This is an optimization exercise on Yosys and OpenROAD, whose aim is small area and a short achievable clock period, not a production implementation. RTL that was checked went through simulation tests only; none was proved equivalent to the original. Not every run is shown, and edits may drop behaviour that the tests do not exercise. The RTL of runs 3 to 6 was laid out without a check of its function. Treat power and IR drop as tool artefacts here; the default activity estimate runs too high for this design.

--- config.mk ---
export PLATFORM = sky130hd
export DESIGN_NAME = encoder
export DESIGN_NICKNAME = encoder
export VERILOG_FILES = /design/flow/design.v
export SDC_FILE = /design/flow/constraint.sdc
export NUM_CORES = 8
export LEC_CHECK = 0
export CAP_MARGIN = 20
export CORE_MARGIN = 2
export CORE_UTILIZATION = 40
export SLEW_MARGIN = 20
--- constraint.sdc ---
create_clock -name core_clock -period 14.0 [get_ports {clk}]
set_input_delay 2.8000 -clock core_clock [delete_from_list [all_inputs] [get_ports {clk}]]
set_output_delay 2.8000 -clock core_clock [all_outputs]
set_load 0.01 [all_outputs]
--- design.v ---
localparam EGF_ORDER = 8;
localparam logic [EGF_ORDER : 0] EGF_PRI_POL = 9'b100011101;  
localparam RS_COR_CAP = 8;
localparam RS_PAR_LEN = 16;  
localparam RS_COD_LEN = 255;  
localparam RS_MES_LEN = 239;  
localparam logic [(RS_PAR_LEN + 1) * EGF_ORDER - 1 : 0] RS_GEN_POL = {8'b00000001, 8'b01110110, 8'b00110100, 8'b01100111, 8'b00011111, 8'b01101000, 8'b01111110, 8'b10111011, 8'b11101000, 8'b00010001, 8'b00111000, 8'b10110111, 8'b00110001, 8'b01100100, 8'b01010001, 8'b00101100, 8'b01001111};
localparam ENC_SYM_NUM = 4;
localparam logic [RS_PAR_LEN * $clog2(RS_COD_LEN) - 1 : 0] ENC_CON_STA = {8'd239, 8'd240, 8'd241, 8'd242, 8'd243, 8'd244, 8'd245, 8'd246, 8'd247, 8'd248, 8'd249, 8'd250, 8'd251, 8'd252, 8'd253, 8'd254};
localparam SEL_PHA_NUM = 5;
localparam PRO_PHA_NUM = 4;
typedef enum logic [$clog2(SEL_PHA_NUM) - 1 : 0] {
    SEL_IDL,
    SEL_MES,
    SEL_PAR,
    SEL_MTP,
    SEL_PTM
} SEL_PHASE;
typedef enum logic [$clog2(PRO_PHA_NUM) - 1 : 0] {
    PRO_IDL,
    PRO_FIR,
    PRO_NOR,
    PRO_LAS
} PRO_PHASE;
module enc_buffer (
    input clk,
    input rst_n,
    input con_stall,
    input [ENC_SYM_NUM - 1 : 0][EGF_ORDER - 1 : 0] enc_data,
    output logic [2 * ENC_SYM_NUM - 1 : 0][EGF_ORDER - 1 : 0] buf_data
);
    always_ff @(posedge clk) begin
        if (!rst_n) begin
            buf_data <= '0;
        end else if (!con_stall) begin
            buf_data[2 * ENC_SYM_NUM - 1 : ENC_SYM_NUM] <= buf_data[ENC_SYM_NUM - 1 : 0];
            buf_data[ENC_SYM_NUM - 1 : 0] <= enc_data;
        end
    end
endmodule
module enc_controller (
    input clk,
    input rst_n,
    output logic [$clog2(RS_COD_LEN) - 1 : 0] con_counter,
    output logic con_stall,
    output SEL_PHASE sel_phase,
    output logic [$clog2(ENC_SYM_NUM + 1) - 1 : 0] sel_request,
    output logic [$clog2(ENC_SYM_NUM) - 1 : 0] sel_offset,
    output PRO_PHASE pro_phase,
    output logic [$clog2(ENC_SYM_NUM + 1) - 1 : 0] for_request,
    output logic [$clog2(2 * ENC_SYM_NUM - 1) - 1 : 0] for_offset
);
    logic [RS_PAR_LEN - 1 : 0] con_stall_temp;
    logic con_stall_reg;
    logic [$clog2(ENC_SYM_NUM) - 1 : 0] sel_offset_reg;
    logic [$clog2(2 * ENC_SYM_NUM - 1) - 1 : 0] for_offset_reg;
    always_ff @(posedge clk) begin
        if (!rst_n) begin
            con_counter <= '0;
        end else if (con_counter > RS_COD_LEN - ENC_SYM_NUM) begin
            con_counter <= con_counter + ENC_SYM_NUM - RS_COD_LEN;
        end else begin
            con_counter <= con_counter + ENC_SYM_NUM;
        end
    end
    always_ff @(posedge clk) begin
        if (!rst_n) begin
            con_stall_reg <= '0;
        end else begin
            con_stall_reg <= con_stall;
        end
    end
    always_comb begin
        for (int i = 0; i < RS_PAR_LEN; i++) begin
            con_stall_temp[i] = (con_counter == ENC_CON_STA[i * $clog2(RS_COD_LEN) +: $clog2(RS_COD_LEN)]);
        end
        con_stall = |con_stall_temp;
    end
    always_comb begin
        if (con_counter == '0) begin
            sel_phase = SEL_IDL;
        end else if (con_counter < ENC_SYM_NUM) begin
            sel_phase = SEL_PTM;
        end else if (con_counter <= RS_MES_LEN) begin
            sel_phase = SEL_MES;
        end else if (con_counter < RS_MES_LEN + ENC_SYM_NUM) begin
            sel_phase = SEL_MTP;
        end else if (con_counter <= RS_COD_LEN) begin
            sel_phase = SEL_PAR;
        end else begin
            sel_phase = SEL_IDL;
        end
    end
    always_comb begin
        if (sel_phase == SEL_IDL) begin
            sel_request = '0;
        end else if (sel_phase == SEL_MES) begin
            sel_request = ENC_SYM_NUM;
        end else if (sel_phase == SEL_PAR) begin
            sel_request = '0;
        end else if (sel_phase == SEL_MTP) begin
            sel_request = RS_MES_LEN + ENC_SYM_NUM - con_counter;
        end else if (sel_phase == SEL_PTM) begin
            sel_request = con_counter;
        end else begin
            sel_request = '0;
        end
    end
    always_ff @(posedge clk) begin
        if (!rst_n) begin
            sel_offset_reg <= '0;
        end else begin
            sel_offset_reg <= sel_offset;
        end
    end
    always_comb begin
        if (con_counter == ENC_SYM_NUM) begin
            sel_offset = '0;
        end else if (sel_phase == SEL_IDL) begin
            sel_offset = '0;
        end else if (con_stall_reg) begin
            sel_offset = sel_offset_reg - sel_request;
        end else begin
            sel_offset = sel_offset_reg + ENC_SYM_NUM - sel_request;
        end
    end
    always_comb begin
        if (con_counter < RS_MES_LEN % ENC_SYM_NUM) begin
            pro_phase = PRO_IDL;
        end else if (con_counter < ENC_SYM_NUM + RS_MES_LEN % ENC_SYM_NUM) begin
            pro_phase = PRO_FIR;
        end else if (con_counter < RS_MES_LEN) begin
            pro_phase = PRO_NOR;
        end else if (con_counter < RS_MES_LEN + ENC_SYM_NUM) begin
            pro_phase = PRO_LAS;
        end else begin
            pro_phase = PRO_IDL;
        end
    end
    always_comb begin
        if (pro_phase == PRO_IDL) begin
            for_request = '0;
        end else if (pro_phase == PRO_FIR) begin
            for_request = RS_MES_LEN % ENC_SYM_NUM;
        end else if (pro_phase == PRO_NOR) begin
            for_request = ENC_SYM_NUM;
        end else if (pro_phase == PRO_LAS) begin
            for_request = ENC_SYM_NUM;
        end else begin
            for_request = '0;
        end
    end
    always_ff @(posedge clk) begin
        if (!rst_n) begin
            for_offset_reg <= '0;
        end else begin
            for_offset_reg <= for_offset;
        end
    end
    always_comb begin
        if (con_counter == ENC_SYM_NUM) begin
            for_offset = ENC_SYM_NUM - RS_MES_LEN % ENC_SYM_NUM;
        end else if (con_stall_reg) begin
            for_offset = for_offset_reg - for_request;
        end else begin
            for_offset = for_offset_reg + ENC_SYM_NUM - for_request;
        end
    end
endmodule
module enc_formatter (
    input [$clog2(ENC_SYM_NUM + 1) - 1 : 0] for_request,
    input [$clog2(2 * ENC_SYM_NUM - 1) - 1 : 0] for_offset,
    input [ENC_SYM_NUM - 1 : 0][EGF_ORDER - 1 : 0] enc_data,
    input [2 * ENC_SYM_NUM - 1 : 0][EGF_ORDER - 1 : 0] buf_data,
    output logic [ENC_SYM_NUM - 1 : 0][EGF_ORDER - 1 : 0] for_data
);
    logic [3 * ENC_SYM_NUM - 1 : 0][EGF_ORDER - 1 : 0] for_data_temp;
    always_comb begin
        for_data_temp = {buf_data, enc_data};
        for (int i = ENC_SYM_NUM - 1; i >= 0; i --) begin
            if (i >= for_request) begin
                for_data[i] = '0;
            end else begin
                for_data[i] = for_data_temp[i + for_offset];
            end
        end
    end
endmodule
function logic [EGF_ORDER - 1 : 0] egf_mul (
    input [EGF_ORDER - 1 : 0] data_in_0,
    input [EGF_ORDER - 1 : 0] data_in_1
);
    logic redundant_bit;
    logic [EGF_ORDER - 1 : 0] returned_data;
    redundant_bit = '0;
    returned_data = '0;
    for (int i = 0; i < EGF_ORDER; i ++) begin
        redundant_bit = returned_data[EGF_ORDER - 1];
        for (int j = EGF_ORDER - 1; j > 0; j --) begin
            returned_data[j] = returned_data[j - 1] ^ (redundant_bit & EGF_PRI_POL[j]) ^ (data_in_0[j] & data_in_1[EGF_ORDER - i - 1]);
        end
        returned_data[0] = (redundant_bit & EGF_PRI_POL[0]) ^ (data_in_0[0] & data_in_1[EGF_ORDER - i - 1]);
    end
    egf_mul = returned_data;
endfunction
module enc_pro_partly (
    input [RS_MES_LEN % ENC_SYM_NUM - 1 : 0][EGF_ORDER - 1 : 0] for_data,
    output logic [RS_PAR_LEN - 1 : 0][EGF_ORDER - 1 : 0] pro_data_partly
);
    logic [RS_PAR_LEN - 1 : 0][EGF_ORDER - 1 : 0] pro_data_temp;
    always_comb begin
        pro_data_temp = '0;
        for (int i = RS_MES_LEN % ENC_SYM_NUM - 1; i >= 0; i --) begin
            for (int j = RS_PAR_LEN - 1; j > 0; j --) begin
                pro_data_partly[j] = pro_data_temp[j - 1] ^ egf_mul(for_data[i] ^ pro_data_temp[RS_PAR_LEN - 1], RS_GEN_POL[j * EGF_ORDER +: EGF_ORDER]);
            end
            pro_data_partly[0] = egf_mul(for_data[i] ^ pro_data_temp[RS_PAR_LEN - 1], RS_GEN_POL[0 +: EGF_ORDER]);
            for (int j = RS_PAR_LEN - 1; j >= 0; j --) begin
                pro_data_temp[j] = pro_data_partly[j];
            end
        end
    end
endmodule
module enc_pro_fully (
    input [ENC_SYM_NUM - 1 : 0][EGF_ORDER - 1 : 0] for_data,
    input [RS_PAR_LEN - 1 : 0][EGF_ORDER - 1 : 0] pro_data_reg,
    output logic [RS_PAR_LEN - 1 : 0][EGF_ORDER - 1 : 0] pro_data_fully
);
    logic [RS_PAR_LEN - 1 : 0][EGF_ORDER - 1 : 0] pro_data_temp;
    always_comb begin
        pro_data_temp = pro_data_reg;
        for (int i = ENC_SYM_NUM - 1; i >= 0; i --) begin
            for (int j = RS_PAR_LEN - 1; j > 0; j --) begin
                pro_data_fully[j] = pro_data_temp[j - 1] ^ egf_mul(for_data[i] ^ pro_data_temp[RS_PAR_LEN - 1], RS_GEN_POL[j * EGF_ORDER +: EGF_ORDER]);
            end
            pro_data_fully[0] = egf_mul(for_data[i] ^ pro_data_temp[RS_PAR_LEN - 1], RS_GEN_POL[0 +: EGF_ORDER]);
            for (int j = RS_PAR_LEN - 1; j >= 0; j --) begin
                pro_data_temp[j] = pro_data_fully[j];
            end
        end
    end
endmodule
module enc_processor (
    input clk,
    input rst_n,
    input PRO_PHASE pro_phase,
    input [ENC_SYM_NUM - 1 : 0][EGF_ORDER - 1 : 0] for_data,
    output logic [RS_PAR_LEN - 1 : 0][EGF_ORDER - 1 : 0] pro_data
);
    logic [RS_PAR_LEN - 1 : 0][EGF_ORDER - 1 : 0] pro_data_reg;
    logic [RS_PAR_LEN - 1 : 0][EGF_ORDER - 1 : 0] pro_data_partly;
    logic [RS_PAR_LEN - 1 : 0][EGF_ORDER - 1 : 0] pro_data_fully;
    always_ff @(posedge clk) begin
        if (!rst_n) begin
            pro_data_reg <= '0;
        end else begin
            pro_data_reg <= pro_data;
        end
    end
    enc_pro_partly partly (
        .for_data(for_data[RS_MES_LEN % ENC_SYM_NUM - 1 : 0]),
        .pro_data_partly (pro_data_partly)
    );
    enc_pro_fully fully (
        .for_data(for_data),
        .pro_data_reg(pro_data_reg),
        .pro_data_fully(pro_data_fully)
    );
    always_comb begin
        if (pro_phase == PRO_FIR) begin
            pro_data = pro_data_partly;
        end else if (pro_phase == PRO_NOR) begin
            pro_data = pro_data_fully;
        end else if (pro_phase == PRO_LAS) begin
            pro_data = pro_data_fully;
        end else begin
            pro_data = pro_data_reg;
        end
    end
endmodule
module enc_selector (
    input clk,
    input rst_n,
    input SEL_PHASE sel_phase,
    input [$clog2(ENC_SYM_NUM + 1) - 1 : 0] sel_request,
    input [$clog2(ENC_SYM_NUM) - 1 : 0] sel_offset,
    input [ENC_SYM_NUM - 1 : 0][EGF_ORDER - 1 : 0] enc_data,
    input [2 * ENC_SYM_NUM - 1 : 0][EGF_ORDER - 1 : 0] buf_data,
    input PRO_PHASE pro_phase,
    input [RS_PAR_LEN - 1 : 0][EGF_ORDER - 1 : 0] pro_data,
    output logic [ENC_SYM_NUM - 1 : 0][EGF_ORDER - 1 : 0] sel_data
);
    logic [3 * ENC_SYM_NUM - 1 : 0][EGF_ORDER - 1 : 0] sel_data_temp;
    logic [RS_PAR_LEN - 1 : 0][EGF_ORDER - 1 : 0] pro_data_reg;
    logic [RS_PAR_LEN - 1 : 0][EGF_ORDER - 1 : 0] pro_data_shift;
    always_ff @(posedge clk) begin
        if (!rst_n) begin
            pro_data_reg <= '0;
        end else if (pro_phase == PRO_LAS) begin
            for (int i = RS_PAR_LEN - 1; i >= 0; i --) begin
                if (i >= ENC_SYM_NUM - sel_request) begin
                    pro_data_reg[i] <= pro_data[i + sel_request - ENC_SYM_NUM];
                end else begin
                    pro_data_reg[i] <= '0;
                end
            end 
        end else begin
            pro_data_reg <= pro_data_shift;
        end
    end
    always_comb begin
        if (sel_phase == SEL_PAR) begin
            pro_data_shift = '0;
            for (int i = RS_PAR_LEN - 1; i >= ENC_SYM_NUM; i --) begin
                pro_data_shift[i] = pro_data_reg[i - ENC_SYM_NUM];
            end
        end else if (sel_phase == SEL_PTM) begin
            pro_data_shift = '0;
        end else begin
            pro_data_shift = pro_data_reg;
        end
    end
    always_comb begin
        sel_data_temp = {buf_data, enc_data};
        if (sel_phase == SEL_MES) begin
            sel_data = sel_data_temp[ENC_SYM_NUM - 1 + sel_offset -: ENC_SYM_NUM];
        end else if (sel_phase == SEL_PAR) begin
            sel_data = pro_data_reg[RS_PAR_LEN - 1 -: ENC_SYM_NUM];
        end else if (sel_phase == SEL_MTP) begin
            for (int i = ENC_SYM_NUM - 1; i >= 0; i --) begin
                if (i >= ENC_SYM_NUM - sel_request) begin
                    sel_data[i] = sel_data_temp[i + sel_offset + sel_request - ENC_SYM_NUM];
                end else begin
                    sel_data[i] = pro_data[i + sel_request + RS_PAR_LEN - ENC_SYM_NUM];
                end
            end
        end else if (sel_phase == SEL_PTM) begin
            for (int i = ENC_SYM_NUM - 1; i >= 0; i --) begin
                if (i >= sel_request) begin
                    sel_data[i] = pro_data_reg[i + RS_PAR_LEN - ENC_SYM_NUM];
                end else begin
                    sel_data[i] = sel_data_temp[i + sel_offset];
                end
            end
        end else begin
            sel_data = '0;
        end
    end
endmodule
module encoder (
    input clk,
    input rst_n,
    input [ENC_SYM_NUM * EGF_ORDER - 1 : 0] data_in,
    output logic [ENC_SYM_NUM * EGF_ORDER - 1 : 0] data_out
);
    logic [ENC_SYM_NUM - 1 : 0][EGF_ORDER - 1 : 0] enc_data;
    logic [$clog2(RS_COD_LEN) - 1 : 0] con_counter;
    logic con_stall;
    SEL_PHASE sel_phase;
    logic [$clog2(ENC_SYM_NUM + 1) - 1 : 0] sel_request;
    logic [$clog2(ENC_SYM_NUM) - 1 : 0] sel_offset;
    PRO_PHASE pro_phase;
    logic [$clog2(ENC_SYM_NUM + 1) - 1 : 0] for_request;
    logic [$clog2(2 * ENC_SYM_NUM - 1) - 1 : 0] for_offset;
    logic [2 * ENC_SYM_NUM - 1 : 0][EGF_ORDER - 1 : 0] buf_data;
    logic [ENC_SYM_NUM - 1 : 0][EGF_ORDER - 1 : 0] for_data;
    logic [RS_PAR_LEN - 1 : 0][EGF_ORDER - 1 : 0] pro_data;
    logic [ENC_SYM_NUM - 1 : 0][EGF_ORDER - 1 : 0] sel_data;
    enc_controller controller (
        .clk(clk),
        .rst_n(rst_n),
        .con_counter(con_counter),
        .con_stall(con_stall),
        .sel_phase(sel_phase),
        .sel_request(sel_request),
        .sel_offset(sel_offset),
        .pro_phase(pro_phase),
        .for_request(for_request),
        .for_offset(for_offset)
    );
    enc_buffer buffer (
        .clk(clk),
        .rst_n(rst_n),
        .con_stall(con_stall),
        .enc_data(enc_data),
        .buf_data(buf_data)
    );
    enc_formatter formatter (
        .for_request(for_request),
        .for_offset(for_offset),
        .enc_data(enc_data),
        .buf_data(buf_data),
        .for_data(for_data)
    );
    enc_processor processor (
        .clk(clk),
        .rst_n(rst_n),
        .pro_phase(pro_phase),
        .for_data(for_data),
        .pro_data(pro_data)
    );
    enc_selector selector (
        .clk(clk),
        .rst_n(rst_n),
        .sel_phase(sel_phase),
        .sel_request(sel_request),
        .sel_offset(sel_offset),
        .enc_data(enc_data),
        .buf_data(buf_data),
        .pro_phase(pro_phase),
        .pro_data(pro_data),
        .sel_data(sel_data)
    );
    always_ff @(posedge clk) begin
        if (!rst_n) begin
            enc_data <= '0;
        end else if (!con_stall) begin
            for (int i = ENC_SYM_NUM - 1; i >= 0; i --) begin
                enc_data[i] <= data_in[(i + 1) * EGF_ORDER - 1 -: EGF_ORDER];
            end
        end else begin
            enc_data <= enc_data;
        end
    end
    always_ff @(posedge clk) begin
        if (!rst_n) begin
            data_out <= '0;
        end else begin
            for (int i = ENC_SYM_NUM - 1; i >= 0; i --) begin
                data_out[(i + 1) * EGF_ORDER - 1 -: EGF_ORDER] <= sel_data[i];
            end
        end
    end
endmodule
--- run.sh ---
#!/bin/bash
# synth_recipe.tcl (not shown) runs the flow's synth.tcl, then flattens the netlist and writes it again
# the make line also repeats each setting of config.mk as NAME=value (left out here)
make -C /OpenROAD-flow-scripts/flow DESIGN_CONFIG=/design/flow/config.mk WORK_HOME=/design/flow/orfs CLKGATE_MAP_FILE= SYNTH_SCRIPT=/design/flow/synth_recipe.tcl finish
**Run 1: cells colored by class**

The bar under the picture is 100 µm long. Fill, decap, tap and diode cells in gray.
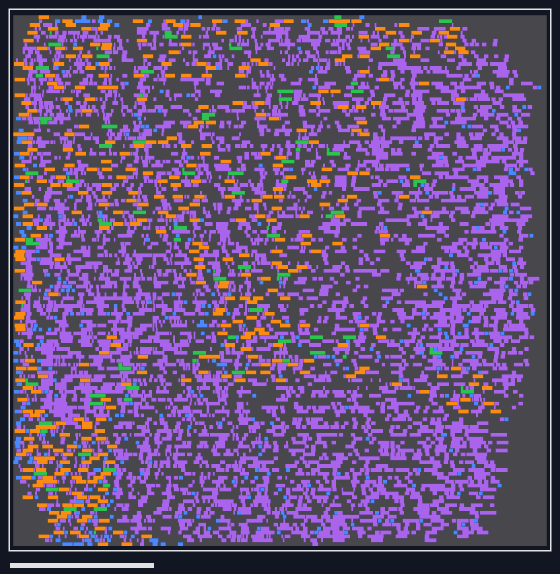
| color | class | cells |
|---|---|---|
| green | clock drivers and dummy loads | 95 |
| blue | remaining buffers and delay cells | 386 |
| orange | registers | 398 |
| purple | remaining logic cells | 5238 |
Finished Cell Area: 0.0608 mm²
Row Count: 136
final core occ: 44.2%

**Run 1: static IR drop**

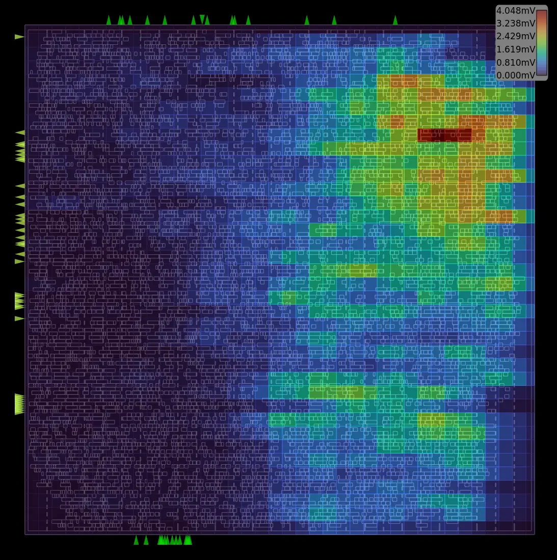

==> qor.yml, run 1 <==
start_util_pct: 40.3
rrSetupSlack_ns: 0.72
place_hpwl_um: 261000
setup_slack_ns: 0.722
use_met2_pct: 66.9
cts_num_sinks: 398
wl_met3_um: 42800
stdcell_count: 7925
critPathArrivalTime_ns: 13.92
synth.most_common_cell: "xnor2_1"
die_area_mm2: 0.142
synth_top_cell_by_area: "xnor2_1"
critPathLaunchType: "flop"
critPathKind: "reg -> reg"
cpMaxStageDelayCell: "fa_4"
synth_compound_area_share_pct: 18.9
grt_pass1_vias: 50000
nNetsFinal: 6164
setup_tns_ns: 0
clockBufferDepth: 3
synth_fp_nets: 6262
seq_area_frac_synth_pct: 14.4
min_period_ns: 13.28
cts_resized: 0
hp-start: "selector.pro_data_reg[13]"
ios: 66
drive_gt1_share_pct: 13.8
root_buffer: "clkbuf_16"
met1_length_um: 127000
synth.distinct_cells: 111
first_pass_iters: 7
gp_congestion: 1.14
die_h_um: 376
yosys.area_share.simple_pct: 11.6
relSlewSlack_pct: 9.66
worst_pin_slew_ns: 1.35
core_area_mm2: 0.137
slowest_delay_ns: 1.12
syn_to_final_growth_pct: 9.63
synthTopCellsByArea: "xnor2_1 (16%), xnor3_1 (15%), dfxtp_1 (14%)"
synth_cells: 6174
netlist_area_mm2: 0.0554
drtAntennaViolNets: 0
synth_fa_ha_area_share_pct: 1.31
overflow: 0
vias: 54700
die_x_um: 376
critPathMaxFanout: 34
vias_per_cell: 6.90
postSynthAreaPerCell_um2: 8.98
cp_data_required_time_ns: 14.64
synthXorXnorAreaFrac_pct: 38.4
min_path_type: "reg -> reg"
dr_wl_met2_um: 138000
use_met1_pct: 59.3
r2r_cells: 30
yosysWarnings: 8
totalWireLength_um: 341000
grt_most_used_layer: "met2"
synth.area.mux_share_pct: 11.0
cap_violations: 0
cts_setup_buffers: 0
grt_pass1_wl_um: 455000
r2r-start: "controller.con_counter[2]"
dp_slack_ns: 1.32
hold_viol_final: 0
numCtsBuffers: 52
rr_endpoint: "selector.pro_data_reg[92]"
synth_edf_count: 0
clkTransAtPathRegs_ns: 0.06
ys_async_sr_fraction_pct: 0
drv_slew: 0
holdWs_ns: 0.437
fin_crit_sh_pct: 94.8
worstSetupEndpointType: "flop"
hold_buffers: 0
routedWlPerCell_um: 43.1
placed_cells: 7813
min_to: "selector.pro_data_reg[13]"
fmax_ghz: 0.0753
drt_iter0_drc: 9420
synth.top_cells.by_count: "xnor2_1 (999), nand2_1 (553), nor2_1 (440)"
synth_seq_cells: 398
cts_tree: "built"
status: "finished clean"
htreeDepth: 2
rsz0062_at_grt: "false"
grt_max_degree: 118
io_buffers: 65
antenna_found_initial: 14
highest_layer: "met5"
drc: 0
synth_top_family_by_area: "XOR/XNOR gates"
setup_viol: 0
netlist.area_leader.share_pct: 15.8
globalRouteTotalUtil_pct: 46.9
met3_usage_pct: 13.8
synth_ff_type: "dfxtp_1"
holdPathStages: 2
**Run 1: layout detail**

Window x 82 to 107, y 82 to 107 µm. Cells in gray, sequential cells in the stronger gray; small squares are vias.
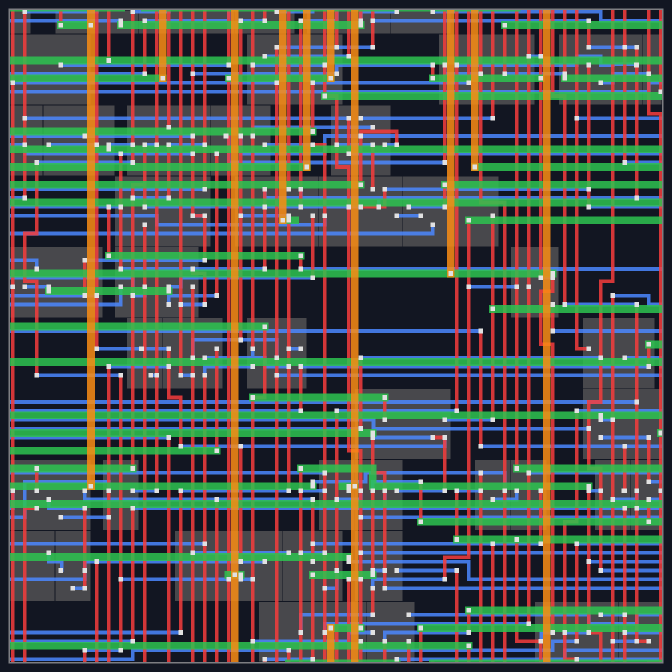
| color | layer |
|---|---|
| green | M3 |
| orange | M4 |
| red | M2 |
| blue | M1 |
sequential cells in the window: 0
cells with their middle in the window: 37
most frequent: mux2i_1 (7), a2bb2oi_1 (6), nor2_1 (6)

**Run 1: clock distribution**

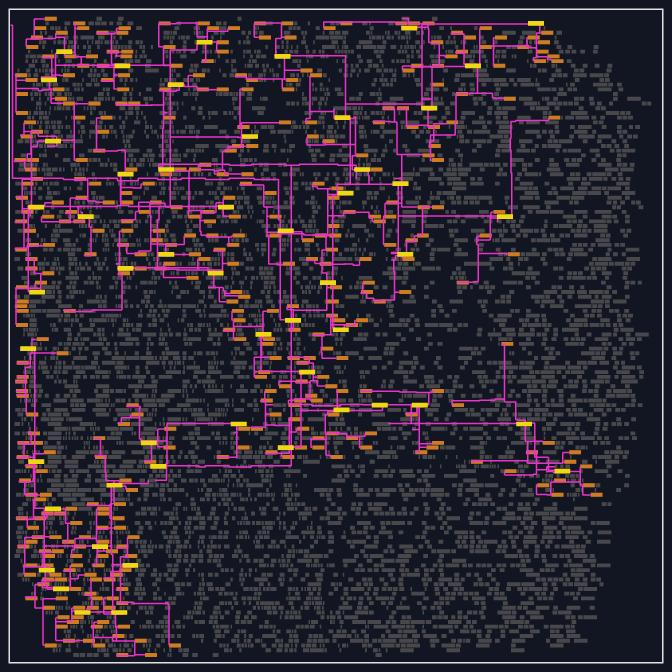
[yellow] clock-net drivers | count: 52
[magenta] clock wires | length: 7880 µm
[orange] flip-flops | count: 398
routed clock nets: 53
flops lie: widely spread
clock latency on the worst-skew pair: 0.71 ns
Worst Skew: 0.0899 ns

## run 1: how the worst max path moves through the flow
| stage | start | endpoint | slack [ns] | depth (start not counted) |
|---|---|---|---|---|
| floorplan | controller.con_counter[6] | data_out[18] | 4.19 | 33 |
| global route | controller.con_counter[0] | selector.pro_data_reg[92] | 0.68 | 29 |
| finish | controller.con_counter[2] | selector.pro_data_reg[92] | 0.72 | 30 |
| global placement | controller.con_counter[2] | selector.pro_data_reg[92] | 1.30 | 30 |
| CTS | controller.con_counter[2] | data_out[18] | 1.31 | 29 |
| detailed placement | controller.con_counter[2] | data_out[18] | 1.32 | 29 |
## run 1: stage by stage
| stage | area, µm² | utilization (%) |
|---|---|---|
| floorplan | 55400 | - |
| finish | 60800 | 44.2 |
| detailed placement | 58900 | 42.8 |
| CTS | 60700 | 44.1 |
| global placement | 58800 | 42.8 |
| global route | 60700 | 44.2 |
## run 1: layout make-up
type                    instances  area, µm²
diodes                         14       35.0
clock buffers                  77       1550
clock inverters                18        248
fillers                     13600      76700
inverters                      63        246
multi-input cells            5175      45400
flip-flops and latches        398       7970
well taps                    1794       2240
repair buffers                386       3090
## run 1: logic make-up (layout without fill, tap and decap cells)
group | Yosys count | after routing
adders and majority gates | 54 | 54
DFF | 398 | 398
AOI/OAI and AO/OA | 1518 | 1518
xor gates and xnor gates | 1734 | 1734
muxes | 420 | 420
and+or+nand+nor | 1449 | 1449
other | 0 | 14
buffers and inverters | 601 | 544
## run 1: critical path, delay by kind of cell, from the launching register on
kind	cells	cell delay, ns
buffers and inverters	5	1.05
xor gates and xnor gates	8	4.85
and+or+nand+nor	4	0.98
DFF	1	0.47
adders and majority gates	3	1.59
AOI/OAI and AO/OA	8	3.48
muxes	2	0.76
## run 1: placed cells by master, fill, tap and decap left out, types with 67 or more instances in the layout
cell | netlist | routed
o22ai_1 | 80 | 79
a22oi_1 | 70 | 70
a21oi_1 | 337 | 332
nand2_1 | 553 | 552
dfxtp_1 | 398 | 398
mux2_2 | 81 | 81
and2_1 | 71 | 71
mux4_2 | 143 | 143
xor2_1 | 282 | 279
buf_4 | 19 | 315
xnor3_1 | 358 | 357
nor3_1 | 68 | 67
o211ai_1 | 119 | 119
nand3_1 | 100 | 98
o21ai_0 | 248 | 246
nor2_1 | 440 | 438
xnor2_1 | 999 | 985
mux2i_1 | 194 | 192
**Run 1: M3 wires**

The bar under the picture is 100 µm long. Cells faint in the background.
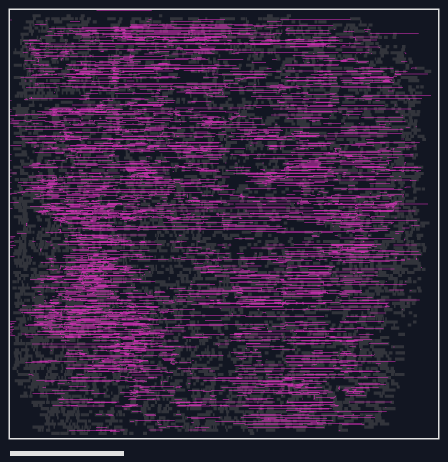

--- run 2 (changed files replaced; the others as in run 1) ---
==> design.v <==
module encoder (
    input clk,
    input rst_n,
    input [31:0] data_in,
    output logic [31:0] data_out
);
    localparam logic [4095:0] MAP = {
        32'he5dd51ce,
        32'h726e2867,
        32'hb9379433,
        32'hdc9b4a19,
        32'h0b10f442,
        32'he0552bef,
        32'h95774439,
        32'hcabba29c,
        32'h33643f6c,
        32'h19b21f36,
        32'h8cd90f1b,
        32'h46ec878d,
        32'h90127caa,
        32'hfbed81b9,
        32'hce92ffb0,
        32'h67c97fd8,
        32'hb12f07c6,
        32'h589703e3,
        32'h2ccb81f1,
        32'h1665c078,
        32'hba1d67fa,
        32'hec2134bb,
        32'hc7bf1d1b,
        32'h635f0e8d,
        32'haa203978,
        32'hd5109c3c,
        32'hea88ce9e,
        32'hf5c467cf,
        32'h50c20a9f,
        32'h0241bc37,
        32'hab80e7e3,
        32'h554073f1,
        32'hca782236,
        32'he53c111b,
        32'h729e088d,
        32'hb9cf84c6,
        32'h169fe0d5,
        32'hc13752dc,
        32'h2ae38bd8,
        32'h95f1456c,
        32'haf44c9de,
        32'hd7a264ef,
        32'heb51b2f7,
        32'h7528d9fb,
        32'h15d02523,
        32'h25acdb4f,
        32'hbd122479,
        32'h5e8992bc,
        32'h81b5eced,
        32'hc0da76f6,
        32'h606d3b7b,
        32'h30b69dbd,
        32'h19eea2b3,
        32'h0dc2bdb4,
        32'h07d4b2b7,
        32'h036ad9db,
        32'h0dfb2547,
        32'h86fd1223,
        32'hc37e8991,
        32'he1bf4448,
        32'hfda487e3,
        32'h732966b6,
        32'h34ef961c,
        32'h1af74b8e,
        32'he0fa1e08,
        32'h707d8f84,
        32'hb83ec7c2,
        32'h5c9f6361,
        32'h4eb5afb8,
        32'hc720c954,
        32'h83ea7a22,
        32'hc1f53d11,
        32'hfcf00e5c,
        32'hfef807ae,
        32'hff7c0357,
        32'h7fbe81ab,
        32'hc32fce09,
        32'h1d676958,
        32'hf2c33a70,
        32'hf9e11db8,
        32'h4c4c4ddd,
        32'h2626a66e,
        32'h9393d337,
        32'h4949699b,
        32'h68687910,
        32'hf8f8f155,
        32'h30303577,
        32'h98989abb,
        32'h8c9a02cc,
        32'h464d0166,
        32'ha3a680b3,
        32'hd1d34059,
        32'he4f32260,
        32'h7ee313fc,
        32'h336b0b32,
        32'h19350599,
        32'h017a3c06,
        32'h803d9e83,
        32'h401ecfc1,
        32'h208fe7e0,
        32'h11bd4f76,
        32'h09249b3d,
        32'h05e8f118,
        32'h02f4780c,
        32'h4f2315ea,
        32'ha7918af5,
        32'h5348c5fa,
        32'h29a4627d,
        32'h5bf124d4,
        32'he25b8780,
        32'h3e8e56aa,
        32'h9f472bd5,
        32'h44ac7ef4,
        32'ha256bf7a,
        32'h512b5f3d,
        32'h28152f1e,
        32'hd026e97b,
        32'hac3f0a49,
        32'h12b3fbd0,
        32'h8959fde8,
        32'hec0e2012,
        32'h76071089,
        32'h3b038844,
        32'h9d81c4a2,
        32'ha2cec243,
        32'hbd6941b3,
        32'hb23a804b,
        32'hd91d4025
    };
    logic [7:0] cnt;
    logic [127:0] par;            
    logic [3:0][7:0] enc;         
    logic [1:0] u;
    logic [5:0] v;
    logic [7:0] cnt_nxt;
    logic acc;
    assign u = cnt[7:6];
    assign v = cnt[5:0];
    assign cnt_nxt = (cnt == 8'd254) ? 8'd0 : cnt + 8'd1;
    assign acc = (cnt_nxt[5:0] < 6'd59) || (cnt_nxt[5:0] == 6'd59 && cnt_nxt[7:6] != 2'd3);
    always_ff @(posedge clk) begin
        if (!rst_n) cnt <= 8'd254;
        else cnt <= cnt_nxt;
    end
    always_ff @(posedge clk) begin
        if (acc) enc <= data_in;
    end
    logic [7:0] dl [0:3];
    logic [7:0] el [0:3];
    logic [7:0] cat [0:7];
    always_comb begin
        for (int s = 0; s < 4; s++) begin
            dl[s] = data_out[31 - 8 * s -: 8];
            el[s] = enc[3 - s];
            cat[s] = dl[s];
            cat[s + 4] = el[s];
        end
    end
    logic [3:0][7:0] slot;
    logic [31:0] fb;              
    logic [127:0] peff;
    logic [127:0] mp;
    logic [127:0] pnew;
    logic en;
    logic first;
    assign first = (v == 6'd0);
    assign en = (v <= 6'd59);
    assign peff = first ? 128'd0 : par;
    always_comb begin
        for (int j = 0; j < 4; j++) begin
            slot[j] = cat[j + 3 - u];
            if (j == 0 && first) slot[j] = 8'd0;
        end
        for (int e = 0; e < 4; e++)
            fb[8 * e +: 8] = en ? (peff[8 * (12 + e) +: 8] ^ slot[3 - e]) : 8'd0;
        for (int b = 0; b < 128; b++)
            mp[b] = ^(fb & MAP[32 * b +: 32]);
        pnew = {peff[95:0], 32'd0} ^ mp;
    end
    always_ff @(posedge clk) begin
        par <= pnew;
    end
    logic [7:0] sw [0:7];
    logic [3:0] msg;
    logic [31:0] dnext;
    always_comb begin
        for (int i = 0; i < 8; i++) begin
            sw[i] = par[8 * (15 - i) +: 8];
            if (i >= 4 && v == 6'd59) sw[i] = pnew[8 * (19 - i) +: 8];
        end
        for (int s = 0; s < 4; s++) begin
            msg[s] = (v <= 6'd58) || (v == 6'd59 && s < 3 - u) || (v == 6'd63 && s >= 3 - u);
            dnext[31 - 8 * s -: 8] = msg[s] ? el[s] : sw[s + u + 1];
        end
    end
    always_ff @(posedge clk) begin
        data_out <= dnext;
    end
endmodule
**Run 2: M3 wires**

The bar under the picture is 50 µm long. Cells faint in the background.
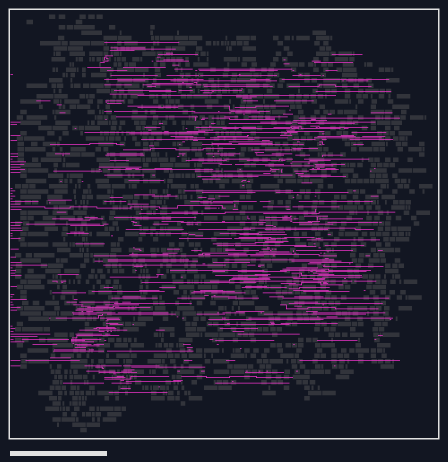
nets with wire on the layer: 362
longest straight run: 109 µm
main direction: horizontal
WL final: 82100 µm
met3 Use GR: 7.54%
Via Count: 15000

**Run 2: layout detail**

Window x 42 to 67, y 42 to 67 µm. Cells in gray, sequential cells in the stronger gray; small squares are vias.
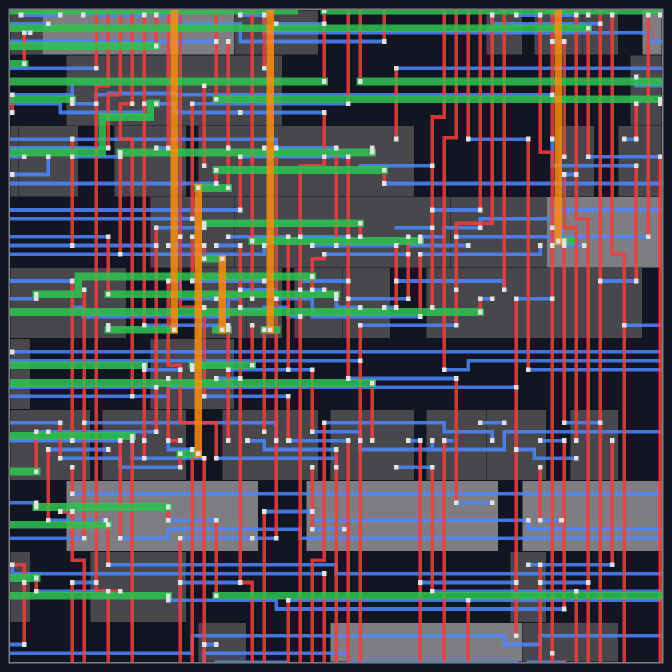
| color | layer |
|---|---|
| green | M3 |
| red | M2 |
| orange | M4 |
| blue | M1 |
netlist names of flops here include: data_out (5), par (1)
sequential cells in the window: 6
cells with their middle in the window: 38
most frequent: dfxtp_1 (6), mux4_2 (5)

==> qor.yml, run 2 <==
gp_congestion: 1.07  # -5.5%
rr_endpoint: "data_out[18]"
status: "finished clean"
drt_iter0_drc: 2137  # -77%
overflow: 0  # unchanged
worstSkewPairLatency_ns: 0.53  # -0.18 ns
die_h_um: 220  # -42%
rsz0062_at_grt: "false"
synth_edf_count: 32  # +32
hold_viol_final: 0  # unchanged
die_x_um: 220  # -42%
clockBufferDepth: 2  # -1
holdWs_ns: 0.469  # +0.0326 ns
r2r_cells: 11  # -63%
cp_data_required_time_ns: 14.44  # -0.20 ns
setup_viol: 0  # unchanged
grt_pass1_wl_um: 114000  # -75%
drtAntennaViolNets: 0  # unchanged
min_to: "data_out[4]"
netlist.area_leader.share_pct: 31.7  # +16 points
core_area_mm2: 0.0463  # -66%
start_util_pct: 40.2  # -0.091 points
critPathLaunchType: "flop"
clkTransAtPathRegs_ns: 0.08  # +0.02 ns
synth_top_cell_by_area: "xnor2_1"
fin_crit_sh_pct: 41.3  # -54 points
critPathArrivalTime_ns: 6.22  # -7.70 ns
min_period_ns: 5.78  # -7.50 ns
routedWlPerCell_um: 31.8  # -26%
holdPathStages: 2  # unchanged
dpl-instance-area_mm2: 0.0198  # -66%
setup_tns_ns: 0  # unchanged
synth.top_cells.by_count: "xnor2_1 (674), xor2_1 (209), nand2_1 (173)"
relSlewSlack_pct: 11.1  # +1.4 points
place_hpwl_um: 63000  # -76%
drive_gt1_share_pct: 9.72  # -4.1 points
numCtsBuffers: 17  # -67%
worstSetupEndpointType: "flop"
critPathKind: "reg -> reg"
antennaDiodeCount: 0  # -14
fill_cells: 4487  # -67%
yosysWarnings: 9  # +1
first_pass_iters: 5  # -2
synth_seq_cells: 200  # -50%
dp_slack_ns: 8.36  # +7.04 ns
rrSetupSlack_ns: 8.22  # +7.50 ns
cts_resized: 0  # unchanged
htreeDepth: 4  # +2
cap_violations: 0  # unchanged
synth_cells: 1960  # -68%
drv_slew: 0  # unchanged
synth_fp_nets: 1997  # -68%
globalRouteTotalUtil_pct: 34.7  # -12 points
final_common_cell: "xnor2_1"
critPathMaxFanout: 66  # +94%
vias_per_cell: 5.82  # -16%
synth.most_common_cell: "xnor2_1"
netlist_area_mm2: 0.0186  # -66%
nNetsFinal: 1999  # -68%
seq_area_frac_synth_pct: 23.2  # +8.9 points
ys_async_sr_fraction_pct: 0  # unchanged
io_buffers: 65  # unchanged
synthTopCellsByArea: "xnor2_1 (32%), dfxtp_1 (18%), xor2_1 (9.8%)"
**Run 2: cells colored by class**

The bar under the picture is 50 µm long. Fill, decap, tap and diode cells in gray.
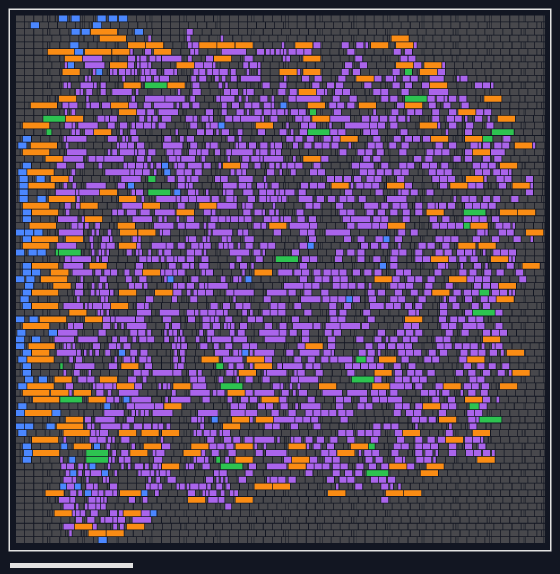
| color | class | cells |
|---|---|---|
| purple | remaining logic cells | 1648 |
| blue | remaining buffers and delay cells | 95 |
| green | clock drivers and dummy loads | 32 |
| orange | registers | 200 |
Finished Cell Area: 0.0204 mm²
final core occ: 44.0%
Row Count: 79

**Run 2: clock distribution**

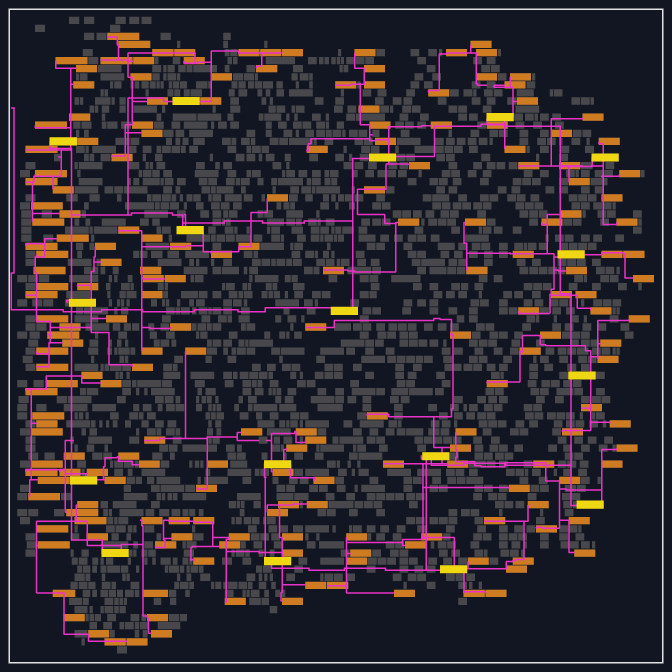
[orange] flip-flops | count: 200
[magenta] clock wires | length: 3430 µm
[yellow] clock-net drivers | count: 17
routed clock nets: 18
flops lie: widely spread
Worst Skew: 0.0235 ns

## run 2: metal layers
metal  share of wire (%)  track usage (%)
met1                  40             45.4
met2                  42             50.8
met3                  10             7.54
met4                 8.0             24.3
met5                   0                0
## run 2: worst max-delay path by stage
stage / endpoint / startpoint / slack, ns
global route: data_out[18] / cnt[6] / 8.07
detailed placement: data_out[18] / cnt[6] / 8.36
CTS: data_out[18] / cnt[6] / 8.31
floorplan: enc[0] / cnt[4] / 9.91
global placement: data_out[18] / cnt[6] / 8.25
finish: data_out[18] / cnt[6] / 8.22
## run 2: layout make-up
class	count	area [µm²]	area share, %
multi-input combinational	1623	13700	67.5
inverter	25	93.8	0.461
clock inverter	12	105	0.516
sequential	200	4330	21.3
timing repair buffer	95	876	4.30
tap	607	759	3.73
clock buffer	20	458	2.25
## run 2: logic make-up after synthesis
family          count (synthesis)  share of synthesized area, %
fa+ha+maj                       3                         0.202
xor+xnor                      952                          49.4
simple gates                  370                          9.10
flops                         200                          23.2
compound gates                219                          7.62
mux                            79                          7.18
buf+inv                       137                          3.31
## run 2: worst max-delay path: stages (launching register included)
cell	delay [ns]
dfxtp_4	0.53
buf_4	0.77
mux4_2	0.69
xnor2_4	0.38
xor2_1	0.18
nand2_1	0.47
xor2_1	1.09
xnor3_1	0.34
xnor3_1	0.31
mux2i_1	0.18
mux4_2	0.51
o21ai_1	0.16
## run 2: through the flow
step	cells	utilization, %
after global placement	2550	42.7
after global routing	2582	44.0
after floorplan	1960	-
final	2582	44.0
after detailed placement	2550	42.7
after CTS	2582	43.9
**Run 2: static IR drop**

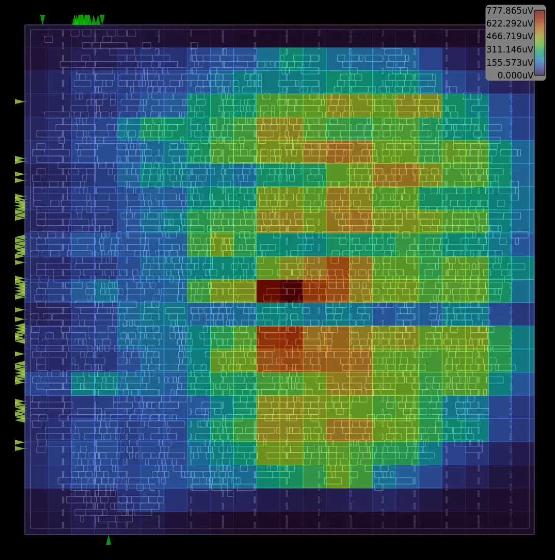

--- run 3 (changed files replaced; the others as in run 2) ---
==> design.v <==
module encoder (
    input clk,
    input rst_n,
    input [31:0] data_in,
    output logic [31:0] data_out
);
    logic [7:0] cnt;
    logic [127:0] par;            
    logic [3:0][7:0] enc;         
    logic [1:0] u;
    logic [5:0] v;
    logic [7:0] cnt_nxt;
    logic acc;
    assign u = cnt[7:6];
    assign v = cnt[5:0];
    assign cnt_nxt = (cnt == 8'd254) ? 8'd0 : cnt + 8'd1;
    assign acc = (cnt_nxt[5:0] < 6'd59) || (cnt_nxt[5:0] == 6'd59 && cnt_nxt[7:6] != 2'd3);
    always_ff @(posedge clk) begin
        if (!rst_n) cnt <= 8'd254;
        else cnt <= cnt_nxt;
    end
    always_ff @(posedge clk) begin
        if (acc) enc <= data_in;
    end
    logic [7:0] dl [0:3];
    logic [7:0] el [0:3];
    logic [7:0] cat [0:7];
    always_comb begin
        for (int s = 0; s < 4; s++) begin
            dl[s] = data_out[31 - 8 * s -: 8];
            el[s] = enc[3 - s];
            cat[s] = dl[s];
            cat[s + 4] = el[s];
        end
    end
    logic [3:0][7:0] slot;
    logic [31:0] fb;              
    logic [127:0] peff;
    logic [127:0] mp;
    logic [127:0] pnew;
    logic en;
    logic first;
    assign first = (v == 6'd0);
    assign en = (v <= 6'd59);
    assign peff[127:96] = first ? 32'd0 : par[127:96];
    assign peff[95:64] = par[95:64];
    assign peff[63:0] = (cnt == 8'd254) ? 64'd0 : par[63:0];
    always_comb begin
        for (int j = 0; j < 4; j++) begin
            slot[j] = cat[j + 3 - u];
            if (j == 0 && first) slot[j] = 8'd0;
        end
        for (int e = 0; e < 4; e++)
            fb[8 * e +: 8] = en ? (peff[8 * (12 + e) +: 8] ^ slot[3 - e]) : 8'd0;
        pnew = {peff[95:0], 32'd0} ^ mp;
    end
    always_ff @(posedge clk) begin
        par <= pnew;
    end
    logic [208:0] cx;
    assign cx[0] = fb[4] ^ fb[21];
    assign cx[1] = fb[20] ^ fb[31];
    assign cx[2] = fb[9] ^ fb[23];
    assign cx[3] = fb[6] ^ fb[8];
    assign cx[4] = fb[5] ^ fb[28];
    assign cx[5] = fb[0] ^ fb[18];
    assign cx[6] = fb[7] ^ fb[30];
    assign cx[7] = fb[3] ^ fb[11];
    assign cx[8] = fb[1] ^ fb[19];
    assign cx[9] = fb[16] ^ fb[24];
    assign cx[10] = fb[2] ^ fb[22];
    assign cx[11] = fb[15] ^ fb[25];
    assign cx[12] = fb[17] ^ fb[29];
    assign cx[13] = fb[10] ^ fb[13];
    assign cx[14] = fb[26] ^ fb[27];
    assign cx[15] = fb[14] ^ cx[3];
    assign cx[16] = fb[12] ^ cx[0];
    assign cx[17] = fb[16] ^ cx[2];
    assign cx[18] = fb[10] ^ cx[9];
    assign cx[19] = fb[3] ^ cx[6];
    assign cx[20] = fb[4] ^ fb[12];
    assign cx[21] = cx[1] ^ cx[8];
    assign cx[22] = fb[14] ^ fb[17];
    assign cx[23] = fb[5] ^ cx[13];
    assign cx[24] = cx[5] ^ cx[7];
    assign cx[25] = fb[25] ^ cx[10];
    assign cx[26] = fb[24] ^ cx[4];
    assign cx[27] = fb[8] ^ fb[22];
    assign cx[28] = fb[7] ^ fb[15];
    assign cx[29] = fb[6] ^ cx[1];
    assign cx[30] = fb[27] ^ fb[29];
    assign cx[31] = fb[18] ^ cx[12];
    assign cx[32] = fb[1] ^ cx[11];
    assign cx[33] = fb[13] ^ fb[30];
    assign cx[34] = fb[19] ^ cx[6];
    assign cx[35] = fb[2] ^ cx[2];
    assign cx[36] = fb[12] ^ fb[21];
    assign cx[37] = fb[26] ^ cx[15];
    assign cx[38] = fb[0] ^ fb[4];
    assign cx[39] = fb[9] ^ fb[16];
    assign cx[40] = fb[8] ^ fb[20];
    assign cx[41] = cx[0] ^ cx[4];
    assign cx[42] = cx[3] ^ cx[14];
    assign cx[43] = fb[23] ^ cx[9];
    assign cx[44] = fb[24] ^ cx[5];
    assign cx[45] = fb[28] ^ cx[10];
    assign cx[46] = fb[22] ^ cx[7];
    assign cx[47] = fb[31] ^ cx[8];
    assign cx[48] = fb[11] ^ fb[17];
    assign cx[49] = fb[1] ^ fb[31];
    assign cx[50] = cx[11] ^ cx[19];
    assign cx[51] = fb[19] ^ cx[1];
    assign cx[52] = fb[5] ^ fb[13];
    assign cx[53] = fb[2] ^ fb[9];
    assign cx[54] = fb[15] ^ cx[16];
    assign cx[55] = fb[20] ^ cx[13];
    assign cx[56] = cx[6] ^ cx[7];
    assign cx[57] = fb[3] ^ fb[26];
    assign cx[58] = fb[10] ^ cx[2];
    assign cx[59] = fb[23] ^ cx[18];
    assign cx[60] = fb[27] ^ cx[0];
    assign cx[61] = fb[7] ^ fb[28];
    assign cx[62] = fb[0] ^ cx[20];
    assign cx[63] = fb[18] ^ cx[7];
    assign cx[64] = cx[14] ^ cx[17];
    assign cx[65] = cx[4] ^ cx[16];
    assign cx[66] = fb[21] ^ cx[12];
    assign cx[67] = fb[29] ^ cx[14];
    assign cx[68] = fb[6] ^ cx[11];
    assign cx[69] = cx[4] ^ cx[5];
    assign cx[70] = fb[9] ^ cx[25];
    assign cx[71] = fb[29] ^ cx[37];
    assign cx[72] = fb[10] ^ cx[34];
    assign cx[73] = fb[7] ^ cx[32];
    assign cx[74] = fb[5] ^ fb[26];
    assign cx[75] = fb[25] ^ cx[12];
    assign cx[76] = fb[31] ^ cx[30];
    assign cx[77] = fb[22] ^ cx[5];
    assign cx[78] = cx[8] ^ cx[26];
    assign cx[79] = fb[20] ^ cx[15];
    assign cx[80] = fb[1] ^ fb[27];
    assign cx[81] = fb[27] ^ cx[9];
    assign cx[82] = fb[14] ^ cx[27];
    assign cx[83] = fb[25] ^ cx[13];
    assign cx[84] = fb[3] ^ cx[29];
    assign cx[85] = fb[29] ^ cx[3];
    assign cx[86] = cx[23] ^ cx[28];
    assign cx[87] = cx[0] ^ cx[44];
    assign cx[88] = fb[2] ^ fb[23];
    assign cx[89] = fb[30] ^ cx[22];
    assign cx[90] = fb[4] ^ cx[15];
    assign cx[91] = cx[1] ^ cx[22];
    assign cx[92] = fb[21] ^ cx[31];
    assign cx[93] = cx[2] ^ cx[20];
    assign cx[94] = cx[10] ^ cx[52];
    assign cx[95] = fb[13] ^ cx[61];
    assign cx[96] = fb[25] ^ cx[36];
    assign cx[97] = fb[28] ^ cx[21];
    assign cx[98] = fb[24] ^ cx[8];
    assign cx[99] = fb[13] ^ fb[17];
    assign cx[100] = fb[11] ^ cx[35];
    assign cx[101] = cx[9] ^ cx[41];
    assign cx[102] = cx[15] ^ cx[46];
    assign cx[103] = cx[1] ^ cx[27];
    assign cx[104] = fb[0] ^ cx[55];
    assign cx[105] = fb[8] ^ cx[21];
    assign cx[106] = fb[3] ^ cx[4];
    assign cx[107] = fb[21] ^ cx[58];
    assign cx[108] = fb[22] ^ cx[33];
    assign cx[109] = fb[7] ^ cx[11];
    assign cx[110] = cx[24] ^ cx[39];
    assign cx[111] = fb[26] ^ cx[5];
    assign cx[112] = fb[30] ^ cx[16];
    assign cx[113] = fb[19] ^ cx[50];
    assign cx[114] = fb[6] ^ fb[14];
    assign cx[115] = fb[10] ^ cx[28];
    assign cx[116] = cx[9] ^ cx[29];
    assign cx[117] = fb[2] ^ fb[30];
    assign cx[118] = cx[19] ^ cx[49];
    assign cx[119] = cx[23] ^ cx[32];
    assign cx[120] = fb[26] ^ cx[26];
    assign cx[121] = fb[5] ^ cx[12];
    assign cx[122] = fb[18] ^ cx[19];
    assign cx[123] = fb[11] ^ cx[39];
    assign cx[124] = cx[60] ^ cx[99];
    assign cx[125] = cx[8] ^ cx[25];
    assign cx[126] = fb[18] ^ cx[23];
    assign cx[127] = fb[24] ^ cx[10];
    assign cx[128] = fb[10] ^ cx[7];
    assign cx[129] = fb[1] ^ cx[104];
    assign cx[130] = cx[16] ^ cx[48];
    assign cx[131] = cx[24] ^ cx[34];
    assign cx[132] = fb[23] ^ cx[54];
    assign cx[133] = cx[13] ^ cx[26];
    assign cx[134] = cx[17] ^ cx[74];
    assign cx[135] = cx[5] ^ cx[43];
    assign cx[136] = fb[31] ^ cx[11];
    assign cx[137] = fb[28] ^ cx[38];
    assign cx[138] = fb[16] ^ fb[22];
    assign cx[139] = cx[69] ^ cx[80];
    assign cx[140] = fb[4] ^ cx[47];
    assign cx[141] = fb[31] ^ cx[73];
    assign cx[142] = cx[7] ^ cx[89];
    assign cx[143] = fb[14] ^ cx[14];
    assign cx[144] = fb[6] ^ fb[11];
    assign cx[145] = cx[15] ^ cx[33];
    assign cx[146] = fb[24] ^ fb[27];
    assign cx[147] = cx[53] ^ cx[92];
    assign cx[148] = cx[85] ^ cx[110];
    assign cx[149] = fb[20] ^ cx[131];
    assign cx[150] = cx[17] ^ cx[25];
    assign cx[151] = cx[30] ^ cx[35];
    assign cx[152] = cx[1] ^ cx[20];
    assign cx[153] = cx[10] ^ cx[43];
    assign cx[154] = fb[19] ^ cx[14];
    assign cx[155] = cx[36] ^ cx[98];
    assign cx[156] = fb[21] ^ cx[22];
    assign cx[157] = cx[12] ^ cx[18];
    assign cx[158] = cx[12] ^ cx[46];
    assign cx[159] = fb[1] ^ cx[13];
    assign cx[160] = cx[36] ^ cx[63];
    assign cx[161] = fb[8] ^ cx[14];
    assign cx[162] = fb[24] ^ cx[2];
    assign cx[163] = fb[30] ^ cx[58];
    assign cx[164] = fb[19] ^ cx[17];
    assign cx[165] = cx[51] ^ cx[81];
    assign cx[166] = cx[4] ^ cx[7];
    assign cx[167] = fb[29] ^ cx[42];
    assign cx[168] = cx[12] ^ cx[68];
    assign cx[169] = cx[6] ^ cx[23];
    assign cx[170] = cx[30] ^ cx[39];
    assign cx[171] = fb[0] ^ cx[16];
    assign cx[172] = fb[15] ^ cx[5];
    assign cx[173] = cx[11] ^ cx[103];
    assign cx[174] = fb[9] ^ cx[62];
    assign cx[175] = cx[28] ^ cx[59];
    assign cx[176] = fb[7] ^ cx[106];
    assign cx[177] = cx[2] ^ cx[45];
    assign cx[178] = cx[27] ^ cx[76];
    assign cx[179] = cx[38] ^ cx[56];
    assign cx[180] = fb[17] ^ cx[24];
    assign cx[181] = fb[21] ^ cx[24];
    assign cx[182] = cx[5] ^ cx[40];
    assign cx[183] = cx[6] ^ cx[94];
    assign cx[184] = cx[19] ^ cx[42];
    assign cx[185] = cx[8] ^ cx[101];
    assign cx[186] = fb[23] ^ cx[121];
    assign cx[187] = fb[1] ^ fb[17];
    assign cx[188] = cx[50] ^ cx[78];
    assign cx[189] = fb[28] ^ cx[75];
    assign cx[190] = fb[13] ^ cx[82];
    assign cx[191] = fb[16] ^ cx[111];
    assign cx[192] = cx[33] ^ cx[69];
    assign cx[193] = cx[4] ^ cx[20];
    assign cx[194] = cx[2] ^ cx[77];
    assign cx[195] = cx[93] ^ cx[169];
    assign cx[196] = cx[6] ^ cx[26];
    assign cx[197] = cx[12] ^ cx[65];
    assign cx[198] = cx[40] ^ cx[80];
    assign cx[199] = cx[18] ^ cx[41];
    assign cx[200] = cx[11] ^ cx[56];
    assign cx[201] = cx[18] ^ cx[61];
    assign cx[202] = cx[31] ^ cx[164];
    assign cx[203] = fb[19] ^ cx[18];
    assign cx[204] = fb[4] ^ cx[95];
    assign cx[205] = fb[8] ^ cx[53];
    assign cx[206] = cx[3] ^ cx[17];
    assign cx[207] = cx[29] ^ cx[66];
    assign cx[208] = cx[105] ^ cx[112];
    assign mp[0] = fb[14] ^ cx[69] ^ cx[117] ^ cx[165];
    assign mp[1] = fb[0] ^ fb[3] ^ cx[66] ^ cx[68] ^ cx[97];
    assign mp[2] = fb[0] ^ fb[7] ^ cx[47] ^ cx[67] ^ cx[82] ^ cx[101];
    assign mp[3] = fb[14] ^ cx[47] ^ cx[168] ^ cx[194];
    assign mp[4] = cx[4] ^ cx[49] ^ cx[143] ^ cx[175];
    assign mp[5] = fb[2] ^ fb[11] ^ fb[28] ^ cx[81] ^ cx[168];
    assign mp[6] = fb[12] ^ cx[19] ^ cx[189] ^ cx[191];
    assign mp[7] = cx[14] ^ cx[31] ^ cx[33] ^ cx[140];
    assign mp[8] = fb[12] ^ cx[86] ^ cx[102] ^ cx[165];
    assign mp[9] = cx[11] ^ cx[17] ^ cx[79] ^ cx[95] ^ cx[130];
    assign mp[10] = cx[110] ^ cx[154] ^ cx[207];
    assign mp[11] = fb[15] ^ cx[41] ^ cx[49] ^ cx[145] ^ cx[180];
    assign mp[12] = fb[2] ^ fb[4] ^ cx[40] ^ cx[63] ^ cx[159] ^ cx[170];
    assign mp[13] = fb[0] ^ cx[65] ^ cx[142] ^ cx[203] ^ cx[205];
    assign mp[14] = fb[9] ^ cx[3] ^ cx[31] ^ cx[46] ^ cx[119] ^ cx[152];
    assign mp[15] = fb[26] ^ cx[16] ^ cx[34] ^ cx[100] ^ cx[114] ^ cx[126];
    assign mp[16] = fb[31] ^ cx[5] ^ cx[9] ^ cx[42] ^ cx[48] ^ cx[70] ^ cx[204];
    assign mp[17] = fb[12] ^ fb[25] ^ cx[8] ^ cx[31] ^ cx[58] ^ cx[143] ^ cx[176];
    assign mp[18] = cx[12] ^ cx[39] ^ cx[72] ^ cx[173];
    assign mp[19] = fb[6] ^ fb[28] ^ cx[6] ^ cx[25] ^ cx[43] ^ cx[55] ^ cx[60];
    assign mp[20] = fb[3] ^ cx[52] ^ cx[87] ^ cx[114] ^ cx[151];
    assign mp[21] = fb[10] ^ fb[22] ^ cx[90] ^ cx[188];
    assign mp[22] = fb[29] ^ cx[38] ^ cx[74] ^ cx[100] ^ cx[109] ^ cx[116];
    assign mp[23] = fb[5] ^ cx[18] ^ cx[96] ^ cx[184] ^ cx[187];
    assign mp[24] = fb[13] ^ fb[14] ^ fb[20] ^ fb[23] ^ cx[25] ^ cx[160];
    assign mp[25] = fb[19] ^ fb[24] ^ cx[57] ^ cx[132] ^ cx[190];
    assign mp[26] = fb[5] ^ cx[24] ^ cx[54] ^ cx[146] ^ cx[205];
    assign mp[27] = fb[18] ^ cx[8] ^ cx[79] ^ cx[100] ^ cx[199];
    assign mp[28] = cx[15] ^ cx[86] ^ cx[202];
    assign mp[29] = fb[9] ^ cx[48] ^ cx[72] ^ cx[79] ^ cx[172];
    assign mp[30] = cx[5] ^ cx[21] ^ cx[36] ^ cx[115] ^ cx[123];
    assign mp[31] = cx[10] ^ cx[48] ^ cx[55] ^ cx[155];
    assign mp[32] = fb[3] ^ cx[60] ^ cx[182] ^ cx[201];
    assign mp[33] = fb[9] ^ fb[11] ^ cx[27] ^ cx[75] ^ cx[185];
    assign mp[34] = cx[150] ^ cx[184] ^ cx[197];
    assign mp[35] = cx[108] ^ cx[134] ^ cx[207];
    assign mp[36] = fb[22] ^ cx[43] ^ cx[84] ^ cx[89] ^ cx[137];
    assign mp[37] = cx[87] ^ cx[141] ^ cx[186];
    assign mp[38] = fb[16] ^ fb[18] ^ fb[30] ^ cx[3] ^ cx[74] ^ cx[125];
    assign mp[39] = fb[7] ^ fb[17] ^ cx[35] ^ cx[84] ^ cx[154];
    assign mp[40] = fb[27] ^ cx[2] ^ cx[21] ^ cx[28] ^ cx[62] ^ cx[166];
    assign mp[41] = fb[2] ^ cx[65] ^ cx[85] ^ cx[129];
    assign mp[42] = fb[0] ^ cx[30] ^ cx[45] ^ cx[51] ^ cx[132] ^ cx[145];
    assign mp[43] = fb[11] ^ fb[19] ^ cx[16] ^ cx[30] ^ cx[33] ^ cx[82];
    assign mp[44] = cx[8] ^ cx[81] ^ cx[179] ^ cx[190];
    assign mp[45] = fb[8] ^ cx[4] ^ cx[9] ^ cx[32] ^ cx[35] ^ cx[62] ^ cx[91];
    assign mp[46] = fb[6] ^ cx[57] ^ cx[119] ^ cx[147];
    assign mp[47] = cx[10] ^ cx[14] ^ cx[24] ^ cx[72] ^ cx[90];
    assign mp[48] = cx[56] ^ cx[59] ^ cx[65] ^ cx[178];
    assign mp[49] = fb[31] ^ cx[17] ^ cx[75] ^ cx[108] ^ cx[144] ^ cx[193];
    assign mp[50] = fb[18] ^ fb[28] ^ cx[0] ^ cx[9] ^ cx[14] ^ cx[99] ^ cx[102];
    assign mp[51] = fb[9] ^ cx[89] ^ cx[136] ^ cx[181] ^ cx[203];
    assign mp[52] = fb[23] ^ cx[14] ^ cx[66] ^ cx[182] ^ cx[188];
    assign mp[53] = fb[30] ^ cx[70] ^ cx[87] ^ cx[97] ^ cx[167];
    assign mp[54] = cx[4] ^ cx[19] ^ cx[25] ^ cx[67] ^ cx[105] ^ cx[107];
    assign mp[55] = cx[0] ^ cx[7] ^ cx[29] ^ cx[45] ^ cx[67] ^ cx[163];
    assign mp[56] = fb[11] ^ cx[13] ^ cx[103] ^ cx[112] ^ cx[135];
    assign mp[57] = fb[11] ^ fb[22] ^ cx[22] ^ cx[47] ^ cx[52] ^ cx[96] ^ cx[162];
    assign mp[58] = fb[11] ^ fb[24] ^ cx[0] ^ cx[37] ^ cx[117] ^ cx[136];
    assign mp[59] = cx[0] ^ cx[40] ^ cx[64] ^ cx[126] ^ cx[200];
    assign mp[60] = fb[17] ^ fb[19] ^ cx[64] ^ cx[79] ^ cx[192];
    assign mp[61] = fb[9] ^ fb[27] ^ cx[15] ^ cx[92] ^ cx[97] ^ cx[115];
    assign mp[62] = fb[15] ^ fb[18] ^ fb[21] ^ fb[29] ^ cx[40] ^ cx[45] ^ cx[72] ^ cx[123];
    assign mp[63] = cx[36] ^ cx[51] ^ cx[158] ^ cx[163];
    assign mp[64] = cx[61] ^ cx[63] ^ cx[150] ^ cx[156] ^ cx[198];
    assign mp[65] = fb[10] ^ cx[45] ^ cx[54] ^ cx[57] ^ cx[202];
    assign mp[66] = fb[14] ^ fb[29] ^ cx[6] ^ cx[53] ^ cx[83] ^ cx[185];
    assign mp[67] = cx[49] ^ cx[107] ^ cx[167] ^ cx[172] ^ cx[196];
    assign mp[68] = fb[14] ^ fb[19] ^ fb[30] ^ cx[59] ^ cx[84] ^ cx[92];
    assign mp[69] = cx[34] ^ cx[48] ^ cx[87] ^ cx[173];
    assign mp[70] = cx[21] ^ cx[77] ^ cx[96] ^ cx[134];
    assign mp[71] = fb[17] ^ fb[21] ^ cx[8] ^ cx[42] ^ cx[104] ^ cx[153];
    assign mp[72] = fb[17] ^ cx[98] ^ cx[102] ^ cx[109] ^ cx[171];
    assign mp[73] = fb[20] ^ fb[26] ^ cx[44] ^ cx[73] ^ cx[93] ^ cx[94];
    assign mp[74] = fb[23] ^ cx[20] ^ cx[48] ^ cx[86] ^ cx[127] ^ cx[161];
    assign mp[75] = cx[28] ^ cx[78] ^ cx[124] ^ cx[194];
    assign mp[76] = cx[24] ^ cx[40] ^ cx[88] ^ cx[115] ^ cx[197];
    assign mp[77] = fb[5] ^ cx[8] ^ cx[16] ^ cx[108] ^ cx[148];
    assign mp[78] = fb[6] ^ cx[10] ^ cx[21] ^ cx[22] ^ cx[195];
    assign mp[79] = fb[2] ^ fb[14] ^ cx[29] ^ cx[43] ^ cx[86] ^ cx[181];
    assign mp[80] = fb[2] ^ cx[64] ^ cx[113] ^ cx[193];
    assign mp[81] = cx[12] ^ cx[14] ^ cx[38] ^ cx[84] ^ cx[133];
    assign mp[82] = fb[15] ^ cx[24] ^ cx[35] ^ cx[71] ^ cx[155];
    assign mp[83] = fb[23] ^ cx[27] ^ cx[120] ^ cx[129];
    assign mp[84] = fb[0] ^ cx[54] ^ cx[56] ^ cx[71] ^ cx[78];
    assign mp[85] = cx[30] ^ cx[32] ^ cx[116] ^ cx[174] ^ cx[183];
    assign mp[86] = fb[0] ^ fb[6] ^ cx[83] ^ cx[88] ^ cx[118] ^ cx[120] ^ cx[156];
    assign mp[87] = cx[63] ^ cx[67] ^ cx[90] ^ cx[127] ^ cx[141];
    assign mp[88] = fb[21] ^ cx[1] ^ cx[10] ^ cx[37] ^ cx[59] ^ cx[106];
    assign mp[89] = cx[60] ^ cx[109] ^ cx[158] ^ cx[206];
    assign mp[90] = cx[16] ^ cx[22] ^ cx[53] ^ cx[116] ^ cx[122];
    assign mp[91] = fb[19] ^ fb[20] ^ cx[22] ^ cx[68] ^ cx[88] ^ cx[191] ^ cx[204];
    assign mp[92] = fb[6] ^ fb[27] ^ cx[31] ^ cx[45] ^ cx[47] ^ cx[175];
    assign mp[93] = cx[88] ^ cx[149] ^ cx[189];
    assign mp[94] = fb[29] ^ cx[44] ^ cx[57] ^ cx[208];
    assign mp[95] = fb[5] ^ cx[21] ^ cx[33] ^ cx[60] ^ cx[70];
    assign mp[96] = fb[13] ^ fb[22] ^ cx[37] ^ cx[174] ^ cx[196];
    assign mp[97] = fb[0] ^ cx[15] ^ cx[23] ^ cx[73] ^ cx[76] ^ cx[162];
    assign mp[98] = fb[11] ^ fb[16] ^ cx[10] ^ cx[62] ^ cx[119];
    assign mp[99] = cx[177] ^ cx[179] ^ cx[187];
    assign mp[100] = cx[13] ^ cx[44] ^ cx[71] ^ cx[118] ^ cx[177];
    assign mp[101] = fb[10] ^ fb[14] ^ cx[140] ^ cx[151] ^ cx[200];
    assign mp[102] = fb[15] ^ cx[117] ^ cx[120] ^ cx[128] ^ cx[152];
    assign mp[103] = fb[25] ^ cx[3] ^ cx[7] ^ cx[16] ^ cx[52] ^ cx[76];
    assign mp[104] = cx[70] ^ cx[149] ^ cx[157];
    assign mp[105] = fb[25] ^ fb[26] ^ cx[59] ^ cx[180] ^ cx[208];
    assign mp[106] = fb[16] ^ cx[23] ^ cx[67] ^ cx[118] ^ cx[171];
    assign mp[107] = fb[18] ^ cx[21] ^ cx[83] ^ cx[90] ^ cx[170] ^ cx[176];
    assign mp[108] = fb[14] ^ fb[18] ^ cx[41] ^ cx[57] ^ cx[68] ^ cx[138];
    assign mp[109] = fb[19] ^ cx[28] ^ cx[38] ^ cx[42] ^ cx[138] ^ cx[186];
    assign mp[110] = fb[17] ^ fb[20] ^ cx[6] ^ cx[139] ^ cx[206];
    assign mp[111] = cx[3] ^ cx[47] ^ cx[147] ^ cx[201];
    assign mp[112] = cx[9] ^ cx[34] ^ cx[46] ^ cx[71] ^ cx[83] ^ cx[93];
    assign mp[113] = fb[11] ^ cx[11] ^ cx[91] ^ cx[161] ^ cx[195];
    assign mp[114] = cx[41] ^ cx[113] ^ cx[135] ^ cx[178];
    assign mp[115] = fb[7] ^ fb[12] ^ cx[91] ^ cx[159] ^ cx[166];
    assign mp[116] = fb[8] ^ cx[10] ^ cx[107] ^ cx[111] ^ cx[113];
    assign mp[117] = cx[21] ^ cx[27] ^ cx[38] ^ cx[64] ^ cx[128];
    assign mp[118] = fb[10] ^ cx[26] ^ cx[35] ^ cx[130] ^ cx[198];
    assign mp[119] = cx[70] ^ cx[85] ^ cx[133] ^ cx[160];
    assign mp[120] = fb[2] ^ cx[17] ^ cx[50] ^ cx[51] ^ cx[124];
    assign mp[121] = cx[57] ^ cx[77] ^ cx[91] ^ cx[199];
    assign mp[122] = fb[1] ^ cx[1] ^ cx[148] ^ cx[183];
    assign mp[123] = fb[12] ^ cx[32] ^ cx[55] ^ cx[114] ^ cx[146];
    assign mp[124] = cx[51] ^ cx[64] ^ cx[137] ^ cx[142];
    assign mp[125] = cx[1] ^ cx[54] ^ cx[139] ^ cx[157];
    assign mp[126] = cx[66] ^ cx[125] ^ cx[144] ^ cx[192];
    assign mp[127] = fb[12] ^ cx[21] ^ cx[71] ^ cx[122] ^ cx[153];
    logic [7:0] sw [0:7];
    logic [3:0] msg;
    logic [31:0] dnext;
    always_comb begin
        for (int i = 0; i < 8; i++) begin
            sw[i] = par[8 * (15 - i) +: 8];
            if (i >= 4 && v == 6'd59) sw[i] = pnew[8 * (19 - i) +: 8];
        end
        for (int s = 0; s < 4; s++) begin
            msg[s] = (v <= 6'd58) || (v == 6'd59 && s < 3 - u) || (v == 6'd63 && s >= 3 - u);
            dnext[31 - 8 * s -: 8] = msg[s] ? el[s] : sw[s + u + 1];
        end
    end
    always_ff @(posedge clk) begin
        data_out <= dnext;
    end
endmodule
==> config.mk <==
export PLATFORM = sky130hd
export DESIGN_NAME = encoder
export DESIGN_NICKNAME = encoder
export VERILOG_FILES = /design/flow/design.v
export SDC_FILE = /design/flow/constraint.sdc
export NUM_CORES = 8
export LEC_CHECK = 0
export CAP_MARGIN = 60
export CORE_MARGIN = 2
export CORE_UTILIZATION = 40
export SLEW_MARGIN = 60
**Run 3: static IR drop**

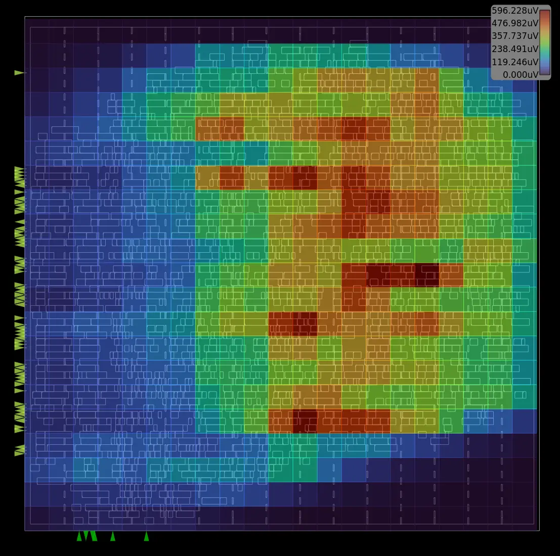

**Run 3: layout detail**

Window x 40 to 65, y 40 to 65 µm. Cells in gray, sequential cells in the stronger gray; small squares are vias.
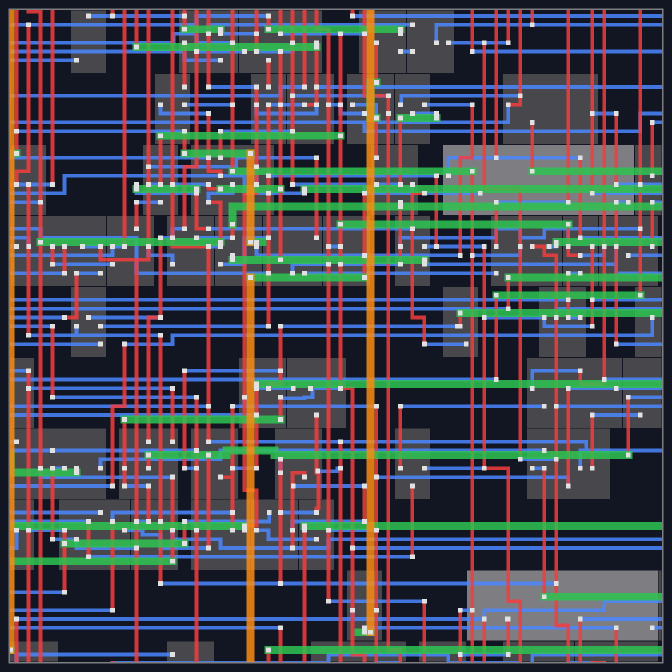
| color | layer |
|---|---|
| green | M3 |
| red | M2 |
| orange | M4 |
| blue | M1 |
most frequent: a21oi_1 (10)
cells with their middle in the window: 47
netlist names of flops here include: data_out (1), par (1)
sequential cells in the window: 2

**Run 3: clock distribution**

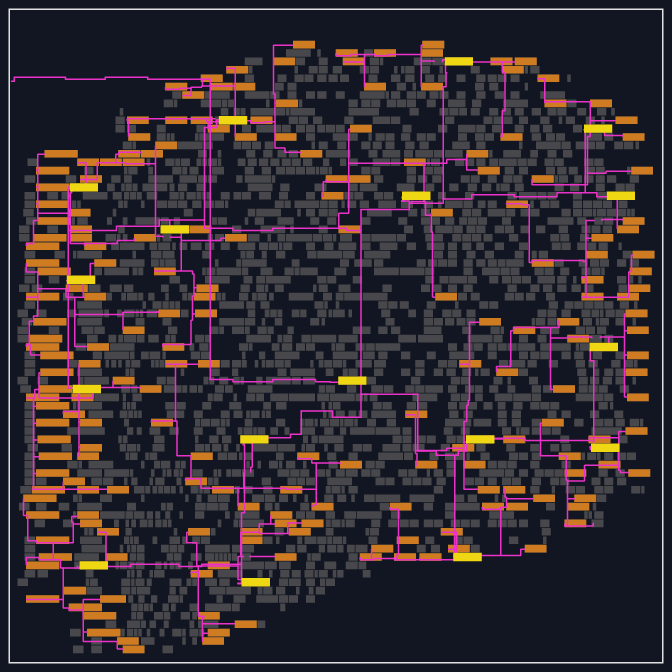
[yellow] clock-net drivers | count: 17
[magenta] clock wires | length: 3130 µm
[orange] flip-flops | count: 200
flops lie: widely spread
routed clock nets: 18
Worst Skew: 0.0132 ns
clock latency on the worst-skew pair: 0.52 ns

**Run 3: cells colored by class**

The bar under the picture is 50 µm long. Fill, decap, tap and diode cells in gray.
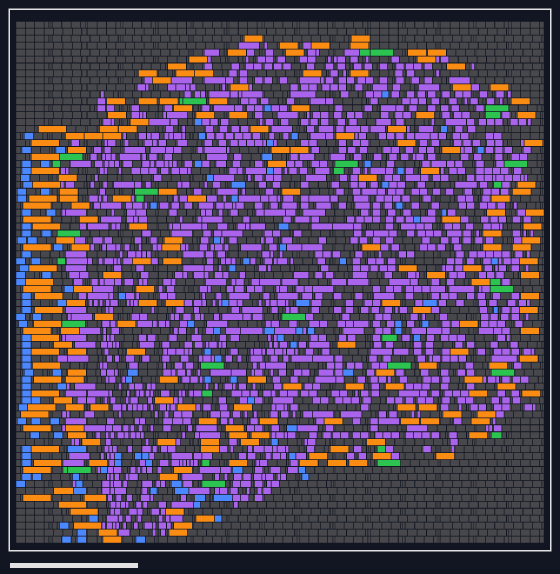
| color | class | cells |
|---|---|---|
| blue | remaining buffers and delay cells | 140 |
| purple | remaining logic cells | 1472 |
| orange | registers | 200 |
| green | clock drivers and dummy loads | 32 |
Row Count: 75
Finished Cell Area: 0.0199 mm²
final core occ: 47.2%

==> qor.yml, run 3 <==
status: "finished clean"
first_pass_iters: 5  # unchanged
setup_tns_ns: 0  # unchanged
rsz0062_at_grt: "false"
syn_to_final_growth_pct: 15.9
netlist_area_mm2: 0.0172  # -7.8%
cts_resized: 0  # unchanged
most-common-layout-cells: "xnor2_1 (565), xor2_1 (222), dfxtp_1 (166), nand2_1 (122), nor2_1 (83)"
drv_slew: 0  # unchanged
clockBufferDepth: 2  # unchanged
worstSetupEndpointType: "flop"
die_h_um: 211  # -3.9%
ios: 66
drt_iter0_drc: 1931  # -9.6%
synth_ff_type: "dfxtp_1"
cts_num_sinks: 200
synth_fp_nets: 1790  # -10%
hold_viol_final: 0  # unchanged
nNetsFinal: 1868  # -6.6%
critPathKind: "reg -> reg"
final_common_cell: "xnor2_1"
synth_seq_cells: 200  # unchanged
synthTopCellsByArea: "xnor2_1 (30%), dfxtp_1 (20%), xor2_1 (12%)"
synth.top_cells.by_count: "xnor2_1 (596), xor2_1 (229), dfxtp_1 (168)"
placed_cells: 2348  # -7.9%
min_period_ns: 5.28  # -0.497 ns
drc: 0
cts_tree: "built"
vias_per_cell: 5.72  # -1.7%
antennaDiodeCount: 0  # unchanged
gp_congestion: 1.04  # -3.5%
drive_gt1_share_pct: 13.7  # +4.0 points
io_buffers: 65  # unchanged
holdWs_ns: 0.475  # +0.00527 ns
fmax_ghz: 0.189
synth_cells: 1753  # -11%
grt_max_degree: 71
cpMaxStageDelayCell: "mux4_2"
die_x_um: 211  # -3.9%
htreeDepth: 4  # unchanged
dpl-instance-area_mm2: 0.0192  # -2.8%
path_cells: "buf_12, buf_4, mux4_2, xnor3_1, nor2_1, xnor3_1, nor2_4, xor2_1, xnor3_1, xnor2_1, mux4_2, a22oi_1, o21ai_1"
cp_data_required_time_ns: 14.41  # -0.03 ns
drtAntennaViolNets: 0  # unchanged
synth.distinct_cells: 70
root_buffer: "clkbuf_16"
cap_violations: 0  # unchanged
cts_setup_buffers: 0
fill_cells: 4026  # -10%
postSynthAreaPerCell_um2: 9.79
critPathMaxFanout: 33  # -50%
place_hpwl_um: 54200  # -14%
grt_pass1_vias: 13200
relSlewSlack_pct: 56.9  # +46 points
start_util_pct: 40.7  # +0.50 points
critPathLaunchType: "flop"
seq_area_frac_synth_pct: 25.2  # +2.0 points
critPathArrivalTime_ns: 5.69  # -0.53 ns
top_register: "par"
worst_pin_slew_ns: 0.642
synth.most_common_cell: "xnor2_1"
setup_slack_ns: 8.72
clkTransAtPathRegs_ns: 0.08  # about the same
globalRouteTotalUtil_pct: 32.4  # -2.3 points
synth_top_cell_by_area: "xnor2_1"
holdPathStages: 2  # unchanged
cpMostUsedCell: "xnor3_1"
setup_viol: 0  # unchanged
die_area_mm2: 0.0446
routedWlPerCell_um: 29.7  # -6.5%
totalWireLength_um: 70900  # -14%
fin_crit_sh_pct: 37.7  # -3.6 points
overflow: 0  # unchanged
synth_edf_count: 32  # unchanged
ys_async_sr_fraction_pct: 0  # unchanged
core_area_mm2: 0.0421  # -8.9%
dp_slack_ns: 8.65  # +0.282 ns
r2r_cells: 13  # +2
netlist.area_leader.share_pct: 30.4  # -1.3 points
vias: 13600  # -9.3%
antenna_found_initial: 2
hold_buffers: 0
yosysWarnings: 9  # unchanged
stdcell_count: 2383  # -7.7%
largest_register_ffs: 128
grt_pass1_wl_um: 99800  # -12%
min_path_type: "reg -> reg"
slowest_delay_ns: 0.65  # -0.44 ns
numCtsBuffers: 17  # unchanged
==> run 3: path summary, 6_finish.rpt <==
path,from,to,slack (ns)
worst max register to register,cnt[6],data_out[4],8.72
worst max-delay path,cnt[6],data_out[4],8.72
worst min-delay path,par[33],par[65],0.47
worst min register to register,par[33],par[65],0.47
==> run 3: per-layer routing <==
layer	GRT usage, %	routed length [µm]	vias up
li1	-	-	5928
met5	0	13	-
met3	7.29	7120	229
met2	45.8	28900	877
met4	22.2	5310	2
met1	43.8	29500	6589
==> run 3: final cells by class <==
class | instances | area, µm² | share of cell area (%)
clock buffers | 17 | 425 | 2.14
clock inverters | 15 | 150 | 0.755
inverters | 13 | 50.0 | 0.252
multi-input cells | 1459 | 12900 | 65.1
flip-flops and latches | 200 | 4330 | 21.8
well taps | 539 | 674 | 3.39
repair buffers | 140 | 1300 | 6.56
==> run 3: cells by family (layout without fill, tap and decap cells) <==
group	Yosys count	after routing	synth area share [%]
xor gates and xnor gates	893	893	50.8
DFF	200	200	25.2
buffers and inverters	94	185	2.34
adders and majority gates	3	3	0.219
muxes	74	74	6.83
and+or+nand+nor	301	301	7.76
AOI/OAI and AO/OA	188	188	6.80
==> run 3: critical path: cells and delay by family (launching register included) <==
family | cells | cell delay, ns
XOR/XNOR | 5 | 1.94
multiplexers | 2 | 1.18
buffers and inverters | 2 | 0.69
flip-flops | 1 | 0.60
AND/OR/NAND/NOR | 2 | 0.49
AO/OA/AOI/OAI | 2 | 0.24
**Run 3: M3 wires**

The bar under the picture is 50 µm long. Cells faint in the background.
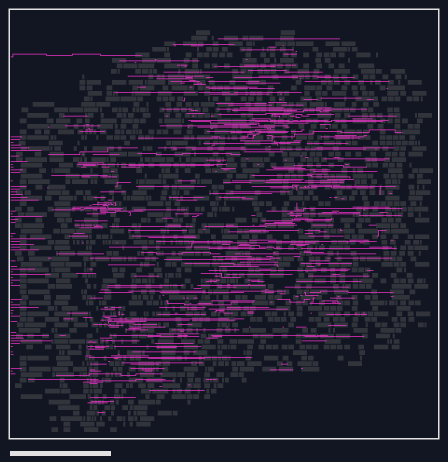

## Run 4: what changed since run 3
--- a/config.mk
+++ b/config.mk
@@ -5,7 +5,7 @@
 export SDC_FILE = /design/flow/constraint.sdc
 export NUM_CORES = 8
 export LEC_CHECK = 0
-export CAP_MARGIN = 60
+export CAP_MARGIN = 85
 export CORE_MARGIN = 2
 export CORE_UTILIZATION = 40
-export SLEW_MARGIN = 60
+export SLEW_MARGIN = 85
**Run 4: M3 wires**

The bar under the picture is 50 µm long. Cells faint in the background.
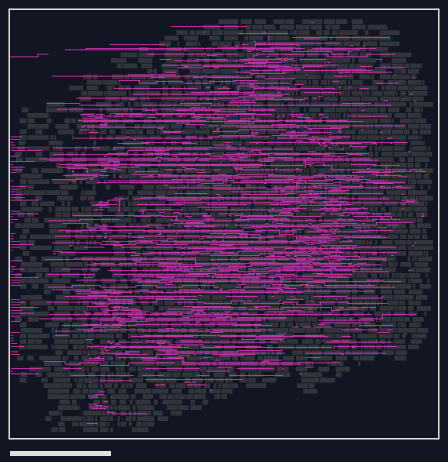
nets with wire on the layer: 574
main direction: horizontal
wire length on this layer: 14600 µm
longest straight run: 114 µm
WL final: 96400 µm
met3 Use GR: 12.9%
Via Count: 17700

**Run 4: layout detail**

Window x 40 to 65, y 40 to 65 µm. Cells in gray, sequential cells in the stronger gray; small squares are vias.
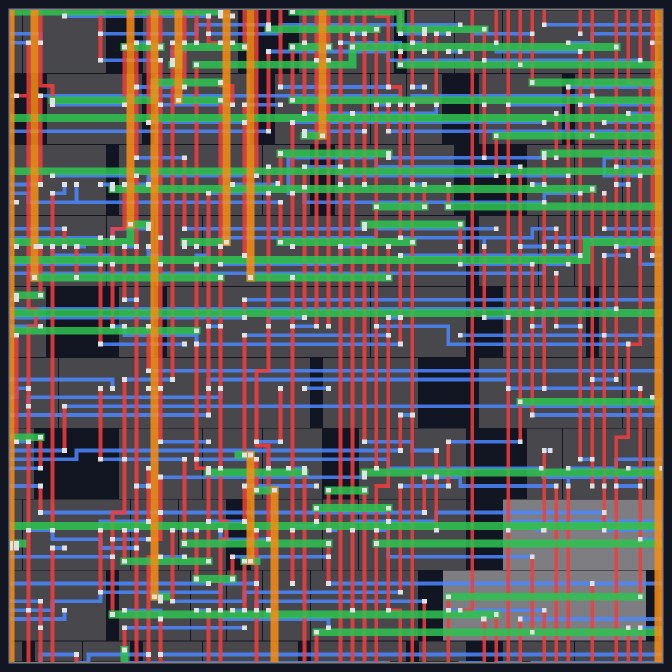
| color | layer |
|---|---|
| orange | M4 |
| blue | M1 |
| red | M2 |
| green | M3 |
sequential cells in the window: 2
most frequent: a21oi_1 (6), nand2_1 (5), clkdlybuf4s50_1 (4)
netlist names of flops here include: data_out (1), par (1)
cells with their middle in the window: 56

**Run 4: clock distribution**

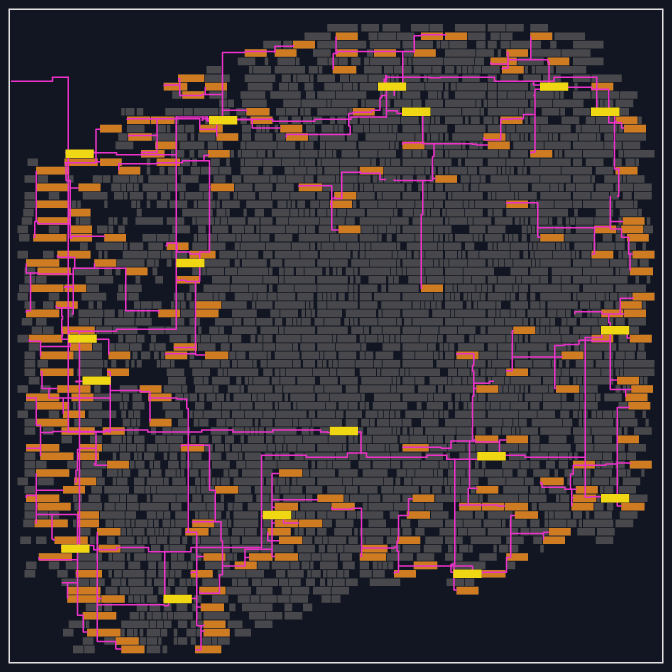
[yellow] clock-net drivers | count: 17
[orange] flip-flops | count: 200
[magenta] clock wires | length: 3220 µm
routed clock nets: 18
flops lie: widely spread
Worst Skew: 0.0201 ns

**Run 4: static IR drop**

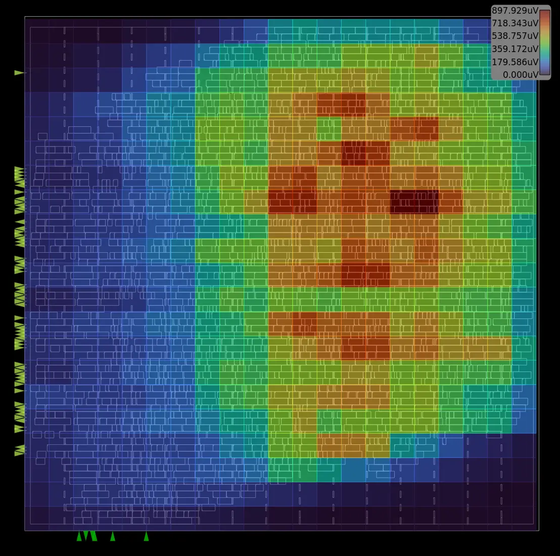

==> qor.yml, run 4 <==
status: "finished clean"
yosysWarnings: 9  # unchanged
yosys.area_share.simple_pct: 7.76  # unchanged
routedWlPerCell_um: 32.9  # +11%
utilization_pct: 71.1  # +24 points
worstSetupEndpointType: "flop"
fmax_ghz: 0.0820  # -57%
synth.area.mux_share_pct: 6.83  # unchanged
synthXorXnorAreaFrac_pct: 50.8  # unchanged
holdWs_ns: 0.467  # -0.00761 ns
grt_pass1_vias: 17000  # +28%
setup_viol: 0  # unchanged
postSynthAreaPerCell_um2: 9.79  # unchanged
cts_num_sinks: 200  # unchanged
cpMaxStageDelayCell: "mux4_4"
clkTransAtPathRegs_ns: 0.08  # about the same
worstSkewPairLatency_ns: 0.52  # about the same
most-common-layout-cells: "xnor2_2 (327), xnor2_1 (215), buf_1 (190), buf_2 (175), dfxtp_1 (109)"
largest_register_ffs: 128  # unchanged
hold_buffers: 0  # unchanged
dpl-instance-area_mm2: 0.0272  # +41%
critPathLaunchType: "flop"
die_h_um: 211  # unchanged
antenna_found_initial: 3  # +1
root_buffer: "clkbuf_16"
setup_tns_ns: 0  # unchanged
rsz0062_at_grt: "false"
cts_setup_buffers: 0  # unchanged
placed_cells: 2841  # +21%
critPathMaxFanout: 16  # -52%
drive_gt1_share_pct: 54.1  # +40 points
synth_ff_type: "dfxtp_1"
core_area_mm2: 0.0421  # unchanged
grt_max_degree: 23  # -68%
clockBufferDepth: 2  # unchanged
ys_async_sr_fraction_pct: 0  # unchanged
netlist_area_mm2: 0.0172  # unchanged
final_cell_area_mm2: 0.0300  # +51%
globalRouteTotalUtil_pct: 38.6  # +6.2 points
cap_violations: 0  # unchanged
die_x_um: 211  # unchanged
synth_fa_ha_area_share_pct: 0.219  # unchanged
grt_pass1_wl_um: 119000  # +19%
place_hpwl_um: 66400  # +23%
fin_crit_sh_pct: 87.1  # +49 points
io_buffers: 65  # unchanged
numCtsBuffers: 17  # unchanged
rows: 75  # unchanged
overflow: 0  # unchanged
critPathKind: "reg -> reg"
slowest_delay_ns: 0.78  # +0.13 ns
cpMostUsedCell: "clkdlybuf4s50_1"
synth_top_cell_by_area: "xnor2_1"
min_period_ns: 12.19  # +6.91 ns
relSlewSlack_pct: 49.7  # -7.2 points
synth_fp_nets: 1790  # unchanged
synth.most_common_cell: "xnor2_1"
drtAntennaViolNets: 0  # unchanged
critPathArrivalTime_ns: 12.60  # +6.91 ns
ios: 66  # unchanged
seq_area_frac_synth_pct: 25.2  # unchanged
worst_pin_slew_ns: 0.751  # +0.109 ns
hold_viol_final: 0  # unchanged
drc: 0  # unchanged
path_buf_inv: 23  # +21
cts_tree: "built"
synth.top_cells.by_count: "xnor2_1 (596), xor2_1 (229), dfxtp_1 (168)"
syn_to_final_growth_pct: 74.6
top_register: "par"
synthTopCellsByArea: "xnor2_1 (30%), dfxtp_1 (20%), xor2_1 (12%)"
dp_slack_ns: 7.56  # -1.09 ns
synth_seq_cells: 200  # unchanged
synth_compound_area_share_pct: 6.80  # unchanged
synth_cells: 1753  # unchanged
synth_edf_count: 32  # unchanged
setup_slack_ns: 1.81  # -6.91 ns
vias_per_cell: 6.06  # +6.0%
stdcell_count: 2927  # +23%
crit_family: "buffers and inverters"
drt_iter0_drc: 2728  # +41%
die_area_mm2: 0.0446  # unchanged
final_common_cell: "xnor2_2"
synth.distinct_cells: 70  # unchanged
synth_top_family_by_area: "XOR/XNOR gates"
nNetsFinal: 2410  # +29%
first_pass_iters: 8  # +3
htreeDepth: 4  # unchanged
drv_slew: 0  # unchanged
start_util_pct: 40.7  # unchanged
cts_resized: 0  # unchanged
min_path_type: "reg -> reg"
netlist.area_leader.share_pct: 30.4  # unchanged
cp_data_required_time_ns: 14.41  # about the same
gp_congestion: 1.04  # unchanged
run 4: cell counts after synthesis:
No cell type changed its count.
run 4: kinds of logic after synthesis:
logic type / count (synthesis)
AO/OA/AOI/OAI: 188
adder cells (fa/ha/maj): 3
buffers and inverters: 94
multiplexers: 74
AND/OR/NAND/NOR: 301
flip-flops: 200
XOR/XNOR: 893
run 4: worst reg2reg max path: cells and delay by family (launching register included):
family	cells	cell delay [ns]
and+or+nand+nor	3	0.22
AOI/OAI and AO/OA	2	0.44
muxes	1	0.79
buffers and inverters	23	8.76
xor gates and xnor gates	5	1.52
DFF	1	0.36
run 4: worst paths after layout:
kind | end | depth (start not counted) | slack [ns] | from
max | data_out[10] | 34 | 1.81 | cnt[6]
min | par[65] | 2 | 0.47 | par[33]
max reg2reg | data_out[10] | 34 | 1.81 | cnt[6]
min reg2reg | par[65] | 2 | 0.47 | par[33]
run 4: area by class of cell:
type                    instances  area [µm²]
diodes                          2        5.00
clock buffers                  19         454
clock inverters                13         159
fillers                      2546       12200
inverters                      13        58.8
multi-input cells            1459       19300
flip-flops and latches        200        4430
well taps                     539         674
repair buffers                682        4860
run 4: per-layer routing:
| layer | routed length (µm) | vias up | track usage, % |
|---|---|---|---|
| li1 | - | 6939 | - |
| met1 | 32100 | 8531 | 47.3 |
| met2 | 38700 | 1575 | 54.6 |
| met3 | 14600 | 688 | 12.9 |
| met4 | 10800 | 6 | 32.8 |
| met5 | 156 | - | 0 |
**Run 4: cells colored by class**

The bar under the picture is 50 µm long. Fill, decap, tap and diode cells in gray.
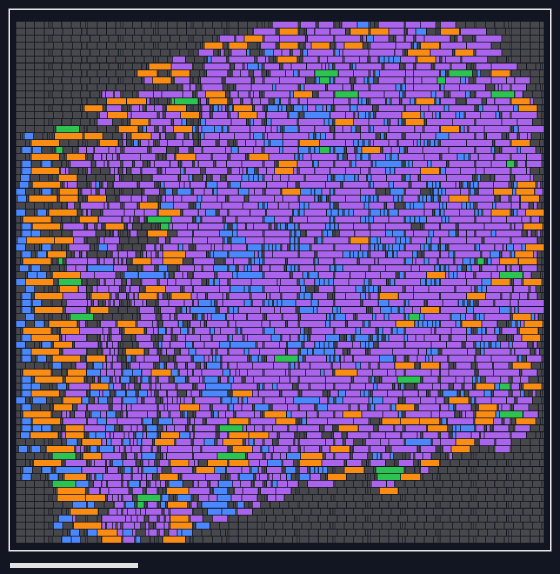

## Run 5: what changed since run 4
--- a/design.v
+++ b/design.v
@@ -4,59 +4,63 @@
     input [31:0] data_in,
     output logic [31:0] data_out
 );
-    logic [7:0] cnt;
-    logic [127:0] par;            
-    logic [3:0][7:0] enc;         
-    logic [1:0] u;
-    logic [5:0] v;
+    logic [7:0] cnt;              
     logic [7:0] cnt_nxt;
-    logic acc;
+    logic [1:0] u, un;
+    logic [5:0] v, vn;
+    assign cnt_nxt = (cnt == 8'd254) ? 8'd0 : cnt + 8'd1;
     assign u = cnt[7:6];
     assign v = cnt[5:0];
-    assign cnt_nxt = (cnt == 8'd254) ? 8'd0 : cnt + 8'd1;
-    assign acc = (cnt_nxt[5:0] < 6'd59) || (cnt_nxt[5:0] == 6'd59 && cnt_nxt[7:6] != 2'd3);
+    assign un = cnt_nxt[7:6];
+    assign vn = cnt_nxt[5:0];
     always_ff @(posedge clk) begin
         if (!rst_n) cnt <= 8'd254;
         else cnt <= cnt_nxt;
     end
+    logic ptop;
+    always_ff @(posedge clk) begin
+        if (!rst_n) ptop <= 1'b0;
+        else ptop <= (vn != 6'd0) && (vn <= 6'd59);
+    end
+    logic acc;
+    assign acc = (vn < 6'd59) || (vn == 6'd59 && un != 2'd3);
+    logic [3:0][7:0] enc;         
     always_ff @(posedge clk) begin
         if (acc) enc <= data_in;
     end
-    logic [7:0] dl [0:3];
     logic [7:0] el [0:3];
-    logic [7:0] cat [0:7];
+    logic [7:0] cat [0:7];        
     always_comb begin
         for (int s = 0; s < 4; s++) begin
-            dl[s] = data_out[31 - 8 * s -: 8];
             el[s] = enc[3 - s];
-            cat[s] = dl[s];
-            cat[s + 4] = el[s];
+            cat[s] = enc[3 - s];
+            cat[s + 4] = data_in[31 - 8 * s -: 8];
         end
     end
-    logic [3:0][7:0] slot;
-    logic [31:0] fb;              
+    logic [3:0][7:0] rot;
+    logic [3:0][7:0] rot_d;
+    always_comb begin
+        for (int j = 0; j < 4; j++) begin
+            rot_d[j] = cat[j + 3 - un];
+            if ((j == 0 && vn == 6'd0) || vn > 6'd59 || !rst_n) rot_d[j] = 8'd0;
+        end
+    end
+    always_ff @(posedge clk) begin
+        rot <= rot_d;
+    end
+    logic [127:0] par;            
     logic [127:0] peff;
+    logic [31:0] fb;              
     logic [127:0] mp;
     logic [127:0] pnew;
-    logic en;
-    logic first;
-    assign first = (v == 6'd0);
-    assign en = (v <= 6'd59);
-    assign peff[127:96] = first ? 32'd0 : par[127:96];
+    assign peff[127:96] = ptop ? par[127:96] : 32'd0;
     assign peff[95:64] = par[95:64];
     assign peff[63:0] = (cnt == 8'd254) ? 64'd0 : par[63:0];
     always_comb begin
-        for (int j = 0; j < 4; j++) begin
-            slot[j] = cat[j + 3 - u];
-            if (j == 0 && first) slot[j] = 8'd0;
-        end
         for (int e = 0; e < 4; e++)
-            fb[8 * e +: 8] = en ? (peff[8 * (12 + e) +: 8] ^ slot[3 - e]) : 8'd0;
+            fb[8 * e +: 8] = peff[8 * (12 + e) +: 8] ^ rot[3 - e];
         pnew = {peff[95:0], 32'd0} ^ mp;
     end
-    always_ff @(posedge clk) begin
-        par <= pnew;
-    end
     logic [208:0] cx;
     assign cx[0] = fb[4] ^ fb[21];
     assign cx[1] = fb[20] ^ fb[31];
@@ -395,17 +399,30 @@
     assign mp[125] = cx[1] ^ cx[54] ^ cx[139] ^ cx[157];
     assign mp[126] = cx[66] ^ cx[125] ^ cx[144] ^ cx[192];
     assign mp[127] = fb[12] ^ cx[21] ^ cx[71] ^ cx[122] ^ cx[153];
-    logic [7:0] sw [0:7];
+    always_ff @(posedge clk) begin
+        par <= pnew;
+    end
     logic [3:0] msg;
+    logic s59;
+    logic [3:0] uoh;
+    logic [7:0] wr [0:3];
+    logic [7:0] wn [0:3];
     logic [31:0] dnext;
     always_comb begin
-        for (int i = 0; i < 8; i++) begin
-            sw[i] = par[8 * (15 - i) +: 8];
-            if (i >= 4 && v == 6'd59) sw[i] = pnew[8 * (19 - i) +: 8];
-        end
+        s59 = (v == 6'd59);
+        for (int i = 0; i < 4; i++) uoh[i] = (u == i);
         for (int s = 0; s < 4; s++) begin
             msg[s] = (v <= 6'd58) || (v == 6'd59 && s < 3 - u) || (v == 6'd63 && s >= 3 - u);
-            dnext[31 - 8 * s -: 8] = msg[s] ? el[s] : sw[s + u + 1];
+            wr[s] = 8'd0;
+            wn[s] = 8'd0;
+            for (int k = 0; k < 4; k++) begin
+                wr[s] = wr[s] | ({8{uoh[k]}} & par[8 * (15 - (s + k + 1)) +: 8]);
+                if (s + k + 1 >= 4)
+                    wn[s] = wn[s] | ({8{uoh[k]}} & pnew[8 * (19 - (s + k + 1)) +: 8]);
+            end
+            dnext[31 - 8 * s -: 8] = ({8{msg[s]}} & el[s])
+                                   | ({8{!msg[s] && s59}} & wn[s])
+                                   | ({8{!msg[s] && !s59}} & wr[s]);
         end
     end
     always_ff @(posedge clk) begin
--- a/config.mk
+++ b/config.mk
@@ -5,7 +5,7 @@
 export SDC_FILE = /design/flow/constraint.sdc
 export NUM_CORES = 8
 export LEC_CHECK = 0
-export CAP_MARGIN = 85
+export CAP_MARGIN = 20
 export CORE_MARGIN = 2
 export CORE_UTILIZATION = 40
-export SLEW_MARGIN = 85
+export SLEW_MARGIN = 20
**Run 5: cells colored by class**

The bar under the picture is 50 µm long. Fill, decap, tap and diode cells in gray.
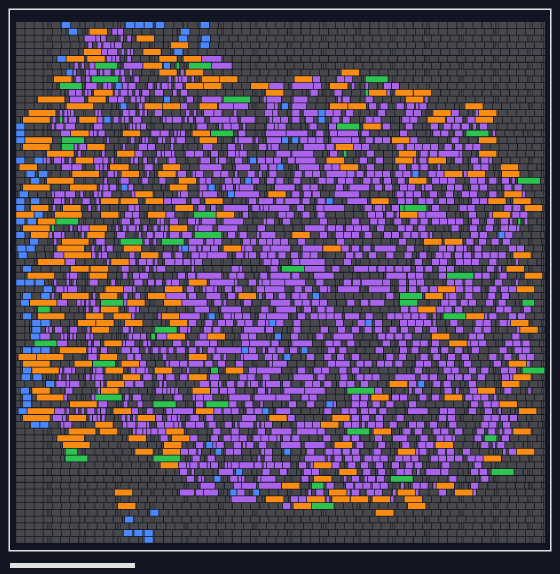
| color | class | cells |
|---|---|---|
| blue | remaining buffers and delay cells | 104 |
| purple | remaining logic cells | 1494 |
| green | clock drivers and dummy loads | 52 |
| orange | registers | 233 |
Row Count: 77
core area: 0.0445 mm²
final core occ: 46.2%

**Run 5: clock distribution**

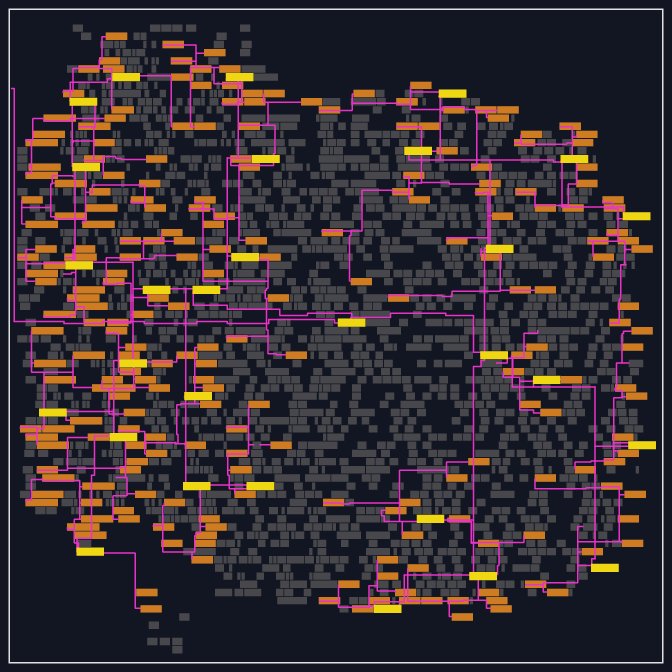
[magenta] clock wires | length: 3680 µm
[orange] flip-flops | count: 233
[yellow] clock-net drivers | count: 29
routed clock nets: 30
flops lie: widely spread
clock latency on the worst-skew pair: 0.60 ns
Worst Skew: 0.0254 ns

==> qor.yml, run 5 <==
yosysWarnings: 5  # -4
drv_slew: 0  # unchanged
cts_resized: 0  # unchanged
cp_data_required_time_ns: 14.52  # +0.11 ns
start_util_pct: 40.7  # about the same
drive_gt1_share_pct: 10.1  # -44 points
rsz0062_at_grt: "false"
postSynthAreaPerCell_um2: 9.95  # +1.6%
dp_slack_ns: 9.28  # +1.71 ns
first_pass_iters: 8  # unchanged
min_path_type: "reg -> reg"
largest_register_ffs: 128  # unchanged
synthTopCellsByArea: "xnor2_1 (29%), dfxtp_1 (22%), xor2_1 (11%)"
io_buffers: 65  # unchanged
overflow: 0  # unchanged
synth.most_common_cell: "xnor2_1"
drt_iter0_drc: 1760  # -35%
synth_top_cell_by_area: "xnor2_1"
final_cell_area_mm2: 0.0206  # -31%
root_buffer: "clkbuf_16"
min_period_ns: 4.43  # -7.76 ns
critPathMaxFanout: 32  # +16
hold_viol_final: 0  # unchanged
clockBufferDepth: 3  # +1
antenna_found_initial: 0  # -3
synth.distinct_cells: 64  # -8.6%
worst_pin_slew_ns: 1.26  # +0.507 ns
drc: 0  # unchanged
seq_area_frac_synth_pct: 27.5  # +2.3 points
dpl-instance-area_mm2: 0.0195  # -28%
totalWireLength_um: 70300  # -27%
critPathKind: "reg -> reg"
fmax_ghz: 0.226  # +180%
place_hpwl_um: 54100  # -19%
die_x_um: 217  # +2.7%
fin_crit_sh_pct: 31.6  # -55 points
setup_tns_ns: 0  # unchanged
routedWlPerCell_um: 28.4  # -14%
antennaDiodeCount: 0  # -2
syn_to_final_growth_pct: 13.4
status: "finished clean"
cts_setup_buffers: 0  # unchanged
drtAntennaViolNets: 0  # unchanged
clkTransAtPathRegs_ns: 0.06  # -0.02 ns
top_register: "par"
synth_ff_type: "dfxtp_1"
cts_num_sinks: 233  # +17%
worstSetupEndpointType: "flop"
synth_cells: 1821  # +3.9%
critPathLaunchType: "flop"
numCtsBuffers: 29  # +12
grt_pass1_wl_um: 99200  # -17%
netlist.area_leader.share_pct: 29.2  # -1.3 points
die_h_um: 217  # +2.7%
critPathArrivalTime_ns: 4.95  # -7.65 ns
globalRouteTotalUtil_pct: 29.7  # -8.9 points
synth.top_cells.by_count: "xnor2_1 (603), nand2_1 (237), xor2_1 (229)"
rrSetupSlack_ns: 9.57  # +7.76 ns
htreeDepth: 1  # -3
cap_violations: 0  # unchanged
hold_buffers: 0  # unchanged
grt_max_degree: 60  # +160%
setup_viol: 0  # unchanged
most-common-layout-cells: "xnor2_1 (597), nand2_1 (236), xor2_1 (225), dfxtp_1 (198), clkdlybuf4s50_1 (65)"
ys_async_sr_fraction_pct: 0  # unchanged
synth_seq_cells: 233  # +17%
die_area_mm2: 0.0470  # +5.5%
final_common_cell: "xnor2_1"
relSlewSlack_pct: 15.5  # -34 points
vias_per_cell: 5.47  # -9.8%
nNetsFinal: 1898  # -21%
netlist_area_mm2: 0.0181  # +5.6%
synth_fp_nets: 1857  # +3.7%
synth_edf_count: 32  # unchanged
gp_congestion: 1.05  # +1.2%
cts_tree: "built"
ios: 66  # unchanged
holdWs_ns: 0.525  # +0.0579 ns
setup_slack_ns: 9.57  # +7.76 ns
grt_pass1_vias: 13400  # -21%
**Run 5: static IR drop**

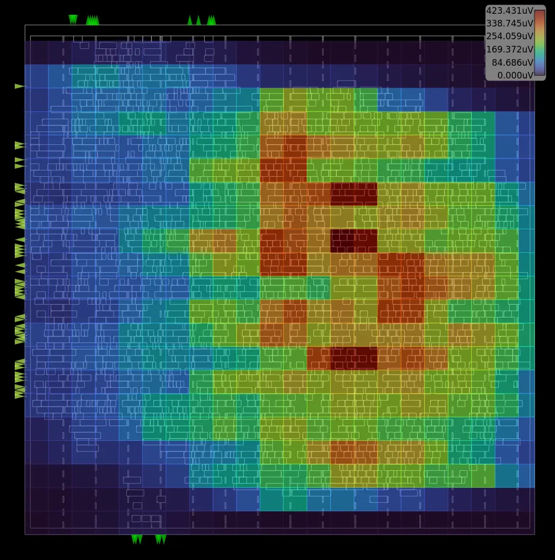

**Run 5: M3 wires**

The bar under the picture is 50 µm long. Cells faint in the background.
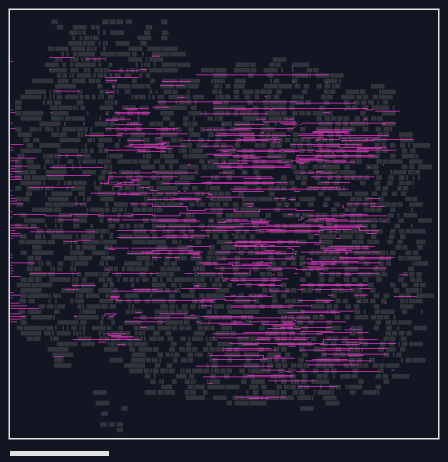
share of all routed wire: 9.2%
nets with wire on the layer: 288
Via Count: 13500
met3 Use GR: 4.71%

[run 5: worst max-delay path, cell delays in order (launching register included)]
cell      delay (ns)
dfxtp_2         0.72
nand2_1         0.18
xor2_2          0.79
xor3_1          0.60
xnor2_1         1.00
xor2_1          0.31
xnor2_1         0.49
a221oi_1        0.15
nand2_1         0.10
[run 5: area by class of cell]
| type | instances | area [µm²] |
|---|---|---|
| clock buffers | 41 | 831 |
| multi-input cells | 1489 | 12800 |
| repair buffers | 104 | 943 |
| clock inverters | 11 | 249 |
| inverters | 5 | 18.8 |
| fillers | 4255 | 24000 |
| flip-flops and latches | 233 | 4990 |
| well taps | 592 | 741 |
[run 5: final timing paths]
kind / depth (start not counted) / endpoint / start
worst min-delay path: 1 / data_out[30] / enc[30]
worst max register to register: 8 / data_out[8] / ptop
worst min register to register: 1 / data_out[30] / enc[30]
worst max-delay path: 8 / data_out[8] / ptop
[run 5: kinds of logic after synthesis]
| logic type | count (synthesis) | synth area share [%] |
|---|---|---|
| simple gates | 342 | 7.82 |
| compound gates | 146 | 5.80 |
| xor+xnor | 934 | 52.0 |
| flops | 233 | 27.5 |
| buf+inv | 99 | 2.51 |
| mux | 65 | 4.20 |
| fa+ha+maj | 2 | 0.138 |
[run 5: per-layer routing]
layer / vias to the layer above / wire length [µm] / track usage, %
met5: - / 0 / 0
met4: 0 / 4770 / 16.9
met3: 214 / 6490 / 4.71
met2: 797 / 30200 / 45.4
met1: 6544 / 28800 / 39.9
li1: 5977 / - / -
[run 5: metrics by stage]
| step | util, % | instances |
|---|---|---|
| 4_1_cts | 46.2 | 2475 |
| 2_1_floorplan | - | 1821 |
| 3_5_place_dp | 43.7 | 2423 |
| 5_1_grt | 46.2 | 2475 |
| 3_3_place_gp | 43.7 | 2423 |
| 6_report | 46.2 | 2475 |
**Run 5: layout detail**

Window x 42 to 67, y 42 to 67 µm. Cells in gray, sequential cells in the stronger gray; small squares are vias.
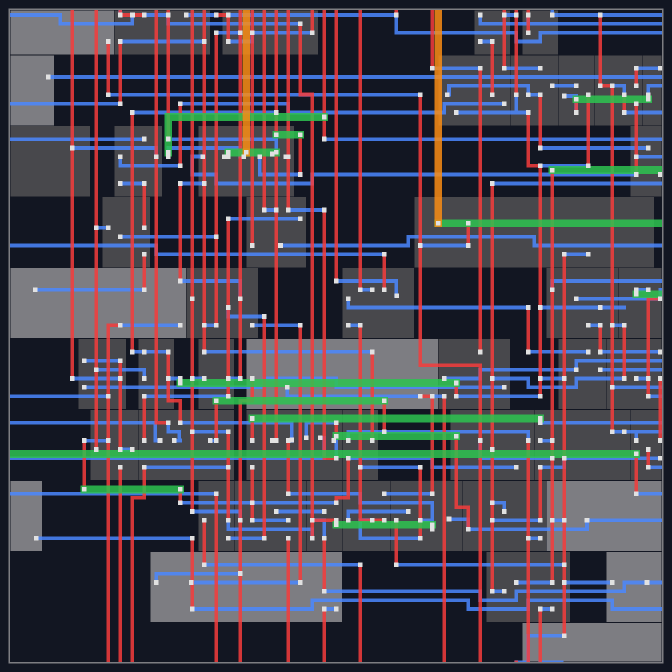

## Run 6: what changed since run 5
--- a/config.mk
+++ b/config.mk
@@ -7,5 +7,5 @@
 export LEC_CHECK = 0
 export CAP_MARGIN = 20
 export CORE_MARGIN = 2
-export CORE_UTILIZATION = 40
+export CORE_UTILIZATION = 70
 export SLEW_MARGIN = 20
**Run 6: layout detail**

Window x 29 to 54, y 29 to 54 µm. Cells in gray, sequential cells in the stronger gray; small squares are vias.
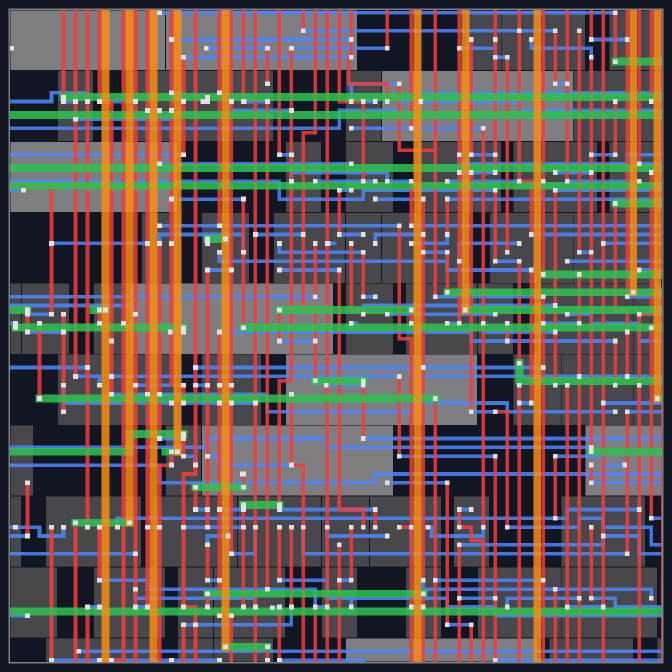
| color | layer |
|---|---|
| orange | M4 |
| green | M3 |
| blue | M1 |
| red | M2 |
most frequent: nand2_1 (7), dfxtp_1 (6)
cells with their middle in the window: 53
sequential cells in the window: 7
netlist names of flops here include: data_out (2), par (2), rot (2)

**Run 6: cells colored by class**

The bar under the picture is 50 µm long. Fill, decap, tap and diode cells in gray.
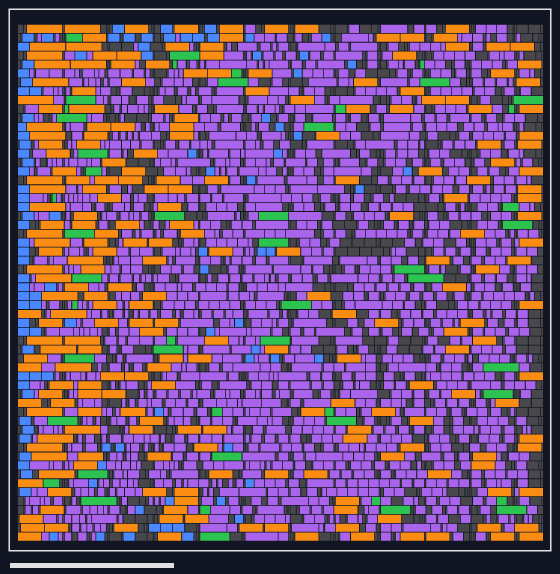
| color | class | cells |
|---|---|---|
| purple | remaining logic cells | 1494 |
| orange | registers | 233 |
| blue | remaining buffers and delay cells | 104 |
| green | clock drivers and dummy loads | 48 |
core area: 0.0253 mm²
sequential cell area share: 24.9%
final core occ: 79.2%
Row Count: 58

**Run 6: static IR drop**

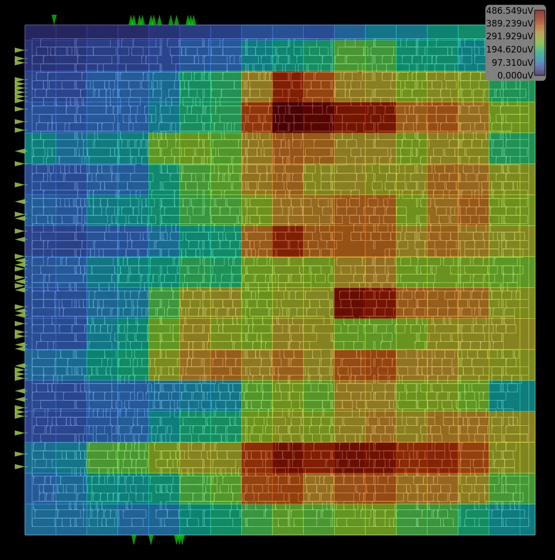

**Run 6: M3 wires**

The bar under the picture is 50 µm long. Cells faint in the background.
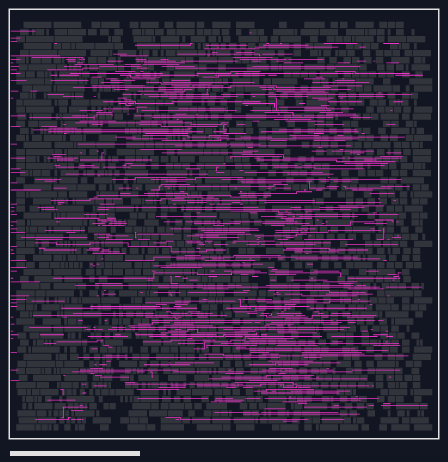
wire length on this layer: 9170 µm
main direction: horizontal
longest straight run: 85.1 µm
WL final: 67200 µm
met3 Use GR: 16.9%

==> qor.yml, run 6 <==
vias: 14200  # +4.6%
slowest_delay_ns: 0.89  # -0.11 ns
synth.distinct_cells: 64  # unchanged
antenna_found_initial: 0  # unchanged
fin_crit_sh_pct: 31.7  # +0.088 points
grt_pass1_wl_um: 95800  # -3.4%
drtAntennaViolNets: 0  # unchanged
relSlewSlack_pct: 13.8  # -1.8 points
stdcell_count: 2209  # -11%
synth_fp_nets: 1857  # unchanged
io_buffers: 65  # unchanged
die_h_um: 165  # -24%
hp-start: "enc[26]"
hold_viol_final: 0  # unchanged
rr_endpoint: "data_out[4]"
synth.top_cells.by_count: "xnor2_1 (603), nand2_1 (237), xor2_1 (229)"
vias_per_cell: 6.41  # +17%
placed_cells: 2161  # -11%
cts_resized: 0  # unchanged
grt_max_degree: 82  # +37%
synth_seq_cells: 233  # unchanged
min_to: "data_out[26]"
routedWlPerCell_um: 30.4  # +7.1%
setup_tns_ns: 0  # unchanged
die_x_um: 165  # -24%
synth.most_common_cell: "xnor2_1"
die_area_mm2: 0.0272  # -42%
clockBufferDepth: 3  # unchanged
root_buffer: "clkbuf_16"
fin_skew_ns: 0.0218  # -0.00354 ns
critPathMaxFanout: 81  # +150%
clkTransAtPathRegs_ns: 0.06  # about the same
cp_data_required_time_ns: 14.42  # -0.10 ns
holdPathStages: 1  # unchanged
numCtsBuffers: 26  # -10%
synth_edf_count: 32  # unchanged
cts_tree: "built"
use_met1_pct: 60.2  # +20 points
fmax_ghz: 0.225  # -0.28%
start_util_pct: 71.5  # +31 points
use_met2_pct: 72.9  # +27 points
syn_to_final_growth_pct: 10.7
worst_pin_slew_ns: 1.29  # +0.0310 ns
netlist.area_leader.share_pct: 29.2  # unchanged
cap_violations: 0  # unchanged
r2r-start: "ptop"
drv_slew: 0  # unchanged
hold_buffers: 0  # unchanged
drive_gt1_share_pct: 9.95  # -0.14 points
min_period_ns: 4.44  # +0.0123 ns
setup_viol: 0  # unchanged
path_cells: "buf_4, nand2_1, xor2_2, xor3_1, xnor2_1, xnor2_1, xnor3_1, a221oi_1, nand2_1"
final_common_cell: "xnor2_1"
rrSetupSlack_ns: 9.56  # about the same
most-common-layout-cells: "xnor2_1 (596), nand2_1 (236), xor2_1 (226), dfxtp_1 (198), clkdlybuf4s50_1 (65)"
cts_num_sinks: 233  # unchanged
worstSkewPairLatency_ns: 0.56  # -0.04 ns
cpMaxStageDelayCell: "xor3_1"
r2r_cells: 9  # +1
largest_register_ffs: 128  # unchanged
first_pass_iters: 8  # unchanged
cts_setup_buffers: 0  # unchanged
status: "finished clean"
critPathLaunchType: "flop"
htreeDepth: 1  # unchanged
drt_iter0_drc: 2108  # +20%
ios: 66  # unchanged
rsz0062_at_grt: "false"
place_hpwl_um: 49500  # -8.4%
dp_slack_ns: 9.31  # +0.0295 ns
final_cell_area_mm2: 0.0201  # -2.4%
netlist_area_mm2: 0.0181  # unchanged
==> run 6: cell count changes in the layout (fill, tap and decap cells not counted), moves of 2 or more <==
cell,delta
inv_6,+3
clkbuf_1,-2
clkbuf_16,-2
bufinv_16,-4
clkbuf_8,-2
clkinvlp_4,+3
==> run 6: final cells by class <==
type,instances,area [µm²]
clock buffer,35,746
clock inverter,13,166
fill,1692,5270
inverter,5,18.8
multi-input combinational,1489,12800
sequential,233,4990
tap,330,413
timing repair buffer,104,943
==> run 6: logic make-up (layout without fill, tap and decap cells) <==
logic type | Yosys count | after routing | share of synthesized area [%]
AO/OA/AOI/OAI | 146 | 146 | 5.80
XOR/XNOR | 934 | 934 | 52.0
adder cells (fa/ha/maj) | 2 | 2 | 0.138
buffers and inverters | 99 | 157 | 2.51
flip-flops | 233 | 233 | 27.5
multiplexers | 65 | 65 | 4.20
AND/OR/NAND/NOR | 342 | 342 | 7.82
==> run 6: critical path, delay by kind of cell (launching register included) <==
| family | cells | cell delay [ns] |
|---|---|---|
| buf+inv | 1 | 0.61 |
| xor+xnor | 5 | 2.77 |
| compound gates | 1 | 0.26 |
| flops | 1 | 0.32 |
| simple gates | 2 | 0.30 |
==> run 6: metal layers <==
layer	wire [µm]	part of all wire, %	up-vias
li1	-	-	5984
met4	7160	11	0
met3	9170	14	362
met1	23200	34	6629
met5	0	0	-
met2	27700	41	1177
==> run 6: worst max-delay path by stage <==
| stage | start | end | slack [ns] | depth (start not counted) |
|---|---|---|---|---|
| 6_report | ptop | data_out[4] | 9.56 | 9 |
| 2_1_floorplan | rst_n | rot[0] | 10.14 | 5 |
| 5_1_grt | ptop | data_out[4] | 9.50 | 9 |
| 3_3_place_gp | rst_n | rot[3] | 9.44 | 4 |
| 3_5_place_dp | rst_n | rot[3] | 9.31 | 4 |
| 4_1_cts | ptop | data_out[4] | 9.71 | 9 |

## separate check: timing with driven ports
No port has a modelled driver above. Below, the same layouts with a new extraction and two added sets of constraints. Step 1 assumes that a clkbuf_16 drives the clock port and a buf_2 every other input. Step 2, shift: input delay + t, output delay - t, t = (earliest + latest rising clock arrival at the registers) / 2. This alone moves slack from input paths to output paths. Slacks: no drivers / after step 1 / after step 2; pairs: no drivers / after step 1.
| run | t (ns) | setup slack, ns | worst setup path after step 2 | clock arrival spread, ns | worst slew at a driven data input, ns |
|---|---|---|---|---|---|
| run 1 | 0.743 | 0.722 / 0.722 / 0.722 | register to register | 0.090 / 0.090 | 0.10 |
| run 2 | 0.570 | 8.223 / 8.223 / 8.223 | register to register | 0.026 / 0.026 | 0.04 |
| run 3 | 0.572 | 8.720 / 8.720 / 8.720 | register to register | 0.014 / 0.014 | 0.04 |
| run 4 | 0.573 | 1.810 / 1.810 / 1.810 | register to register | 0.021 / 0.021 | 0.04 |
| run 5 | 0.639 | 9.574 / 9.574 / 9.393 | input to register | 0.025 / 0.025 | 0.04 |
| run 6 | 0.607 | 9.562 / 9.562 / 9.301 | input to register | 0.023 / 0.023 | 0.04 |
After both steps every run listed still meets setup and hold. For run 6, which loses most, drivers alone change the setup slack by 0.000 ns; drivers and shift together by -0.261 ns.
